From an optimization exercise on the open Yosys and OpenROAD flow, aimed at small area; shortcuts taken in it are not production practice.
Where RTL was checked, it was by simulation tests only, not by an equivalence proof against the original.
Not every run is shown, and edits may drop behaviour that the tests do not exercise.
The RTL of run 7 was laid out without a check of its function.
Power is estimated from default activity; no workload was simulated.

`flow/design.v`:
```
`timescale 1ns / 1ps
module main(
        input Reset,
        input oscillator,
        output reg [7:0] pc_sampled,
        input [7:0] instruction,
        output [6:0] LED1,
        output [6:0] LED2,
        output [6:0] LED3,
        output [6:0] LED4,
        output [6:0] LED5,
        output [6:0] LED6
    );
    wire CLK = oscillator;
    function [6:0] seg;
        input [3:0] v;
        case (v)
            4'h0: seg = 7'b1111110;
            4'h1: seg = 7'b0110000;
            4'h2: seg = 7'b1101101;
            4'h3: seg = 7'b1111001;
            4'h4: seg = 7'b0110011;
            4'h5: seg = 7'b1011011;
            4'h6: seg = 7'b1011111;
            4'h7: seg = 7'b1110000;
            4'h8: seg = 7'b1111111;
            4'h9: seg = 7'b1111011;
            4'hA: seg = 7'b1110111;
            4'hB: seg = 7'b0011111;
            4'hC: seg = 7'b1001110;
            4'hD: seg = 7'b0111101;
            4'hE: seg = 7'b1001111;
            default: seg = 7'b1000111;
        endcase
    endfunction
    wire [1:0] op  = instruction[7:6];
    wire [1:0] rs  = instruction[5:4];
    wire [1:0] rt  = instruction[3:2];
    wire [1:0] imm = instruction[1:0];
    wire is_add = (op == 2'b00);
    wire is_lw  = (op == 2'b01);
    wire is_sw  = (op == 2'b10);
    wire is_j   = (op == 2'b11);
    wire [7:0] ext = {{6{imm[1]}}, imm};
    reg [7:0] R0, R1, R2, R3;
    wire [7:0] A  = rs[1] ? (rs[0] ? R3 : R2) : (rs[0] ? R1 : R0);
    wire [7:0] Bt = rt[1] ? (rt[0] ? R3 : R2) : (rt[0] ? R1 : R0);
    wire [7:0] alu = A + ((op[1] ^ op[0]) ? ext : Bt);
    reg valid;
    always @(posedge CLK or posedge Reset)
        if (Reset) valid <= 1'b0;
        else       valid <= 1'b1;
    wire in_range = (alu[7:5] == 3'b000);
    wire [31:0] sel;
    wire [255:0] rd_terms;
    genvar i;
    generate
        for (i = 0; i < 32; i = i + 1) begin : g_word
            localparam [7:0] INIT = (i < 16) ? i : (16 - i);
            reg [7:0] memory;
            assign sel[i] = in_range && (alu[4:0] == i);
            wire we = is_sw && sel[i];
            always @(posedge CLK)
                memory <= we ? (Bt ^ INIT) : (memory & {8{valid}});
            assign rd_terms[i*8 +: 8] = {8{sel[i]}} & memory;
        end
    endgenerate
    reg [7:0] rd_x;
    integer k;
    always @(*) begin
        rd_x = 8'b0;
        for (k = 0; k < 32; k = k + 1) rd_x = rd_x | rd_terms[k*8 +: 8];
    end
    wire [7:0] init_rd = alu[4] ? (8'd16 - {3'b0, alu[4:0]}) : {4'b0, alu[3:0]};
    wire [7:0] rdata = (rd_x & {8{valid}}) ^ (in_range ? init_rd : 8'b0);
    wire [7:0] wd = is_lw ? rdata : alu;
    wire [1:0] wa = op[0] ? rt : imm;
    wire rwe = ~op[1];
    always @(posedge CLK or posedge Reset) begin
        if (Reset) begin
            R0 <= 8'b0; R1 <= 8'b0; R2 <= 8'b0; R3 <= 8'b0;
        end else if (rwe) begin
            case (wa)
                2'd0: R0 <= wd;
                2'd1: R1 <= wd;
                2'd2: R2 <= wd;
                default: R3 <= wd;
            endcase
        end
    end
    wire [7:0] npc = pc_sampled + (is_j ? ext + 8'd1 : 8'd1);
    always @(posedge CLK or posedge Reset)
        if (Reset) pc_sampled <= 8'b0;
        else       pc_sampled <= npc;
    wire [7:0] third = is_sw ? alu : is_j ? npc : {6'b0, wa};
    assign LED1 = seg(wd[7:4]);
    assign LED2 = seg(wd[3:0]);
    assign LED3 = is_sw ? seg(Bt[7:4]) : 7'b0000000;
    assign LED4 = is_sw ? seg(Bt[3:0]) : is_j ? 7'b1011000 : 7'b0000101;
    assign LED5 = seg(third[7:4]);
    assign LED6 = seg(third[3:0]);
endmodule
```
`flow/run.sh`:
```
#!/bin/bash
# synth_recipe.tcl (not shown) runs the flow's synth.tcl, then flattens the netlist and writes it again
# the make line also repeats each setting of config.mk as NAME=value (left out here)
make -C /OpenROAD-flow-scripts/flow DESIGN_CONFIG=/design/flow/config.mk WORK_HOME=/design/flow/orfs CLKGATE_MAP_FILE= SYNTH_SCRIPT=/design/flow/synth_recipe.tcl finish
```
`flow/config.mk`:
```
export PLATFORM = sky130hd
export DESIGN_NAME = main
export DESIGN_NICKNAME = main
export VERILOG_FILES = /design/flow/design.v
export SDC_FILE = /design/flow/constraint.sdc
export NUM_CORES = 4
export LEC_CHECK = 0
export CAP_MARGIN = 20
export CORE_MARGIN = 2
export CORE_UTILIZATION = 40
export SLEW_MARGIN = 20
```
`flow/constraint.sdc`:
```
create_clock -name core_clock -period 7.8 [get_ports {oscillator}]
set_input_delay 1.5600 -clock core_clock [delete_from_list [all_inputs] [get_ports {oscillator}]]
set_output_delay 1.5600 -clock core_clock [all_outputs]
set_load 0.01 [all_outputs]
```
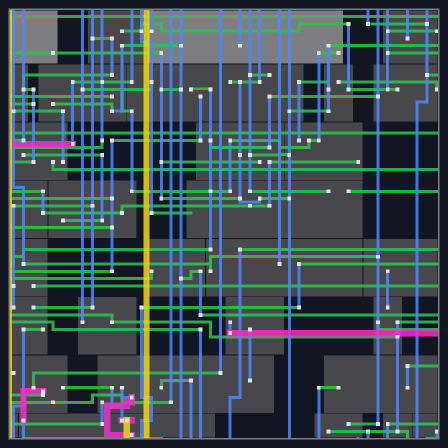
(run_1/detail.png)
Window x 41 to 61, y 143 to 163 um. Cells in gray, sequential cells in the stronger gray; small squares are vias.
| color | layer |
|---|---|
| blue | metal 2 |
| green | metal 1 |
| magenta | metal 3 |
| yellow | metal 4 |
most frequent: buf_4 (4), mux2_2 (3)
netlist names of flops here include: `R2` (1)
cells with their middle in the window: 23
sequential cells in the window: 1

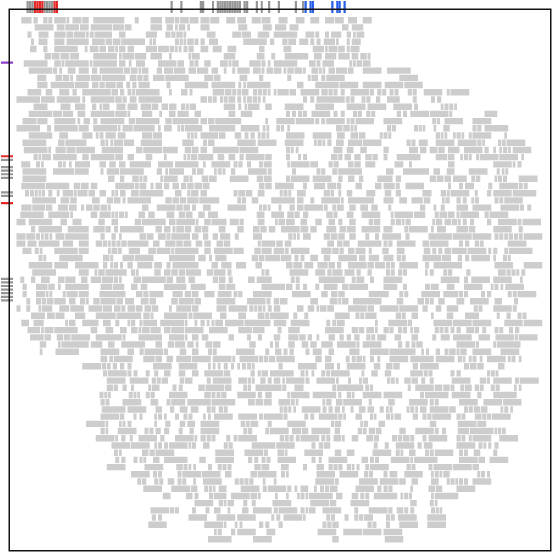
(run_1/io_placement.png)
Pins as bars across the die edge, other pins in gray.
| color | port | pins | direction | edge |
|---|---|---|---|---|
| blue | `LED5` | 7 | output | north |
| red | `instruction` | 8 | input | 6 north, 2 west |
| purple | `oscillator` | 1 | input | west |
I/O Buffers: 59
x dimension of the die: 204 um

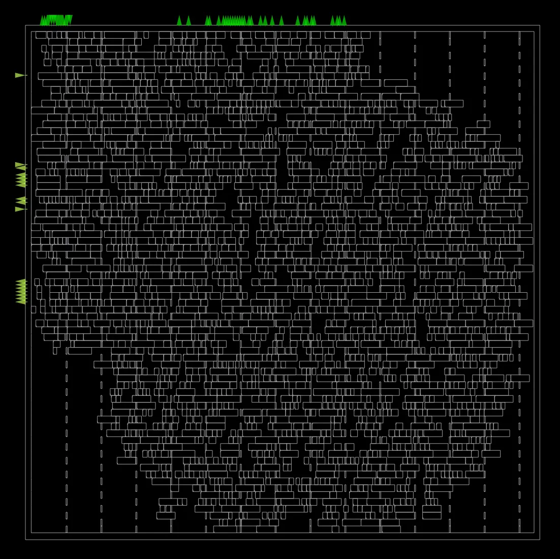
(run_1/placement.png)
Core Util, Final: 55.0%
number of flip-flops and latches: 297

==> summary.txt, run 1 <==
GLOBAL ROUTING
-----------------------------------------------------------------------------------------------------
Vias in the first global route .........................................................        15.6k
GR Overflow Total ......................................................................            0
Pin count of the biggest net entering global routing ...................................           81
GR Util met1 ...........................................................................        42.5%
First-pass GRT wire length .............................................................      98.6 mm
Antenna violations before repair .......................................................            1
Most Used Layer, Global Route ..........................................................         met2

FLOORPLANNING
-----------------------------------------------------------------------------------------------------
Placement row count ....................................................................           73
Die Outline Area .......................................................................  41500 sq um
Number of top-level pins ...............................................................           60
Floorplan core area ....................................................................  39500 sq um

PLACEMENT
-----------------------------------------------------------------------------------------------------
Half-perimeter wire length after placement .............................................      46.3 mm
Cell count after placement .............................................................         2666
GPL Wtd Cong ...........................................................................        0.989
Pre-CTS WS .............................................................................     -1.60 ns

CTS
-----------------------------------------------------------------------------------------------------
Longest Clk Path Bufs ..................................................................            3
Clock transition at path regs ..........................................................      0.06 ns
Clk sinks ..............................................................................          297
Count of H-tree levels built during CTS ................................................            2
Root cell of the clock tree ............................................................ sky130_fd_sc_hd__clkbuf_16

FINAL LAYOUT
-----------------------------------------------------------------------------------------------------
Final net count ........................................................................         2291
Total inserted antenna cells ...........................................................            0
Register with the most flip-flops ...................................................... g_word.memory
Number of flip-flops in the largest register ...........................................          256
Fraction of final layout cells with drive strength greater than 1 ......................        29.7%
Area grow syn2layout ...................................................................        36.3%
Most frequent cells in the layout ...................................................... sky130_fd_sc_hd__buf_4, sky130_fd_sc_hd__o21ai_0, sky130_fd_sc_hd__nand2_1
Post-route design area .................................................................  21800 sq um

STA
-----------------------------------------------------------------------------------------------------
Hold_ws ................................................................................     0.468 ns
Slew HR ................................................................................        34.2%
Setup ws final .........................................................................    -0.248 ns
Final Cycle Share ......................................................................         103%
Slew at the pin closest to its max-slew limit ..........................................     0.988 ns
Number of endpoints with negative hold slack in the final report .......................            0
Maximum achievable frequency ...........................................................      124 MHz
Final setup violation count ............................................................           14
Final worst path period need ...........................................................      8.05 ns
Clock tree skew after final layout .....................................................    0.0264 ns
Unrepaired setup endpoints after global routing ........................................         true

POWER
-----------------------------------------------------------------------------------------------------
LEAKAGE ................................................................................      8.20 nW
Power density normalized to cell area ..................................................  542 nW/um^2
Net switching fraction of the power ....................................................        45.5%
Combinational cell power ...............................................................      8.28 mW
Worst ir drop on vdd ...................................................................     0.569 mV
Sequential group power .................................................................      1.77 mW
Register share of total power ..........................................................        15.0%
Power drawn by the clock network .......................................................      1.74 mW
Clock group share of total power .......................................................        14.7%

SYNTH
-----------------------------------------------------------------------------------------------------
Post-synthesis share of cell area spent on full adders, half adders and majority gates .        4.95%
Largest family of logic cells by synthesized area ...................................... compound AO/OA/AOI/OAI gates
Area fraction of the dominant cell type after synthesis ................................        32.1%
Combined area of all synthesized cells .................................................  16000 sq um
Average cell area after synthesis ......................................................   8.29 sq um
Complex-gate fraction of the synthesized area ..........................................        24.8%
Cell count after synthesis .............................................................         1926
Synth Warn # ...........................................................................            1
Sequential share of the synthesized area ...............................................        38.5%
Top FF cell, synth ..................................................................... sky130_fd_sc_hd__dfxtp_1
Fraction of registers with async set or reset after synthesis ..........................        13.8%
Multiplexer share of the synthesized area ..............................................        5.39%
Flop and latch count out of synthesis ..................................................          297
Xor and xnor fraction of the mapped netlist area .......................................        1.47%
Library cell with the highest instance count after synthesis ........................... sky130_fd_sc_hd__o21ai_0
Post-synth cell types ..................................................................          104

DETAILED ROUTING
-----------------------------------------------------------------------------------------------------
Final ANT Viol Nets ....................................................................            0
Total routed wirelength ................................................................      65.6 mm
Average vias per placed instance .......................................................         5.90
Average routed wire per standard cell ..................................................      23.7 um
First drt pass iteration count .........................................................            5
Number of design rule violations left after detail routing .............................            0
Number of DRC markers in iteration 0 ...................................................         1655
Routed via count .......................................................................        16.3k
Uppermost layer routed .................................................................         met5

WORST SETUP PATH
-----------------------------------------------------------------------------------------------------
Type of element capturing the critical path ............................................   output pin
Endpoint required time on the critical path ............................................      6.24 ns
Maximum fanout count along the critical path ...........................................            7
Arrival time of the worst setup path ...................................................      6.49 ns
Register-to-Register Setup Slack .......................................................      2.85 ns
Crit-path most repeated cell ........................................................... sky130_fd_sc_hd__buf_6
Largest delay contributor family on the critical path .................................. compound AO/OA/AOI/OAI gates
Buffer and inverter count on the worst path ............................................            8

JOB
-----------------------------------------------------------------------------------------------------
Maximum Capacitance Violations .........................................................            0

HOLD PATH
-----------------------------------------------------------------------------------------------------
Type of the worst min-delay path .......................................................   reg -> reg

RUN STATUS
-----------------------------------------------------------------------------------------------------
Result of the run ...................................................................... complete, but fails checks
Violated Checks ........................................................................ negative setup slack

## run 1: what timing repair did
action                     4_1_cts  5_1_grt
hold endpoints to repair         0        0
hold buffers                     0        0
gates resized for setup        232       59
buffers inserted                37       11
pin swaps                       67       25
setup endpoints to repair       14       14
gates cloned                     2        0
## run 1: path summary, 6_finish.rpt
check / cells after the start / to / from
worst max-delay path: 26 / LED1[3] / instruction[3]
worst min-delay path: 2 / g_word[23].memory[0]$_DFF_P_ / g_word[23].memory[0]$_DFF_P_
worst max register to register: 23 / R2[6]$_DFFE_PP0P_ / R2[0]$_DFFE_PP0P_
worst min register to register: 2 / g_word[23].memory[0]$_DFF_P_ / g_word[23].memory[0]$_DFF_P_
max in group asynchronous: 3 / valid$_DFF_PP0_ / Reset
min in group asynchronous: 3 / pc_sampled[1]$_DFF_PP0_ / Reset
## run 1: cell families after synthesis
logic type	count (synthesis)
compound gates	609
xor+xnor	20
fa+ha+maj	62
buf+inv	206
flops	297
mux	68
other cells	1
simple gates	663
## run 1: layout make-up
cell class	count	area, sq um
Fill cell	3573	17800
Multi-Input combinational cell	1424	10000
Sequential cell	297	6150
Timing Repair Buffer	421	3570
Clock buffer	48	1000
Tap cell	525	657
Clock inverter	12	185
Inverter	41	159
==> run_1/chip.png <==
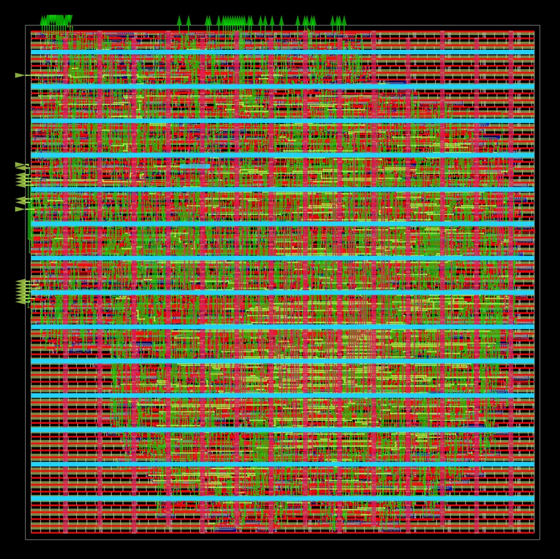

==> run 2: changes to the inputs <==
--- a/flow/config.mk
+++ b/flow/config.mk
@@ -8,4 +8,5 @@
 export CAP_MARGIN = 20
 export CORE_MARGIN = 2
 export CORE_UTILIZATION = 40
+export GPL_TIMING_DRIVEN = 0
 export SLEW_MARGIN = 20
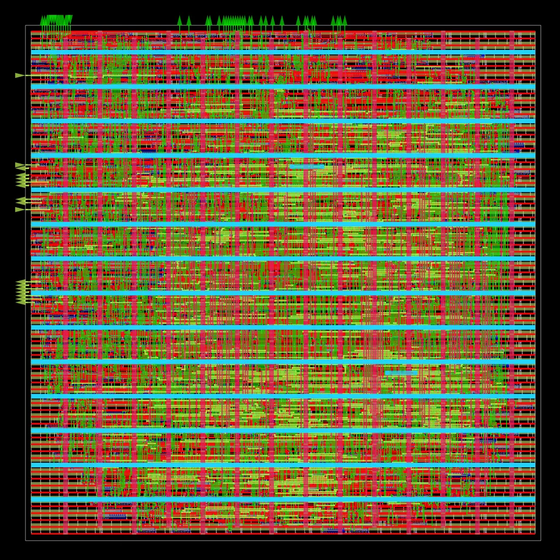
(run_2/chip.png)
number of top-level pins: 60
Core Util, Final: 51.3%
placement row count: 73

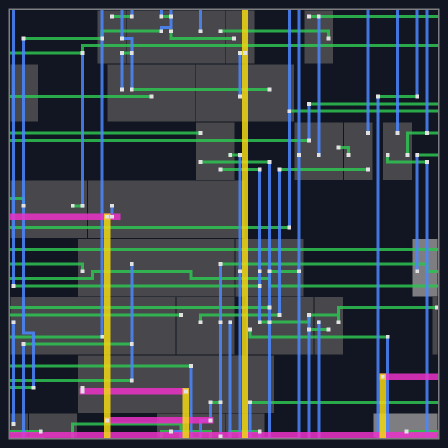
(run_2/detail.png)
Window x 41 to 61, y 143 to 163 um. Cells in gray, sequential cells in the stronger gray; small squares are vias.

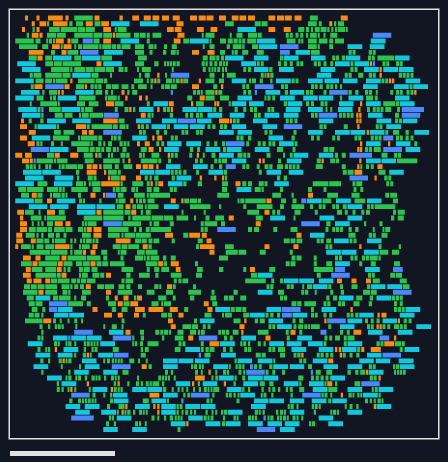
(run_2/placement_by_type.png)
Bar = 50 um.
| color | class | cells |
|---|---|---|
| cyan | sequential cells | 297 |
| green | combinational and other logic | 1465 |
| orange | remaining buffers and delay cells | 293 |
| blue | clock drivers and dummy loads | 63 |
fraction of area in registers: 30.3%
post-route design area: 20300 sq um
floorplan core area: 39500 sq um

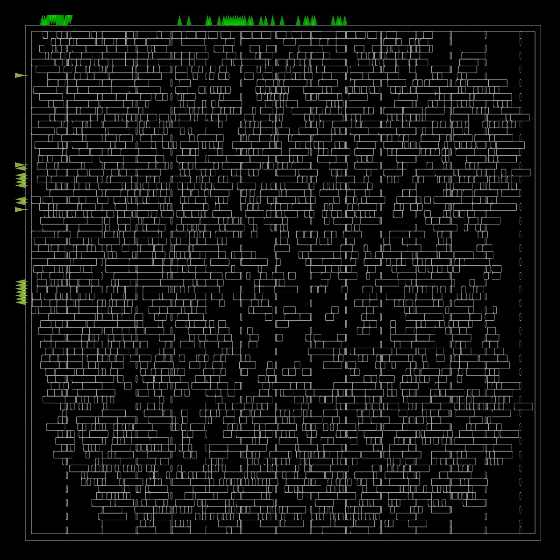
(run_2/placement.png)
filler cell count: 3803
number of tap cells added at floorplan: 525

==> run 2 against run 1 <==
Compared with the run above: the layout still fails its checks (negative setup slack); final cell count shrank 4.4%; fmax shrank 10%; die area is the same; sequential share of layout area grew 2.0 points; largest power group unchanged; highest routed layer unchanged.
==> summary.txt, run 2 <==
CTS
-----------------------------------------------------------------------------------------------------
Clock buffers created by TritonCTS .....................................................           35
Count of H-tree levels built during CTS ................................................            2
Longest Clk Path Bufs ..................................................................            3
Root cell of the clock tree ............................................................ sky130_fd_sc_hd__clkbuf_16
Clk sinks ..............................................................................          297
TritonCTS clock tree ...................................................................         done
Clock transition at path regs ..........................................................      0.05 ns
Number of hold-repair buffers added at the cts stage ...................................            0
Post-CTS setup buffers .................................................................           46
Count of instances resized after the clock tree is built ...............................          214

POWER
-----------------------------------------------------------------------------------------------------
Power drawn by the clock network .......................................................      1.75 mW
Clock group share of total power .......................................................        15.8%
Power density normalized to cell area ..................................................  545 nW/um^2
Worst ir drop on vdd ...................................................................     0.613 mV
Power share of the combinational group .................................................        68.2%
Sequential group power .................................................................      1.77 mW
Combinational cell power ...............................................................      7.55 mW
LEAKAGE ................................................................................      7.20 nW

STA
-----------------------------------------------------------------------------------------------------
Final setup violation count ............................................................           14
Slew at the pin closest to its max-slew limit ..........................................      1.23 ns
Setup ws final .........................................................................     -1.15 ns
Final TNS setup ........................................................................    -12.84 ns
Final worst path period need ...........................................................      8.95 ns
Hold_ws ................................................................................     0.476 ns
Slew HR ................................................................................        17.6%
Number of endpoints with negative hold slack in the final report .......................            0
Maximum achievable frequency ...........................................................      112 MHz
Final Cycle Share ......................................................................         115%
Clock tree skew after final layout .....................................................    0.0224 ns
Unrepaired setup endpoints after global routing ........................................         true

DETAILED ROUTING
-----------------------------------------------------------------------------------------------------
Routed via count .......................................................................        17.0k
Final ANT Viol Nets ....................................................................            0
Average routed wire per standard cell ..................................................      30.2 um
Number of design rule violations left after detail routing .............................            0
Average vias per placed instance .......................................................         6.44
Total routed wirelength ................................................................      79.9 mm
Number of DRC markers in iteration 0 ...................................................         2198
First drt pass iteration count .........................................................            8

SYNTH
-----------------------------------------------------------------------------------------------------
Fraction of registers with async set or reset after synthesis ..........................        13.8%
Combined area of all synthesized cells .................................................  16000 sq um
Post-synth cell types ..................................................................          104
Synth Warn # ...........................................................................            1
Average cell area after synthesis ......................................................   8.29 sq um
Area fraction of the dominant cell type after synthesis ................................        32.1%
Multiplexer share of the synthesized area ..............................................        5.39%
Complex-gate fraction of the synthesized area ..........................................        24.8%
Xor and xnor fraction of the mapped netlist area .......................................        1.47%
Post-synthesis share of cell area spent on full adders, half adders and majority gates .        4.95%
Library cell with the highest instance count after synthesis ........................... sky130_fd_sc_hd__o21ai_0
Top FF cell, synth ..................................................................... sky130_fd_sc_hd__dfxtp_1
Flop and latch count out of synthesis ..................................................          297
Sequential share of the synthesized area ...............................................        38.5%
Cell count after synthesis .............................................................         1926

HOLD PATH
-----------------------------------------------------------------------------------------------------
Hold endpoint .......................................................................... g_word[23].memory[1]$_DFF_P_
Worst hold path stage count ............................................................            2
Origin of the worst min-delay path ..................................................... g_word[23].memory[1]$_DFF_P_
Type of the worst min-delay path .......................................................   reg -> reg

WORST SETUP PATH
-----------------------------------------------------------------------------------------------------
Number of cell instances on the worst register-to-register path ........................           18
Crit-path most repeated cell ........................................................... sky130_fd_sc_hd__buf_4
Register-to-Register Setup Slack .......................................................      1.93 ns
Largest delay contributor family on the critical path .................................. compound AO/OA/AOI/OAI gates
Arrival time of the worst setup path ...................................................      7.39 ns
Startpoint of the most critical register-to-register path .............................. R0[0]$_DFFE_PP0P_
Endpoint required time on the critical path ............................................      6.24 ns
Maximum fanout count along the critical path ...........................................           10
Critical Path Source Type .............................................................. primary input
Buffer and inverter count on the worst path ............................................            9
Reg2reg end ............................................................................ g_word[7].memory[5]$_DFF_P_
Type of element capturing the critical path ............................................   output pin

JOB
-----------------------------------------------------------------------------------------------------
Maximum Capacitance Violations .........................................................            0

GLOBAL ROUTING
-----------------------------------------------------------------------------------------------------
First-pass GRT wire length .............................................................       112 mm
Most Used Layer, Global Route ..........................................................         met2
GR Overflow Total ......................................................................            0
Pin count of the biggest net entering global routing ...................................           34
Antenna violations before repair .......................................................            4
Vias in the first global route .........................................................        15.7k

FLOORPLANNING
-----------------------------------------------------------------------------------------------------
Die Outline Area .......................................................................  41500 sq um
Initial cell density of the core .......................................................        40.4%
X dimension of the die .................................................................       204 um

FINAL LAYOUT
-----------------------------------------------------------------------------------------------------
Most frequent cells in the layout ...................................................... sky130_fd_sc_hd__o21ai_0, sky130_fd_sc_hd__nand2_1, sky130_fd_sc_hd__dfxtp_1
Fraction of final layout cells with drive strength greater than 1 ......................        19.5%
Final net count ........................................................................         2164
Area grow syn2layout ...................................................................        27.2%
Number of flip-flops in the largest register ...........................................          256
Register with the most flip-flops ...................................................... g_word.memory

RUN STATUS
-----------------------------------------------------------------------------------------------------
Result of the run ...................................................................... complete, but fails checks
Violated Checks ........................................................................ negative setup slack

PLACEMENT
-----------------------------------------------------------------------------------------------------
I/O Buffers ............................................................................           56
Pre-CTS WS .............................................................................     -3.87 ns
Cell count after placement .............................................................         2509
GPL Wtd Cong ...........................................................................         1.03
Half-perimeter wire length after placement .............................................      58.8 mm

## run 2: cell types whose count changed in the layout (fill, tap and decap cells not counted), sizes merged, moves of 2 or more
cell	change
buf	-243
clkbuf	+121
clkdlybuf4s15	-4
clkdlybuf4s50	+5
clkinv	-4
diode	+4
inv	+2
## run 2: layout make-up
class,instances,area (sq um),share of cell area [%]
multi-input combinational,1423,9920,48.9
sequential,297,6150,30.3
timing repair buffer,131,1160,5.70
clock buffer,54,1040,5.11
buffer,162,1010,4.97
tap,525,657,3.24
inverter,41,190,0.937
clock inverter,9,163,0.801
antenna,4,10.0,0.0493
timing repair inverter,1,6.26,0.0308
## run 2: worst max path at each step
stage | startpoint | end | slack (ns) | cells past startpoint
after floorplan | instruction[3] | LED1[3] | -0.03 | 25
after global placement | instruction[2] | LED1[3] | -4.10 | 23
after detailed placement | instruction[2] | LED1[3] | -3.87 | 24
after CTS | instruction[3] | LED1[3] | -0.96 | 27
after global routing | instruction[3] | LED1[2] | -1.18 | 26
final | instruction[3] | LED1[2] | -1.15 | 26
## run 2: metal layers
metal | vias up | wire length, um
met5 | - | 23
met4 | 4 | 5170
met3 | 249 | 8540
met2 | 1049 | 33800
met1 | 8350 | 32400
li1 | 7382 | -
==> run_2/clk_routes.png <==
Bar = 50 um.
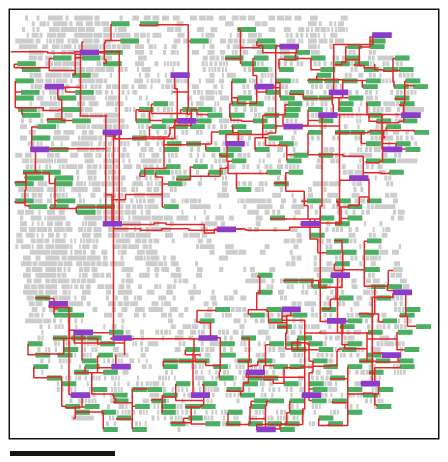

==> run 3: changes to the inputs <==
--- a/flow/config.mk
+++ b/flow/config.mk
@@ -8,5 +8,6 @@
 export CAP_MARGIN = 20
 export CORE_MARGIN = 2
 export CORE_UTILIZATION = 40
+export CTS_BUF_LIST = sky130_fd_sc_hd__clkbuf_4 sky130_fd_sc_hd__clkbuf_8
 export GPL_TIMING_DRIVEN = 0
 export SLEW_MARGIN = 20
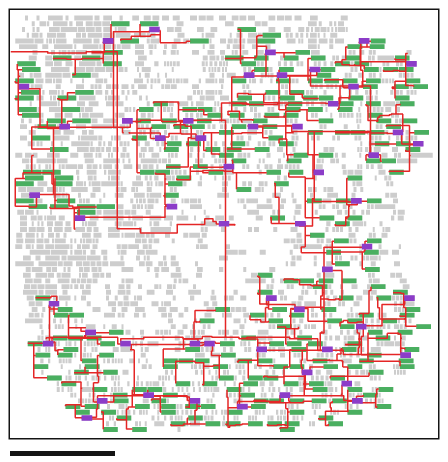
(run_3/clk_routes.png)
Bar = 50 um.
[green] flip-flops | count: 297
[purple] clock drivers | count: 53
[red] clock wires | length: 4530 um
routed clock nets: 54
power drawn by the clock network: 1.67 mW
clock group share of total power: 15.8%
later-pin clock latency in the skew report: 0.67 ns

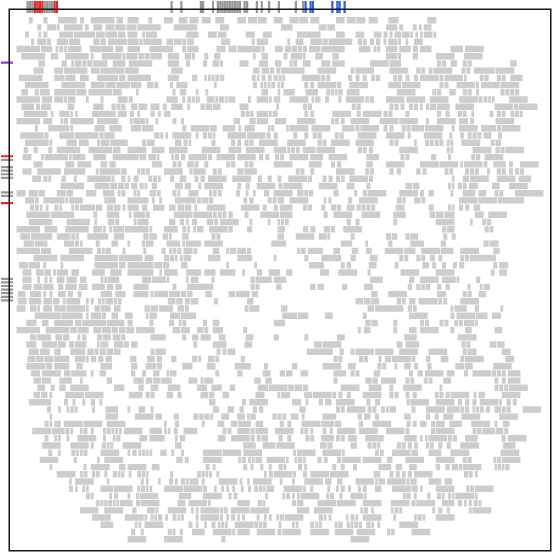
(run_3/io_placement.png)
Pins as bars across the die edge, other pins in gray.
| color | port | pins | direction | edge |
|---|---|---|---|---|
| blue | `LED5` | 7 | output | north |
| red | `instruction` | 8 | input | 6 north, 2 west |
| purple | `oscillator` | 1 | input | west |
all pins by edge: 43 north, 17 west
chip height: 204 um
I/O Buffers: 56

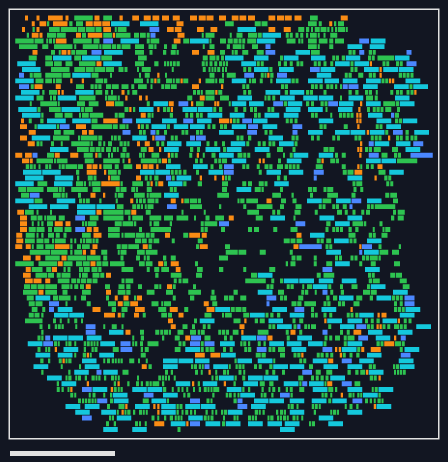
(run_3/placement_by_type.png)
Bar = 50 um.
| color | class | cells |
|---|---|---|
| green | combinational and other logic | 1465 |
| orange | remaining buffers and delay cells | 271 |
| blue | clock drivers and dummy loads | 99 |
| cyan | sequential cells | 297 |
post-route design area: 19800 sq um
fraction of area in registers: 31.0%
Core Util, Final: 50.2%

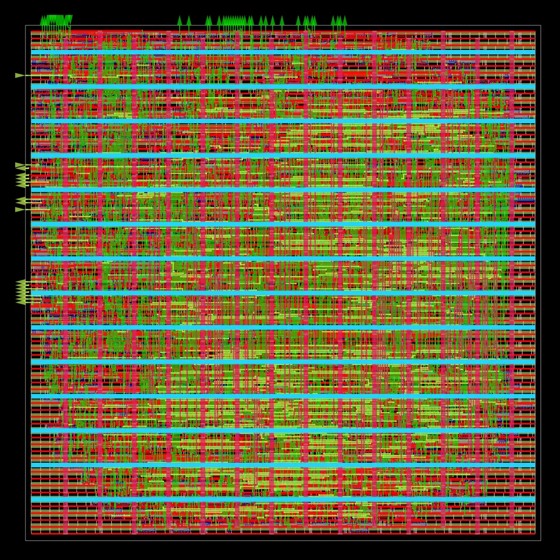
(run_3/chip.png)
Die Outline Area: 41500 sq um
total routed wirelength: 79.4 mm

==> run 3 against run 2 <==
Compared with the run above: the layout still fails its checks (negative setup slack); final area down 2.2%; clock skew up 0.026 ns; wire length down 0.63%; critical path depth up 1; synthesized cell count unchanged; count of clock-buffer cells in the layout up 31; die area unchanged; clock power down 5%; combinational power down 5.8%; largest power group unchanged.
==> summary.txt, run 3 <==
RUN STATUS
-----------------------------------------------------------------------------------------------------
Result of the run ...................................................................... complete, but fails checks
Violated Checks ........................................................................ negative setup slack

GLOBAL ROUTING
-----------------------------------------------------------------------------------------------------
Antenna violations before repair .......................................................            5
Pin count of the biggest net entering global routing ...................................           34

WORST SETUP PATH
-----------------------------------------------------------------------------------------------------
Reg2reg end ............................................................................ g_word[7].memory[5]$_DFF_P_
Origin of the worst setup path ......................................................... instruction[3]
Startpoint of the most critical register-to-register path .............................. R0[0]$_DFFE_PP0P_
Critical Path Sink .....................................................................      LED2[3]
Buffer and inverter count on the worst path ............................................            9
Crit-path most repeated cell ........................................................... sky130_fd_sc_hd__buf_4
WP depth ...............................................................................           27
Arrival time of the worst setup path ...................................................      7.35 ns
Maximum fanout count along the critical path ...........................................           10
Largest delay contributor family on the critical path .................................. buffers and inverters
Register-to-Register Setup Slack .......................................................      2.05 ns

SYNTH
-----------------------------------------------------------------------------------------------------
Fraction of registers with async set or reset after synthesis ..........................        13.8%
Post-synth cell types ..................................................................          104
Largest family of logic cells by synthesized area ...................................... compound AO/OA/AOI/OAI gates
Area fraction of the dominant cell type after synthesis ................................        32.1%
Complex-gate fraction of the synthesized area ..........................................        24.8%
Post-synthesis share of cell area spent on full adders, half adders and majority gates .        4.95%
Top FF cell, synth ..................................................................... sky130_fd_sc_hd__dfxtp_1

CTS
-----------------------------------------------------------------------------------------------------
Clock transition at path regs ..........................................................      0.06 ns
Longest Clk Path Bufs ..................................................................            3
Clock buffers created by TritonCTS .....................................................           53
Number of hold-repair buffers added at the cts stage ...................................            0
Clk sinks ..............................................................................          297
TritonCTS clock tree ...................................................................         done
Count of H-tree levels built during CTS ................................................            2

STA
-----------------------------------------------------------------------------------------------------
Final worst path period need ...........................................................      8.91 ns
Setup ws final .........................................................................     -1.11 ns
Maximum achievable frequency ...........................................................      112 MHz
Final setup violation count ............................................................           14
Number of endpoints with negative hold slack in the final report .......................            0
Final TNS setup ........................................................................    -13.17 ns

FLOORPLANNING
-----------------------------------------------------------------------------------------------------
Floorplan core area ....................................................................  39500 sq um
X dimension of the die .................................................................       204 um

FINAL LAYOUT
-----------------------------------------------------------------------------------------------------
Area taken by multi-input logic gates ..................................................   9650 sq um
Number of flip-flops in the largest register ...........................................          256
Register cell area after layout ........................................................   6150 sq um
Fraction of final layout cells with drive strength greater than 1 ......................        19.6%
Area grow syn2layout ...................................................................        24.3%
Final net count ........................................................................         2160

DETAILED ROUTING
-----------------------------------------------------------------------------------------------------
First drt pass iteration count .........................................................            6
Average vias per placed instance .......................................................         6.37
Number of DRC markers in iteration 0 ...................................................         2043
Final ANT Viol Nets ....................................................................            0
Routed via count .......................................................................        17.0k

JOB
-----------------------------------------------------------------------------------------------------
Maximum Capacitance Violations .........................................................            0

PLACEMENT
-----------------------------------------------------------------------------------------------------
Cell count after placement .............................................................         2509
Pre-CTS WS .............................................................................     -3.87 ns
GPL Wtd Cong ...........................................................................         1.03

HOLD PATH
-----------------------------------------------------------------------------------------------------
Worst hold path stage count ............................................................            2

POWER
-----------------------------------------------------------------------------------------------------
Worst ir drop on vdd ...................................................................     0.636 mV
LEAKAGE ................................................................................      7.10 nW

[run 3: changes by cell type in the layout (fill, tap and decap cells not counted), sizes merged]
cell	previous run	this run
clkbuf	170	201
buf	133	109
clkinv	1	6
clkinvlp	2	5
clkdlybuf4s50	43	45
inv	45	43
bufinv	3	2
[run 3: what timing repair did]
| action | CTS | global route |
|---|---|---|
| gates cloned | 1 | 0 |
| gates resized for setup | 214 | 37 |
| buffers inserted | 43 | 9 |
| pin swaps | 38 | 8 |
| setup endpoints to repair | 114 | 21 |
[run 3: area by class of cell]
type | count | area share (%)
clock buffer | 85 | 5.36
tap | 525 | 3.31
timing repair inverter | 1 | 0.0315
buffer | 162 | 5.09
antenna | 4 | 0.0504
sequential | 297 | 31.0
clock inverter | 14 | 0.744
inverter | 41 | 0.946
multi-input combinational | 1423 | 48.6
timing repair buffer | 109 | 4.85
[run 3: layer usage]
metal  vias up  global-route usage [%]  routed length, um
met5         -                       0                  0
met3       259                    9.46               8590
li1       7381                       -                  -
met2      1048                    54.9              33400
met1      8275                    50.8              32300
met4         0                    21.9               5090
[run 3: power by group]
group          switching (mW)  leakage, nW  internal (mW)
sequential              0.111         2.54           1.66
clock                   0.727        0.633          0.938
combinational            4.74         3.92           2.37
==> run_3/detail.png <==
Window x 41 to 61, y 143 to 163 um. Cells in gray, sequential cells in the stronger gray; small squares are vias.
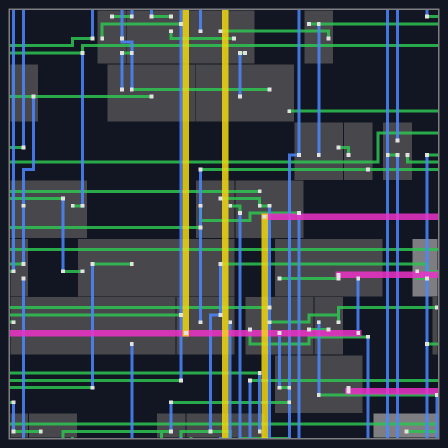

## Run 4: files that changed since run 3, shown whole
removed: flow/run.sh
==> flow/design.v <==
`timescale 1ns / 1ps
module main(
        input Reset,
        input oscillator,
        output reg [7:0] pc_sampled,
        input [7:0] instruction,
        output [6:0] LED1,
        output [6:0] LED2,
        output [6:0] LED3,
        output [6:0] LED4,
        output [6:0] LED5,
        output [6:0] LED6
    );
    wire CLK = oscillator;
    function [6:0] seg;
        input [3:0] v;
        case (v)
            4'h0: seg = 7'b1111110;
            4'h1: seg = 7'b0110000;
            4'h2: seg = 7'b1101101;
            4'h3: seg = 7'b1111001;
            4'h4: seg = 7'b0110011;
            4'h5: seg = 7'b1011011;
            4'h6: seg = 7'b1011111;
            4'h7: seg = 7'b1110000;
            4'h8: seg = 7'b1111111;
            4'h9: seg = 7'b1111011;
            4'hA: seg = 7'b1110111;
            4'hB: seg = 7'b0011111;
            4'hC: seg = 7'b1001110;
            4'hD: seg = 7'b0111101;
            4'hE: seg = 7'b1001111;
            default: seg = 7'b1000111;
        endcase
    endfunction
    wire [1:0] op  = instruction[7:6];
    wire [1:0] rs  = instruction[5:4];
    wire [1:0] rt  = instruction[3:2];
    wire [1:0] imm = instruction[1:0];
    wire is_add = (op == 2'b00);
    wire is_lw  = (op == 2'b01);
    wire is_sw  = (op == 2'b10);
    wire is_j   = (op == 2'b11);
    wire [7:0] ext = {{6{imm[1]}}, imm};
    reg [7:0] R0, R1, R2, R3;
    wire [7:0] A  = rs[1] ? (rs[0] ? R3 : R2) : (rs[0] ? R1 : R0);
    wire [7:0] Bt = rt[1] ? (rt[0] ? R3 : R2) : (rt[0] ? R1 : R0);
    wire [7:0] addr = A + ext;
    wire [7:0] sum  = A + Bt;
    wire [7:0] alu  = (op[1] ^ op[0]) ? addr : sum;
    reg valid;
    always @(posedge CLK or posedge Reset)
        if (Reset) valid <= 1'b0;
        else       valid <= 1'b1;
    wire in_range = (addr[7:5] == 3'b000);
    wire [255:0] flat;
    genvar i;
    generate
        for (i = 0; i < 32; i = i + 1) begin : g_word
            localparam [7:0] INIT = (i < 16) ? i : (16 - i);
            reg [7:0] memory;
            wire we = is_sw && in_range && (addr[4:0] == i);
            wire hold = valid & ~we;
            always @(posedge CLK)
                memory <= (memory & {8{hold}}) | ((Bt ^ INIT) & {8{we}});
            assign flat[i*8 +: 8] = memory;
        end
    endgenerate
    wire [7:0] rd_x = flat[addr[4:0]*8 +: 8];
    wire [7:0] init_rd = addr[4] ? (8'd16 - {3'b0, addr[4:0]}) : {4'b0, addr[3:0]};
    wire [7:0] rdata = in_range ? ((rd_x & {8{valid}}) ^ init_rd) : 8'b0;
    wire [7:0] wd = is_lw ? rdata : alu;
    wire [1:0] wa = op[0] ? rt : imm;
    wire rwe = ~op[1];
    always @(posedge CLK or posedge Reset) begin
        if (Reset) begin
            R0 <= 8'b0; R1 <= 8'b0; R2 <= 8'b0; R3 <= 8'b0;
        end else if (rwe) begin
            case (wa)
                2'd0: R0 <= wd;
                2'd1: R1 <= wd;
                2'd2: R2 <= wd;
                default: R3 <= wd;
            endcase
        end
    end
    wire [7:0] npc = pc_sampled + (is_j ? ext + 8'd1 : 8'd1);
    always @(posedge CLK or posedge Reset)
        if (Reset) pc_sampled <= 8'b0;
        else       pc_sampled <= npc;
    wire [7:0] third = is_sw ? addr : is_j ? npc : {6'b0, wa};
    assign LED1 = seg(wd[7:4]);
    assign LED2 = seg(wd[3:0]);
    assign LED3 = is_sw ? seg(Bt[7:4]) : 7'b0000000;
    assign LED4 = is_sw ? seg(Bt[3:0]) : is_j ? 7'b1011000 : 7'b0000101;
    assign LED5 = seg(third[7:4]);
    assign LED6 = seg(third[3:0]);
endmodule
==> flow/flow/run.sh <==
#!/bin/bash
# Own layout flow: the standard ORFS flow, with two changes in synthesis
# (the register mapping is untouched, so the registers keep the standard
# synthesis's names and cell types):
#  - the combinational logic is mapped by ABC with flow/area.abc
#  - Yosys's extract_fa step (fixed half/full adder cells) is skipped
# Every tool's output goes to a log file in this folder (make_*.log) and in
# orfs/logs/.
set -euo pipefail
HERE=$(pwd)
F=$HERE/flow
{
  echo "proc abc {args} {"
  echo "  set i [lsearch \$args -script]"
  echo "  lset args [expr {\$i+1}] $F/area.abc"
  echo "  set j [lsearch \$args -D]"
  echo "  if {\$j >= 0} { set args [lreplace \$args \$j [expr {\$j+1}]] }"
  echo "  yosys abc {*}\$args"
  echo "}"
  echo "proc extract_fa {args} { puts \"extract_fa skipped\" }"
  cat "$HERE/synth_recipe.tcl"
} > "$HERE/own_synth.tcl"
KNOBS=()
if [[ -f "$F/knobs.txt" ]]; then
  while read -r line; do [[ -n "$line" ]] && KNOBS+=("$line"); done < "$F/knobs.txt"
fi
TARGET=finish
[[ -n "${FP_ONLY:-}" ]] && TARGET=floorplan
make -C "$FLOW_HOME" DESIGN_CONFIG="$HERE/config.mk" WORK_HOME="$HERE/orfs" CLKGATE_MAP_FILE= \
  SYNTH_SCRIPT="$HERE/own_synth.tcl" "${KNOBS[@]}" $TARGET > "$HERE/make_$TARGET.log" 2>&1
[[ -n "${FP_ONLY:-}" ]] && exit 0
R=$HERE/orfs/results/${FLOW_PLATFORM:-sky130hd}/main/base
: # left out here: write the final layout as DEF
==> flow/flow/area.abc <==
&get -n
&st
&dch
&nf
&put
topo
==> flow/flow/knobs.txt <==
BUFFER_PORTS_ARGS=-buffer_cell sky130_fd_sc_hd__buf_2
==> flow/standard.sh <==
#!/bin/bash
# synth_recipe.tcl (not shown) runs the flow's synth.tcl, then flattens the netlist and writes it again
# the make line also repeats each setting of config.mk as NAME=value (left out here)
make -C /OpenROAD-flow-scripts/flow DESIGN_CONFIG=/design/flow/config.mk WORK_HOME=/design/flow/orfs CLKGATE_MAP_FILE= SYNTH_SCRIPT=/design/flow/synth_recipe.tcl "${@:-finish}"
==> flow/config.mk <==
export PLATFORM = sky130hd
export DESIGN_NAME = main
export DESIGN_NICKNAME = main
export VERILOG_FILES = /design/flow/design.v
export SDC_FILE = /design/flow/constraint.sdc
export NUM_CORES = 4
export LEC_CHECK = 0
export CAP_MARGIN = 20
export CORE_MARGIN = 2
export CORE_UTILIZATION = 40
export SLEW_MARGIN = 20
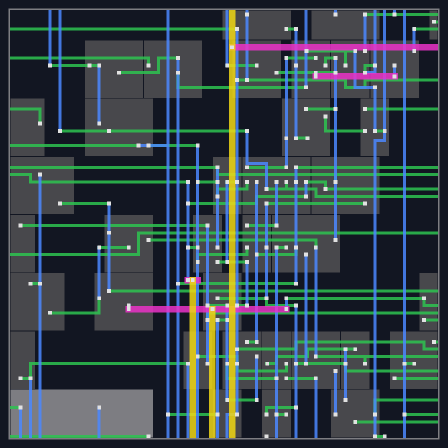
(run_4/detail.png)
Window x 37 to 57, y 131 to 151 um. Cells in gray, sequential cells in the stronger gray; small squares are vias.
| color | layer |
|---|---|
| blue | metal 2 |
| magenta | metal 3 |
| yellow | metal 4 |
| green | metal 1 |
netlist names of flops here include: `R1` (1)
cells with their middle in the window: 31
sequential cells in the window: 1
most frequent: nand2_1 (5), nor2_1 (5)

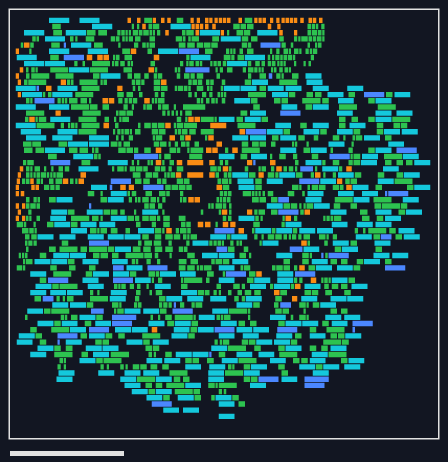
(run_4/placement_by_type.png)
Bar = 50 um.
| color | class | cells |
|---|---|---|
| cyan | sequential cells | 297 |
| blue | clock drivers and dummy loads | 59 |
| green | combinational and other logic | 1001 |
| orange | remaining buffers and delay cells | 131 |
fraction of area in registers: 37.9%
post-route design area: 16200 sq um
placement row count: 67

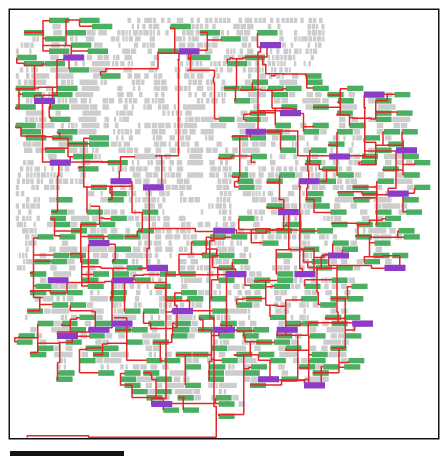
(run_4/clk_routes.png)
Bar = 50 um.
later-pin clock latency in the skew report: 0.54 ns
power drawn by the clock network: 1.63 mW
clock group share of total power: 21.8%
clock tree skew after final layout: 0.0177 ns

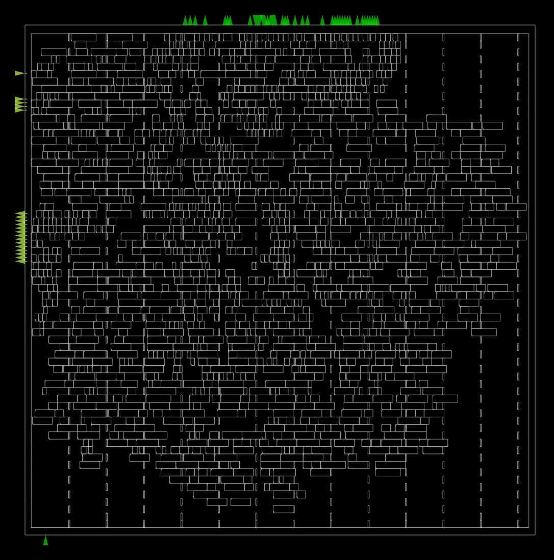
(run_4/placement.png)
Core Util, Final: 48.5%
Non-Filler Instances: 1936

==> run 4 against run 3 <==
Compared with the run above: the run now finishes clean; synthesized area shrank 15%; clock power decreased by 2%; count of clock-buffer cells in the layout down 34; final area fell by 18%; first-iteration DRC count down 43%; total power fell by 29%; global-route usage decreased by 14 points; fmax up 19%; wire length fell by 45%; largest cell class unchanged; largest power group unchanged.
==> summary.txt, run 4 <==
DETAILED ROUTING
-----------------------------------------------------------------------------------------------------
Final ANT Viol Nets ....................................................................            0
Average routed wire per standard cell ..................................................      22.4 um
Number of design rule violations left after detail routing .............................            0
First drt pass iteration count .........................................................            5
Routed via count .......................................................................        11.9k
Total routed wirelength ................................................................      43.4 mm

GLOBAL ROUTING
-----------------------------------------------------------------------------------------------------
GR Overflow Total ......................................................................            0
Pin count of the biggest net entering global routing ...................................           44
Vias in the first global route .........................................................        11.5k

SYNTH
-----------------------------------------------------------------------------------------------------
Post-synthesis share of cell area spent on full adders, half adders and majority gates .       0.295%
Flop and latch count out of synthesis ..................................................          297
Complex-gate fraction of the synthesized area ..........................................        26.2%
Multiplexer share of the synthesized area ..............................................        12.5%
Fraction of registers with async set or reset after synthesis ..........................        13.8%
Top FF cell, synth ..................................................................... sky130_fd_sc_hd__dfxtp_1
Largest family of logic cells by synthesized area ...................................... compound AO/OA/AOI/OAI gates
Library cell with the highest instance count after synthesis ........................... sky130_fd_sc_hd__dfxtp_1
Synth Warn # ...........................................................................            1
Post-synth cell types ..................................................................           55
Xor and xnor fraction of the mapped netlist area .......................................        3.36%

POWER
-----------------------------------------------------------------------------------------------------
LEAKAGE ................................................................................      6.11 nW
Worst ir drop on vdd ...................................................................     0.466 mV
Power density normalized to cell area ..................................................  461 nW/um^2

FINAL LAYOUT
-----------------------------------------------------------------------------------------------------
Register with the most flip-flops ...................................................... g_word.memory
Register cell area after layout ........................................................   6150 sq um
Area grow syn2layout ...................................................................        19.5%

WORST SETUP PATH
-----------------------------------------------------------------------------------------------------
Number of cell instances on the worst register-to-register path ........................           13
Largest delay contributor family on the critical path .................................. simple AND/OR/NAND/NOR gates
Critical Path Sink .....................................................................      LED2[3]
Arrival time of the worst setup path ...................................................      5.94 ns
WP depth ...............................................................................           15
Startpoint of the most critical register-to-register path .............................. R3[1]$_DFFE_PP0P_
Endpoint required time on the critical path ............................................      6.24 ns
Reg2reg end ............................................................................ g_word[0].memory[3]$_DFF_P_

STA
-----------------------------------------------------------------------------------------------------
Final TNS setup ........................................................................         0 ns
Final Cycle Share ......................................................................        96.1%
Slew at the pin closest to its max-slew limit ..........................................      1.01 ns
Final setup violation count ............................................................            0
Hold_ws ................................................................................     0.448 ns
Unrepaired setup endpoints after global routing ........................................        false

CTS
-----------------------------------------------------------------------------------------------------
Root cell of the clock tree ............................................................ sky130_fd_sc_hd__clkbuf_16
Count of instances resized after the clock tree is built ...............................            0
Post-CTS setup buffers .................................................................            0
Clock buffers created by TritonCTS .....................................................           34
Clk sinks ..............................................................................          297
Count of H-tree levels built during CTS ................................................            2

FLOORPLANNING
-----------------------------------------------------------------------------------------------------
Floorplan core area ....................................................................  33400 sq um
Chip height ............................................................................       188 um
Number of top-level pins ...............................................................           60

HOLD PATH
-----------------------------------------------------------------------------------------------------
Worst hold path stage count ............................................................            2
Hold endpoint .......................................................................... g_word[13].memory[0]$_DFF_P_

PLACEMENT
-----------------------------------------------------------------------------------------------------
GPL Wtd Cong ...........................................................................        0.904
I/O Buffers ............................................................................           59

RUN STATUS
-----------------------------------------------------------------------------------------------------
Result of the run ...................................................................... finished clean

## run 4: cell types whose count changed after synthesis, sizes merged, moves of 41 or more
cell / delta
clkbuf: -118
inv: -41
o2bb2ai: +56
mux4: +48
nor2: +77
a22oi: -47
buf: -47
o21ai: -236
nand2: -187
a22o: +151
nand3: -213
ha: -60
## run 4: per-layer routing
layer  routed length (um)  GRT usage [%]  vias up  share of wire (%)
met5                    0              0        -                  0
met4                 1700           9.69        0                3.9
met3                 2970           3.97      108                6.9
met2                18900           36.6      459                 44
met1                19800           34.8     5806                 46
li1                     -              -     5479                  -
## run 4: cell type report
| class | instances | share of cell area, % |
|---|---|---|
| Inverter | 15 | 0.347 |
| Multi-Input combinational cell | 986 | 45.8 |
| Tap cell | 448 | 3.46 |
| Timing Repair Buffer | 131 | 5.39 |
| Clock buffer | 51 | 6.01 |
| Sequential cell | 297 | 37.9 |
| Clock inverter | 8 | 1.07 |
## run 4: report_power, final
group          internal (mW)  leakage, nW  switching (mW)
Combinational           1.50         3.02            2.60
Clock                  0.975        0.554           0.658
Sequential              1.65         2.54          0.0982
Total                   4.12         6.11            3.35
==> run_4/io_placement.png <==
Pins as bars across the die edge, other pins in gray.
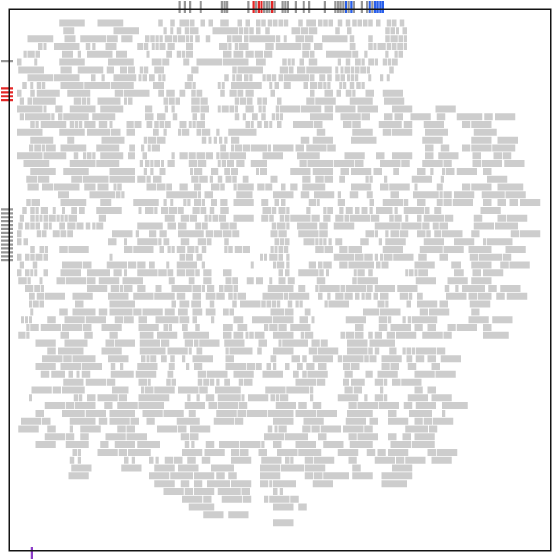

==> run 5: changes to the inputs <==
==> flow/flow/area.abc (replaced) <==
&get -n
&st
&dch -f
&nf -R 1000
&put
&get -n
&st
&dch -f
&nf -R 1000
&put
&get -n
&st
&dch -f
&nf -R 1000
&put
&get -n
&st
&dch -f
&nf -R 1000
&put
topo
==> flow/flow/knobs.txt (replaced) <==
BUFFER_PORTS_ARGS=-buffer_cell sky130_fd_sc_hd__buf_1
CTS_ARGS=-sink_clustering_enable -repair_clock_nets -sink_clustering_size 10 -sink_clustering_max_diameter 40 -buf_list sky130_fd_sc_hd__clkbuf_4 -dont_use_dummy_load
CAP_MARGIN=10
SLEW_MARGIN=10
CORE_UTILIZATION=60
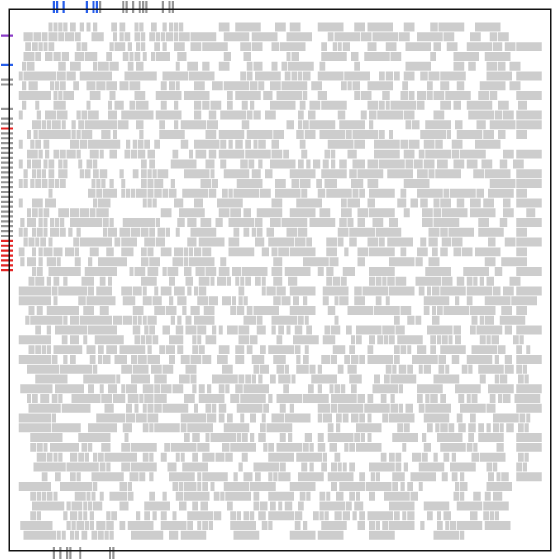
(run_5/io_placement.png)
Pins as bars across the die edge, other pins in gray.
| color | port | pins | direction | edge |
|---|---|---|---|---|
| purple | `oscillator` | 1 | input | west |
| red | `instruction` | 8 | input | west |
| blue | `LED5` | 7 | output | 6 north, 1 west |
x dimension of the die: 150 um
chip height: 150 um
I/O Buffers: 59

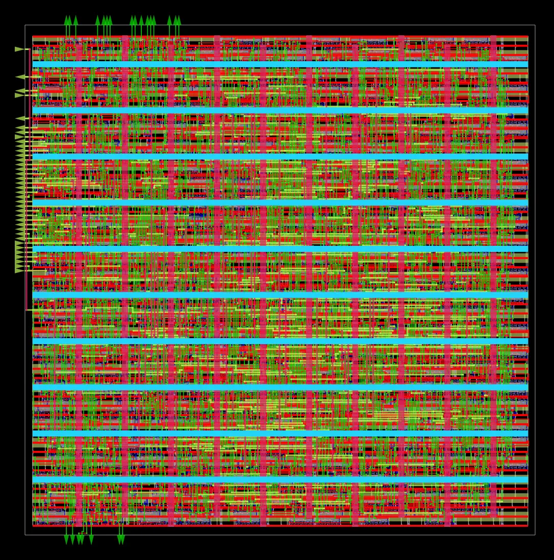
(run_5/chip.png)
total routed wirelength: 40.8 mm
placement row count: 53
Core Util, Final: 68.3%

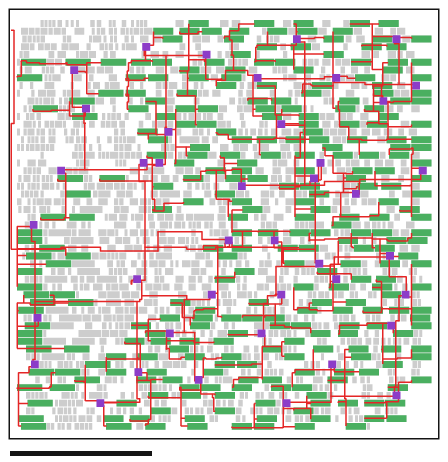
(run_5/clk_routes.png)
Bar = 50 um.
[green] flip-flops | count: 297
[purple] clock drivers | count: 41
[red] clock wires | length: 3370 um
routed clock nets: 42
clock group share of total power: 10.7%
later-pin clock latency in the skew report: 0.69 ns
clock tree skew after final layout: 0.128 ns

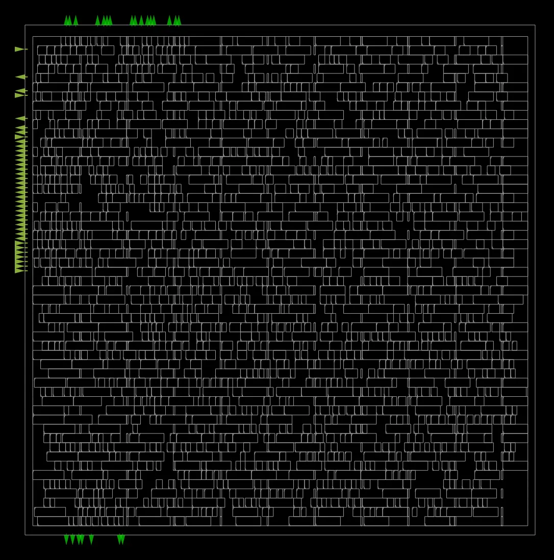
(run_5/placement.png)
number of tap cells added at floorplan: 275
Non-Filler Instances: 1881

==> run 5 against run 4 <==
Compared with the run above: via count up 4.2%; sequential power about the same; largest power group unchanged; worst setup slack worse by 0.067 ns; total power down 8.5%; register-to-register slack worse by 0.95 ns; critical endpoint is now LED1[5]; wire length down 5.9%; combinational power up 6.6%; still clean on timing, DRC and antenna; core utilization up 20 points; die area down 36%; critical path depth up 8.
==> summary.txt, run 5 <==
RUN STATUS
-----------------------------------------------------------------------------------------------------
Result of the run ...................................................................... finished clean

STA
-----------------------------------------------------------------------------------------------------
Slew at the pin closest to its max-slew limit ..........................................      1.18 ns
Maximum achievable frequency ...........................................................      132 MHz
Number of endpoints with negative hold slack in the final report .......................            0
Final worst path period need ...........................................................      7.56 ns
Setup ws final .........................................................................     0.237 ns
Final setup violation count ............................................................            0
Final TNS setup ........................................................................         0 ns
Hold_ws ................................................................................     0.457 ns
Final Cycle Share ......................................................................        97.0%
Slew HR ................................................................................        21.0%

WORST SETUP PATH
-----------------------------------------------------------------------------------------------------
Largest delay contributor family on the critical path .................................. compound AO/OA/AOI/OAI gates
Reg2reg end ............................................................................ g_word[6].memory[3]$_DFF_P_
Type of element capturing the critical path ............................................   output pin
Number of cell instances on the worst register-to-register path ........................           18
Arrival time of the worst setup path ...................................................      6.00 ns
WP depth ...............................................................................           23
Buffer and inverter count on the worst path ............................................            6
Endpoint required time on the critical path ............................................      6.24 ns
Crit-path most repeated cell ........................................................... sky130_fd_sc_hd__o21ai_0
Type of the setup path with the least slack ............................................    in -> out
Origin of the worst setup path ......................................................... instruction[4]
Critical Path Sink .....................................................................      LED1[5]
Register-to-Register Setup Slack .......................................................      2.01 ns

GLOBAL ROUTING
-----------------------------------------------------------------------------------------------------
First-pass GRT wire length .............................................................      63.1 mm
Antenna violations before repair .......................................................            1
Vias in the first global route .........................................................        11.3k
Pin count of the biggest net entering global routing ...................................           59
Global Route Usage Sum .................................................................        36.0%
GR Overflow Total ......................................................................            0

DETAILED ROUTING
-----------------------------------------------------------------------------------------------------
Average routed wire per standard cell ..................................................      21.7 um
First drt pass iteration count .........................................................            8
Number of design rule violations left after detail routing .............................            0
Number of DRC markers in iteration 0 ...................................................         1074
Routed via count .......................................................................        12.4k
Final ANT Viol Nets ....................................................................            0
Average vias per placed instance .......................................................         6.57

SYNTH
-----------------------------------------------------------------------------------------------------
Flop and latch count out of synthesis ..................................................          297
Largest family of logic cells by synthesized area ...................................... compound AO/OA/AOI/OAI gates
Fraction of registers with async set or reset after synthesis ..........................        13.8%
Top FF cell, synth ..................................................................... sky130_fd_sc_hd__dfxtp_1
Post-synthesis share of cell area spent on full adders, half adders and majority gates .       0.234%
Sequential share of the synthesized area ...............................................        47.9%
Complex-gate fraction of the synthesized area ..........................................        30.4%
Post-synth cell types ..................................................................           48
Area fraction of the dominant cell type after synthesis ................................        39.9%
Cell count after synthesis .............................................................         1438
Average cell area after synthesis ......................................................   8.93 sq um
Multiplexer share of the synthesized area ..............................................        3.07%
Xor and xnor fraction of the mapped netlist area .......................................        3.48%
Synth Warn # ...........................................................................            1

PLACEMENT
-----------------------------------------------------------------------------------------------------
GPL Wtd Cong ...........................................................................        0.944
Pre-CTS WS .............................................................................    -0.116 ns
Half-perimeter wire length after placement .............................................      26.7 mm

FLOORPLANNING
-----------------------------------------------------------------------------------------------------
Number of top-level pins ...............................................................           60
Floorplan core area ....................................................................  21000 sq um
Die Outline Area .......................................................................  22600 sq um
Initial cell density of the core .......................................................        61.1%

POWER
-----------------------------------------------------------------------------------------------------
Sequential group power .................................................................      1.75 mW
Switching power total ..................................................................      3.48 mW
Overall power of the completed layout ..................................................      6.84 mW
Power drawn by the clock network .......................................................     0.734 mW
Combinational cell power ...............................................................      4.37 mW
Net switching fraction of the power ....................................................        50.9%
Int Pwr ................................................................................      3.36 mW
Top power group ........................................................................ combinational logic
Power share of the combinational group .................................................        63.8%
LEAKAGE ................................................................................      5.25 nW
Worst ir drop on vdd ...................................................................     0.439 mV

CTS
-----------------------------------------------------------------------------------------------------
Longest Clk Path Bufs ..................................................................            3
Post-CTS setup buffers .................................................................            0
Clock buffers created by TritonCTS .....................................................           41
TritonCTS clock tree ...................................................................         done
Count of H-tree levels built during CTS ................................................            2
Count of instances resized after the clock tree is built ...............................            6
Clk sinks ..............................................................................          297
Clock transition at path regs ..........................................................      0.07 ns

FINAL LAYOUT
-----------------------------------------------------------------------------------------------------
Number of flip-flops in the largest register ...........................................          256
Register with the most flip-flops ...................................................... g_word.memory
Area grow syn2layout ...................................................................        11.9%
Fraction of final layout cells with drive strength greater than 1 ......................        9.03%
Post-route design area .................................................................  14400 sq um
Most common cell after layout, fill and taps aside ..................................... sky130_fd_sc_hd__dfxtp_1
Final net count ........................................................................         1617
Most frequent cells in the layout ...................................................... sky130_fd_sc_hd__dfxtp_1, sky130_fd_sc_hd__o21ai_0, sky130_fd_sc_hd__nand2_1

HOLD PATH
-----------------------------------------------------------------------------------------------------
Hold endpoint .......................................................................... g_word[25].memory[4]$_DFF_P_
Type of the worst min-delay path .......................................................   reg -> reg
Origin of the worst min-delay path ..................................................... g_word[25].memory[4]$_DFF_P_
Worst hold path stage count ............................................................            2

JOB
-----------------------------------------------------------------------------------------------------
Maximum Capacitance Violations .........................................................            0

==> run 5: cell types whose count changed in the layout (fill, tap and decap cells not counted), moves of 45 or more <==
cell,change
sky130_fd_sc_hd__buf_1,+57
sky130_fd_sc_hd__nand2_1,+138
sky130_fd_sc_hd__nor2_1,-59
sky130_fd_sc_hd__mux4_2,-45
sky130_fd_sc_hd__o21ai_0,+171
sky130_fd_sc_hd__o2bb2ai_1,-60
sky130_fd_sc_hd__buf_2,-59
sky130_fd_sc_hd__a22o_1,-55
sky130_fd_sc_hd__o22ai_1,+86
==> run 5: layer usage <==
| layer | track usage, % | share of wire [%] | up-vias | wire length, um |
|---|---|---|---|---|
| met5 | 0 | 0 | - | 0 |
| met4 | 16.0 | 4.7 | 0 | 1900 |
| met3 | 6.67 | 9.7 | 126 | 3950 |
| met2 | 53.8 | 43 | 627 | 17600 |
| met1 | 50.8 | 42 | 5812 | 17300 |
| li1 | - | - | 5790 | - |
==> run 5: cell type report <==
cell class,instances,area [sq um]
multi-input cells,1130,6740
inverters,11,41.3
well taps,275,344
clock buffers,41,308
repair buffers,126,777
diodes,1,2.50
fillers,1823,6660
flip-flops and latches,297,6150
==> run_5/detail.png <==
Window x 28 to 48, y 103 to 123 um. Cells in gray, sequential cells in the stronger gray; small squares are vias.
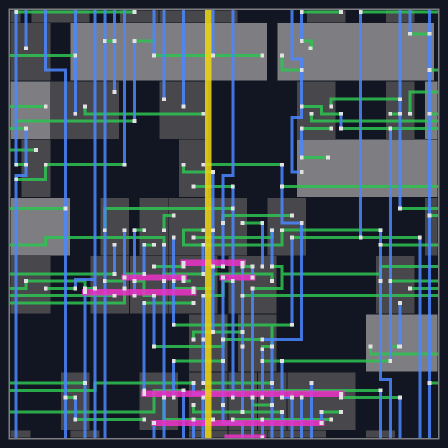

==> run 6: changes to the inputs <==
==> flow/flow/knobs.txt (replaced) <==
BUFFER_PORTS_ARGS=-buffer_cell sky130_fd_sc_hd__buf_1
CTS_ARGS=-sink_clustering_enable -repair_clock_nets -sink_clustering_size 10 -sink_clustering_max_diameter 40 -buf_list sky130_fd_sc_hd__clkbuf_4 -dont_use_dummy_load
CAP_MARGIN=10
SLEW_MARGIN=10
CORE_UTILIZATION=70
PLACE_DENSITY=0.7
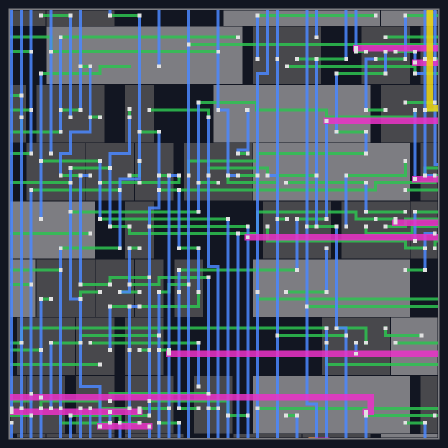
(run_6/detail.png)
Window x 25 to 45, y 95 to 115 um. Cells in gray, sequential cells in the stronger gray; small squares are vias.
| color | layer |
|---|---|
| yellow | metal 4 |
| magenta | metal 3 |
| green | metal 1 |
| blue | metal 2 |
sequential cells in the window: 5
netlist names of flops here include: `g_word.memory` (4), `pc_sampled` (1)
cells with their middle in the window: 31
most frequent: a22o_1 (6), nand2_1 (5)

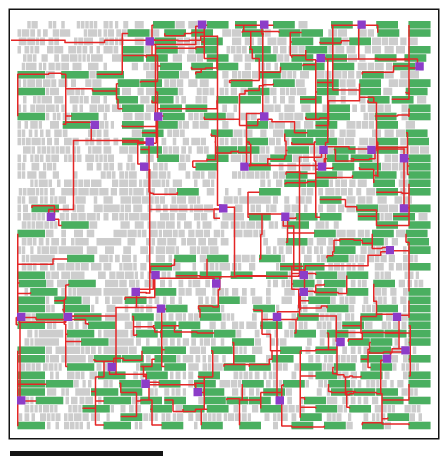
(run_6/clk_routes.png)
Bar = 50 um.
[red] clock wires | length: 3080 um
[purple] clock drivers | count: 39
[green] flip-flops | count: 297
flops lie: widely spread
routed clock nets: 40
clock tree skew after final layout: 0.147 ns
later-pin clock latency in the skew report: 0.70 ns
clock group share of total power: 10.4%

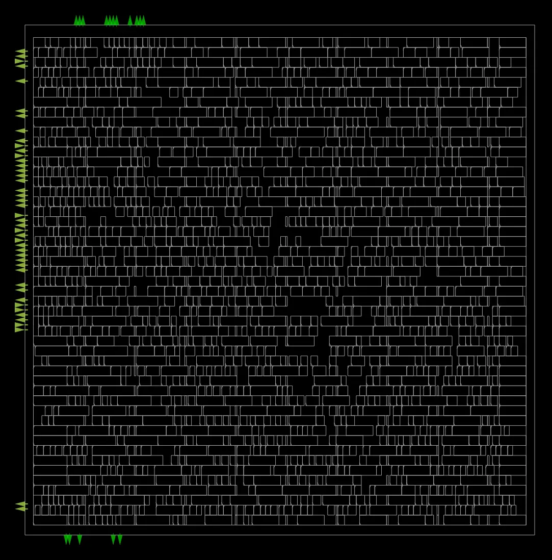
(run_6/placement.png)
filler cell count: 1246
floorplan core area: 18000 sq um
Non-Filler Instances: 1836

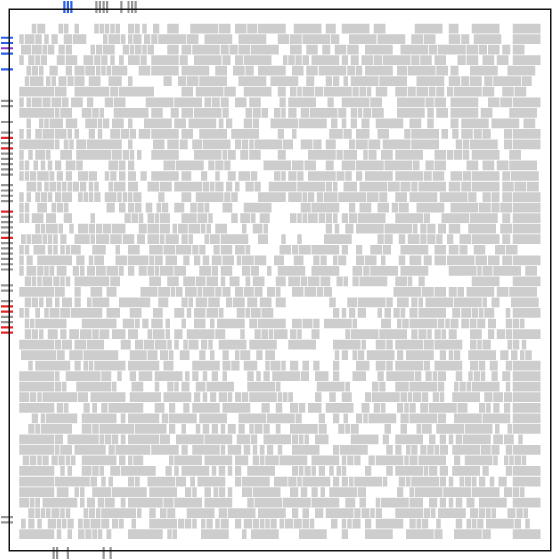
(run_6/io_placement.png)
Pins as bars across the die edge, other pins in gray.
x dimension of the die: 139 um
chip height: 139 um

==> run 6 against run 5 <==
Compared with the run above: critical path type unchanged; worst setup slack got worse by 0.050 ns; wire length shrank 0.53%; via count grew 3.4%; synthesized cell count stayed put; combinational power barely moved; sequential share of layout area increased by 0.27 points; first-iteration DRC count is 44% higher; die area is 14% lower; non-clock buffer count increased by 3; worst hold slack gained 0.0027 ns; core utilization grew 11 points; final cell count is 2.4% lower; still clean on timing, DRC and antenna.
==> summary.txt, run 6 <==
GLOBAL ROUTING
--------------------------------------------------------------------------------
Pin count of the biggest net entering global routing ..............           44
Vias in the first global route ....................................        12.0k
GR Overflow Total .................................................            0
First-pass GRT wire length ........................................      64.1 mm
Global Route Usage Sum ............................................        40.9%
Antenna violations before repair ..................................            1

STA
--------------------------------------------------------------------------------
Final Cycle Share .................................................        97.6%
Slew at the pin closest to its max-slew limit .....................      1.16 ns
Number of endpoints with negative hold slack in the final report ..            0
Final worst path period need ......................................      7.61 ns
Hold_ws ...........................................................     0.459 ns
Slew HR ...........................................................        21.8%
Setup ws final ....................................................     0.187 ns
Final setup violation count .......................................            0
Maximum achievable frequency ......................................      131 MHz

FINAL LAYOUT
--------------------------------------------------------------------------------
Register with the most flip-flops ................................. g_word.memory
Final net count ...................................................         1618
Most common cell after layout, fill and taps aside ................ sky130_fd_sc_hd__dfxtp_1
Number of signal-net buffers in the layout ........................          129
Fraction of final layout cells with drive strength greater than 1 .        8.84%
Number of flip-flops in the largest register ......................          256
Dominant kind of cell by area ..................................... multi-input combinational cells
Most frequent cells in the layout ................................. sky130_fd_sc_hd__dfxtp_1, sky130_fd_sc_hd__o21ai_0, sky130_fd_sc_hd__nand2_1
Area grow syn2layout ..............................................        11.2%
Fraction of area in registers .....................................        43.1%
Total inserted antenna cells ......................................            1
ClkCell Share .....................................................        2.05%
Number of flip-flops and latches ..................................          297
Number of non-clock inverters in the layout .......................           11
Comb_multi_in .....................................................         1130
Area taken by multi-input logic gates .............................   6730 sq um
Fraction of area in multi-input gates .............................        47.1%

WORST SETUP PATH
--------------------------------------------------------------------------------
Endpoint required time on the critical path .......................      6.24 ns
Reg2reg end ....................................................... g_word[8].memory[6]$_DFF_P_
Startpoint of the most critical register-to-register path ......... R1[1]$_DFFE_PP0P_
Buffer and inverter count on the worst path .......................            4
Register-to-Register Setup Slack ..................................      2.18 ns
Maximum fanout count along the critical path ......................            7
Number of cell instances on the worst register-to-register path ...           17
Arrival time of the worst setup path ..............................      6.05 ns
Origin of the worst setup path .................................... instruction[4]
Largest delay contributor family on the critical path ............. compound AO/OA/AOI/OAI gates
Type of the setup path with the least slack .......................    in -> out
Type of element capturing the critical path .......................   output pin
Critical Path Source Type ......................................... primary input

FLOORPLANNING
--------------------------------------------------------------------------------
Die Outline Area ..................................................  19400 sq um
Number of tap cells added at floorplan ............................          229
Number of top-level pins ..........................................           60
Initial cell density of the core ..................................        71.5%

POWER
--------------------------------------------------------------------------------
Net switching fraction of the power ...............................        50.9%
LEAKAGE ...........................................................      5.23 nW
Combinational cell power ..........................................      4.35 mW
Worst ir drop on vdd ..............................................     0.484 mV
Register share of total power .....................................        25.7%
Overall power of the completed layout .............................      6.81 mW
Power drawn by the clock network ..................................     0.710 mW
Power share of the combinational group ............................        63.8%
Sequential group power ............................................      1.75 mW
Power density normalized to cell area .............................  477 nW/um^2
Switching power total .............................................      3.47 mW
Top power group ................................................... combinational logic
Int Pwr ...........................................................      3.35 mW

SYNTH
--------------------------------------------------------------------------------
Combined area of all synthesized cells ............................  12800 sq um
Top FF cell, synth ................................................ sky130_fd_sc_hd__dfxtp_1
Synth Warn # ......................................................            1
Library cell with the highest instance count after synthesis ...... sky130_fd_sc_hd__dfxtp_1
Sequential share of the synthesized area ..........................        47.9%
Post-synth cell types .............................................           48
Area fraction of the dominant cell type after synthesis ...........        39.9%
Average cell area after synthesis .................................   8.93 sq um
Fraction of registers with async set or reset after synthesis .....        13.8%
Flop and latch count out of synthesis .............................          297
Cell count after synthesis ........................................         1438

DETAILED ROUTING
--------------------------------------------------------------------------------
Average vias per placed instance ..................................         6.96
Total routed wirelength ...........................................      40.6 mm
Average routed wire per standard cell .............................      22.1 um
Routed via count ..................................................        12.8k
Number of DRC markers in iteration 0 ..............................         1547
First drt pass iteration count ....................................            8

CTS
--------------------------------------------------------------------------------
Count of instances resized after the clock tree is built ..........            3
Root cell of the clock tree ....................................... sky130_fd_sc_hd__clkbuf_4
Clock transition at path regs .....................................      0.08 ns
Post-CTS setup buffers ............................................            0
Clk sinks .........................................................          297
TritonCTS clock tree ..............................................         done
Number of hold-repair buffers added at the cts stage ..............            0
Longest Clk Path Bufs .............................................            3
Count of H-tree levels built during CTS ...........................            2
Clock buffers created by TritonCTS ................................           39

HOLD PATH
--------------------------------------------------------------------------------
Type of the worst min-delay path ..................................   reg -> reg
Hold endpoint ..................................................... g_word[11].memory[4]$_DFF_P_
Origin of the worst min-delay path ................................ g_word[11].memory[4]$_DFF_P_

PLACEMENT
--------------------------------------------------------------------------------
GPL Wtd Cong ......................................................        0.960
Half-perimeter wire length after placement ........................      27.4 mm
I/O Buffers .......................................................           59

JOB
--------------------------------------------------------------------------------
Maximum Capacitance Violations ....................................            0

RUN STATUS
--------------------------------------------------------------------------------
Result of the run ................................................. finished clean

## run 6: kinds of logic (layout without fill, tap and decap cells)
kind of cell | Yosys count | after routing | synth area share, %
AND/OR/NAND/NOR | 436 | 436 | 14.5
AO/OA/AOI/OAI | 616 | 616 | 30.4
multiplexers | 23 | 23 | 3.07
other | 1 | 2 | 0.0292
flip-flops | 297 | 297 | 47.9
buffers and inverters | 11 | 179 | 0.322
XOR/XNOR | 51 | 51 | 3.48
adder cells (fa/ha/maj) | 3 | 3 | 0.234
## run 6: stage by stage
stage          instance area [sq um]  util, %  setup TNS [ns]
2_1_floorplan                  12800        -               0
3_3_place_gp                   13900     77.4         -0.0832
3_5_place_dp                   13900     77.4          -0.949
4_1_cts                        14200     79.1               0
5_1_grt                        14300     79.5          -0.508
6_report                       14300     79.5               0
## run 6: per-layer routing
metal	GRT usage (%)	vias to the layer above	part of all wire [%]
met4	16.2	0	4.2
met5	0	-	0
met3	7.78	149	12
li1	-	5797	-
met2	63.4	902	44
met1	57.2	5932	39
==> run_6/chip.png <==
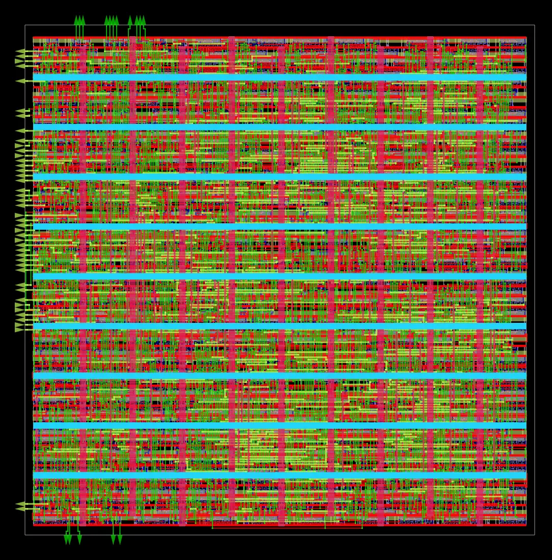

==> run 7: a larger rewrite; changed files in full <==
removed: flow/flow/run.sh
removed: flow/flow/area.abc
removed: flow/flow/knobs.txt
removed: flow/standard.sh
==> flow/design.v <==
`timescale 1ns / 1ps
module Control_Unit(
	input [1:0]ins,  
	output [7:0]out  
    );
	assign out = (ins == 2'b00) ? 8'b11000001:
                 (ins == 2'b01) ? 8'b01101010:
                 (ins == 2'b10) ? 8'b00100100:
                 (ins == 2'b11) ? 8'b00010000:
                 8'b00000000;
endmodule
`timescale 1ns / 1ps
module Extender(
	input [1:0]bit_2,
	output [7:0]bit_8
    );
	assign bit_8[1:0] = bit_2;
	assign bit_8[7:2] = (bit_2[1] == 1'b1) ? 6'b111111 : 6'b000000;
endmodule
`timescale 1ns / 1ps
module adder8(
	input [7:0] A,
	input [7:0] B,
	output [7:0] Result
    );
	assign Result = A + B;
endmodule
`timescale 1ns / 1ps
module hexa_to_7(
        input [3:0] bcd,
        output reg [6:0] seg
    );
	 always@(bcd) begin
        case(bcd)
            4'd0: seg <= 7'b1111110;
            4'd1: seg <= 7'b0110000;
            4'd2: seg <= 7'b1101101;
            4'd3: seg <= 7'b1111001;
            4'd4: seg <= 7'b0110011;
            4'd5: seg <= 7'b1011011;
            4'd6: seg <= 7'b1011111;
            4'd7: seg <= 7'b1110000;
            4'd8: seg <= 7'b1111111;
            4'd9: seg <= 7'b1111011;
            4'd10: seg <= 7'b1110111;
            4'd11: seg <= 7'b0011111;
            4'd12: seg <= 7'b1001110;
            4'd13: seg <= 7'b0111101;
            4'd14: seg <= 7'b1001111;
            4'd15: seg <= 7'b1000111;
        endcase
	end
endmodule
`timescale 1ns / 1ps
module Register_Unit(
	input CLK,
	input Reset,
	input [1:0] ReadAddress1,
	output [7:0] ReadValue1,
	input [1:0] ReadAddress2,
	output [7:0] ReadValue2,
	input WriteControl,
	input [1:0] WriteAddress,
	input [7:0] WriteValue
    );
	reg [7:0] Register0, Register1, Register2, Register3;
	assign ReadValue1 = (ReadAddress1 == 2'd0) ? Register0 :
	                    (ReadAddress1 == 2'd1) ? Register1 :
	                    (ReadAddress1 == 2'd2) ? Register2 : Register3;
	assign ReadValue2 = (ReadAddress2 == 2'd0) ? Register0 :
	                    (ReadAddress2 == 2'd1) ? Register1 :
	                    (ReadAddress2 == 2'd2) ? Register2 : Register3;
	always@(posedge CLK or posedge Reset) begin
		if (Reset) begin
			Register0 <= 8'b0;
			Register1 <= 8'b0;
			Register2 <= 8'b0;
			Register3 <= 8'b0;
		end else if(WriteControl) begin
			case (WriteAddress)
				2'd0: Register0 <= WriteValue;
				2'd1: Register1 <= WriteValue;
				2'd2: Register2 <= WriteValue;
				default: Register3 <= WriteValue;
			endcase
		end
	end
endmodule
`timescale 1ns / 1ps
module Data_Unit(
	   input Reset,
	   input CLK,
	   input [7:0]Address,
	   output [7:0]ReadData,
	   input MemWrite,
	   input [7:0]WriteData
    );
    wire [255:0] memory_flat;
    wire in_range = (Address[7:5] == 3'b000);
    wire [7:0] word = memory_flat[Address[4:0]*8 +: 8];
	assign ReadData = in_range ? word : 8'b0;
    genvar i;
    generate
        for (i = 0; i < 32; i = i + 1) begin : g_word
            localparam [7:0] INIT = (i < 16) ? i : (16 - i);
            reg [7:0] memory;
            always @(posedge CLK or posedge Reset) begin
                if (Reset)
                    memory <= INIT;
                else if (MemWrite && in_range && Address[4:0] == i)
                    memory <= WriteData;
            end
            assign memory_flat[i*8 +: 8] = memory;
        end
    endgenerate
endmodule
`timescale 1ns / 1ps
module main(
        input Reset,
        input oscillator,
        output reg [7:0] pc_sampled,  
        input [7:0] instruction,  
        output [6:0] LED1,
        output [6:0] LED2,
        output [6:0] LED3,
        output [6:0] LED4,
        output [6:0] LED5,
        output [6:0] LED6
    );
    wire CLK = oscillator;
	wire [7:0]Control;
	wire RegDst, RegWrite, ALUSrc, Branch, MemRead, MemWrite, MemtoReg, ALUOp;
	Control_Unit Control_(instruction[7:6], Control);
	assign RegDst = Control[7];
	assign RegWrite = Control[6];
	assign ALUSrc = Control[5];
	assign Branch = Control[4];
	assign MemRead = Control[3];
	assign MemWrite = Control[2];
	assign MemtoReg = Control[1];
	assign ALUOp = Control[0];
	wire [1:0] WriteRegister;
	assign WriteRegister = RegDst ? instruction[1:0] : instruction[3:2];	
	wire [7:0]ReadRegisterResult1;
	wire [7:0]ReadRegisterResult2;
	wire [7:0]RegWriteData;
	Register_Unit Registers(
	   .CLK(CLK),
	   .Reset(Reset),
	   .ReadAddress1(instruction[5:4]),
	   .ReadValue1(ReadRegisterResult1),
	   .ReadAddress2(instruction[3:2]),
	   .ReadValue2(ReadRegisterResult2),
	   .WriteControl(RegWrite),
	   .WriteAddress(WriteRegister),
	   .WriteValue(RegWriteData)
   );
    wire [7:0]ExtendedValue;
    Extender Sign_Extend(.bit_2(instruction[1:0]), .bit_8(ExtendedValue));
	wire [7:0]ALUOutput;
	wire [7:0]ALU_B;
    assign ALU_B = ALUSrc ? ExtendedValue : ReadRegisterResult2;
    adder8 ALU(ReadRegisterResult1, ALU_B, ALUOutput);
	wire [7:0]pc_1;
	wire [7:0]pc_jump;
	wire [7:0]nextPC;
	adder8 Add_Left(8'b00000001, pc_sampled, pc_1);
	adder8 Add_Right(pc_1, ExtendedValue, pc_jump);
    assign nextPC = Branch ? pc_jump : pc_1;
    wire [7:0]ReadDataResult;
    Data_Unit Data_Memory(
       .Reset(Reset),
       .CLK(CLK),
       .Address(ALUOutput),
       .ReadData(ReadDataResult),
       .MemWrite(MemWrite),
       .WriteData(ReadRegisterResult2)
    );
    assign RegWriteData = MemtoReg ? ReadDataResult : ALUOutput;
	always@(posedge CLK or posedge Reset) begin
        if (Reset)
            pc_sampled <= 8'b0;
        else
            pc_sampled <= nextPC;
	end
    hexa_to_7 L1(RegWriteData[7:4], LED1);
    hexa_to_7 L2(RegWriteData[3:0], LED2);
    wire [6:0] LED3_sw;
    wire [6:0] LED4_sw;
    hexa_to_7 L3(ReadRegisterResult2[7:4], LED3_sw);
    hexa_to_7 L4(ReadRegisterResult2[3:0], LED4_sw);
    assign LED3 = (instruction[7:6] == 2'b00) ? 7'b0:
                  (instruction[7:6] == 2'b01) ? 7'b0:
                  (instruction[7:6] == 2'b10) ? LED3_sw:
                  (instruction[7:6] == 2'b11) ? 7'b0:
                  7'b00000000;
    assign LED4 = (instruction[7:6] == 2'b00) ? 7'b0000101:  
                  (instruction[7:6] == 2'b01) ? 7'b0000101:  
                  (instruction[7:6] == 2'b10) ? LED4_sw:     
                  (instruction[7:6] == 2'b11) ? 7'b1011000:  
                  7'b00000000;
    wire [7:0] LEDValue_Third;
    assign LEDValue_Third = (instruction[7:6] == 2'b00) ? {6'b0, WriteRegister}:  
                            (instruction[7:6] == 2'b01) ? {6'b0, WriteRegister}:  
                            (instruction[7:6] == 2'b10) ? ALUOutput:  
                            (instruction[7:6] == 2'b11) ? nextPC:   
                            8'b00000000;
    hexa_to_7 L5(LEDValue_Third[7:4], LED5);
    hexa_to_7 L6(LEDValue_Third[3:0], LED6); 
endmodule
==> flow/run.sh <==
#!/bin/bash
# synth_recipe.tcl (not shown) runs the flow's synth.tcl, then flattens the netlist and writes it again
# the make line also repeats each setting of config.mk as NAME=value (left out here)
make -C /OpenROAD-flow-scripts/flow DESIGN_CONFIG=/design/flow/config.mk WORK_HOME=/design/flow/orfs CLKGATE_MAP_FILE= SYNTH_SCRIPT=/design/flow/synth_recipe.tcl finish
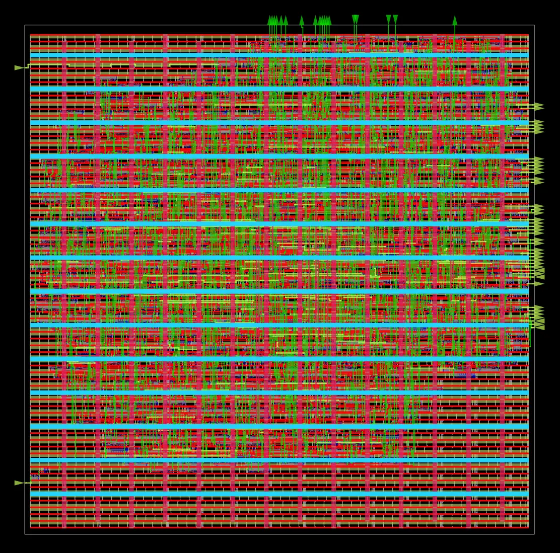
(run_7/chip.png)
Non-Filler Instances: 2179
post-route design area: 19700 sq um
Die Outline Area: 42100 sq um

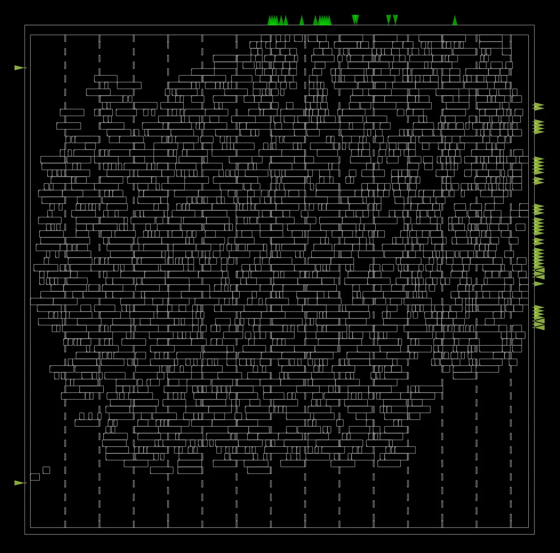
(run_7/placement.png)
filler cell count: 3646
Core Util, Final: 49.4%
number of tap cells added at floorplan: 525
fraction of area in registers: 38.4%

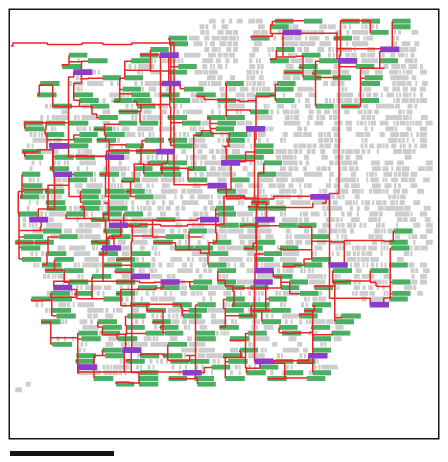
(run_7/clk_routes.png)
Bar = 50 um.
clock group share of total power: 15.1%
clock tree skew after final layout: 0.0199 ns
power drawn by the clock network: 1.54 mW
later-pin clock latency in the skew report: 0.59 ns

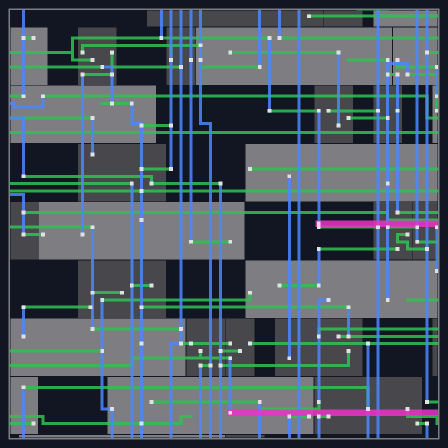
(run_7/detail.png)
Window x 41 to 61, y 144 to 164 um. Cells in gray, sequential cells in the stronger gray; small squares are vias.
| color | layer |
|---|---|
| blue | metal 2 |
| green | metal 1 |
| magenta | metal 3 |
cells with their middle in the window: 19
netlist names of flops here include: `Data_Memory.g_word.memory` (7)
sequential cells in the window: 7
most frequent: dfstp_2 (4), nand2_1 (4), o21ai_0 (4)

==> run 7 against run 6 <==
Compared with the run above: combinational power up 38%; die area up 120%; final cell count grew 19%; critical endpoint is now LED1[1].
==> summary.txt, run 7 <==
CTS
----------------------------------------------------------------------------
Number of hold-repair buffers added at the cts stage ..........            0
Clk sinks .....................................................          296
Clock buffers created by TritonCTS ............................           31
Count of instances resized after the clock tree is built ......           50
Post-CTS setup buffers ........................................            8
Count of H-tree levels built during CTS .......................            1
TritonCTS clock tree ..........................................         done
Clock transition at path regs .................................      0.06 ns
Longest Clk Path Bufs .........................................            3

DETAILED ROUTING
----------------------------------------------------------------------------
Routed via count ..............................................        12.0k
First drt pass iteration count ................................            5
Wl on met1 ....................................................      20.8 mm
Average vias per placed instance ..............................         5.50
Detailed-routed wire length on met2 ...........................      21.0 mm
Average routed wire per standard cell .........................      20.8 um
WL met3 .......................................................      2.21 mm
Final ANT Viol Nets ...........................................            0
Total routed wirelength .......................................      45.3 mm

FLOORPLANNING
----------------------------------------------------------------------------
X dimension of the die ........................................       205 um
Number of top-level pins ......................................           60
Floorplan core area ...........................................  39800 sq um
Initial cell density of the core ..............................        40.7%
Chip height ...................................................       205 um

SYNTH
----------------------------------------------------------------------------
Library cell with the highest instance count after synthesis .. sky130_fd_sc_hd__nand2_1
Flop and latch count out of synthesis .........................          296
Sequential share of the synthesized area ......................        46.7%
Fraction of registers with async set or reset after synthesis .         100%
Cell count after synthesis ....................................         1488
Synth Warn # ..................................................            4
Post-synth cell types .........................................           64

FINAL LAYOUT
----------------------------------------------------------------------------
Number of non-clock inverters in the layout ...................           40
ClkCell Share .................................................        5.40%
Number of flip-flops in the largest register ..................          256
Register with the most flip-flops ............................. Data_Memory.g_word.memory
Fraction of area in multi-input gates .........................        42.3%
Final-layout clock buffer total ...............................           48
Most frequent cells in the layout ............................. sky130_fd_sc_hd__nand2_1, sky130_fd_sc_hd__o21ai_0, sky130_fd_sc_hd__dfrtp_1
Area taken by multi-input logic gates .........................   8330 sq um
Non-clock buffers, area share .................................        9.72%
Area grow syn2layout ..........................................        21.5%
Final net count ...............................................         1700
Number of flip-flops and latches ..............................          296

POWER
----------------------------------------------------------------------------
Int Pwr .......................................................      6.17 mW
Net switching fraction of the power ...........................        39.6%
Power density normalized to cell area .........................  519 nW/um^2
Worst ir drop on vdd ..........................................     0.292 mV
Power share of the combinational group ........................        58.7%
Overall power of the completed layout .........................      10.2 mW
Top power group ............................................... combinational logic
Switching power total .........................................      4.05 mW
Sequential group power ........................................      2.68 mW
Combinational cell power ......................................      6.00 mW

GLOBAL ROUTING
----------------------------------------------------------------------------
Antenna violations before repair ..............................            0
Pin count of the biggest net entering global routing ..........          149
First-pass GRT wire length ....................................      71.1 mm
Met2 track demand over resource in global routing .............        35.1%
Global Route Usage Sum ........................................        22.0%
GR Util met1 ..................................................        31.4%

WORST SETUP PATH
----------------------------------------------------------------------------
Maximum fanout count along the critical path ..................           13
Arrival time of the worst setup path ..........................      6.14 ns
Critical Path Source Type ..................................... primary input
Endpoint required time on the critical path ...................      6.24 ns
Crit-path most repeated cell .................................. sky130_fd_sc_hd__buf_4
Buffer and inverter count on the worst path ...................            9

STA
----------------------------------------------------------------------------
Hold_ws .......................................................     0.473 ns
Final TNS setup ...............................................         0 ns
Final setup violation count ...................................            0
Slew HR .......................................................        36.4%
Final worst path period need ..................................      7.70 ns
Maximum achievable frequency ..................................      130 MHz
Slew at the pin closest to its max-slew limit .................     0.954 ns
Setup ws final ................................................    0.0995 ns

RUN STATUS
----------------------------------------------------------------------------
Result of the run ............................................. finished clean

HOLD PATH
----------------------------------------------------------------------------
Origin of the worst min-delay path ............................ Data_Memory.g_word[9].memory[5]$_DFFE_PP0P_

PLACEMENT
----------------------------------------------------------------------------
Pre-CTS WS ....................................................    -0.639 ns
Cell count after placement ....................................         2107
Post-Place Cell Area ..........................................  18300 sq um
I/O Buffers ...................................................           59
Half-perimeter wire length after placement ....................      30.7 mm

JOB
----------------------------------------------------------------------------
Maximum Capacitance Violations ................................            0

-- run 7: cell types whose count changed after synthesis, sizes merged, moves of 28 or more --
cell / change
a22o: -112
clkbuf: +72
mux4: +72
dfrtp: +131
mux2i: +33
inv: +35
ha: +59
nand2: +28
dfxtp: -256
mux2: +88
buf: +30
dfstp: +124
o22ai: -113
-- run 7: final timing paths --
path	cells past startpoint	to	slack (ns)
min in group asynchronous	2	Data_Memory.g_word[24].memory[1]$_DFFE_PP0P_	1.44
setup / recovery	18	LED1[1]	0.1
hold reg to reg	2	Data_Memory.g_word[9].memory[5]$_DFFE_PP0P_	0.47
setup reg to reg	17	Data_Memory.g_word[15].memory[5]$_DFFE_PP0P_	3.00
hold / removal	2	Data_Memory.g_word[9].memory[5]$_DFFE_PP0P_	0.47
max in group asynchronous	3	Registers.Register2[7]$_DFFE_PP0P_	4.99
-- run 7: kinds of logic (layout without fill, tap and decap cells) --
kind of cell               Yosys count  after routing  share of synthesized area, %
buffers and inverters              142            308                          3.44
xor gates and xnor gates            23             23                          1.29
muxes                              216            216                          20.6
AOI/OAI and AO/OA                  350            350                          12.2
adders and majority gates           61             61                          4.80
DFF                                296            296                          46.7
and+or+nand+nor                    400            400                          11.0

==> what the ideal ports hide <==
In the flow no input, the clock included, has a driving cell. The finished layouts below were timed again as built, in two steps.
Step 1, drivers: a clkbuf_16 drives oscillator and a buf_2 each remaining input, both assumed.
Step 2 also shifts input and output timing later by t, the mid clock arrival at the registers, as if the neighbouring blocks saw the same clock.
Three values: ideal ports, drivers, drivers and shift; two values: the first two.
run | shift t [ns] | setup slack, ns | worst setup path after step 2
run 1 | 0.614 | -0.248 / -0.297 / -0.297 | input to output
run 2 | 0.621 | -1.152 / -1.221 / -1.221 | input to output
run 3 | 0.707 | -1.111 / -1.164 / -1.164 | input to output
run 4 | 0.574 | 0.304 / 0.278 / 0.278 | input to output
run 5 | 0.672 | 0.237 / 0.211 / 0.211 | input to output
run 6 | 0.670 | 0.187 / 0.162 / 0.162 | input to output
run 7 | 0.633 | 0.099 / 0.067 / 0.067 | input to output
The setup slack of run 2, which loses most, moves by -0.069 ns with the drivers and by -0.069 ns with both steps.
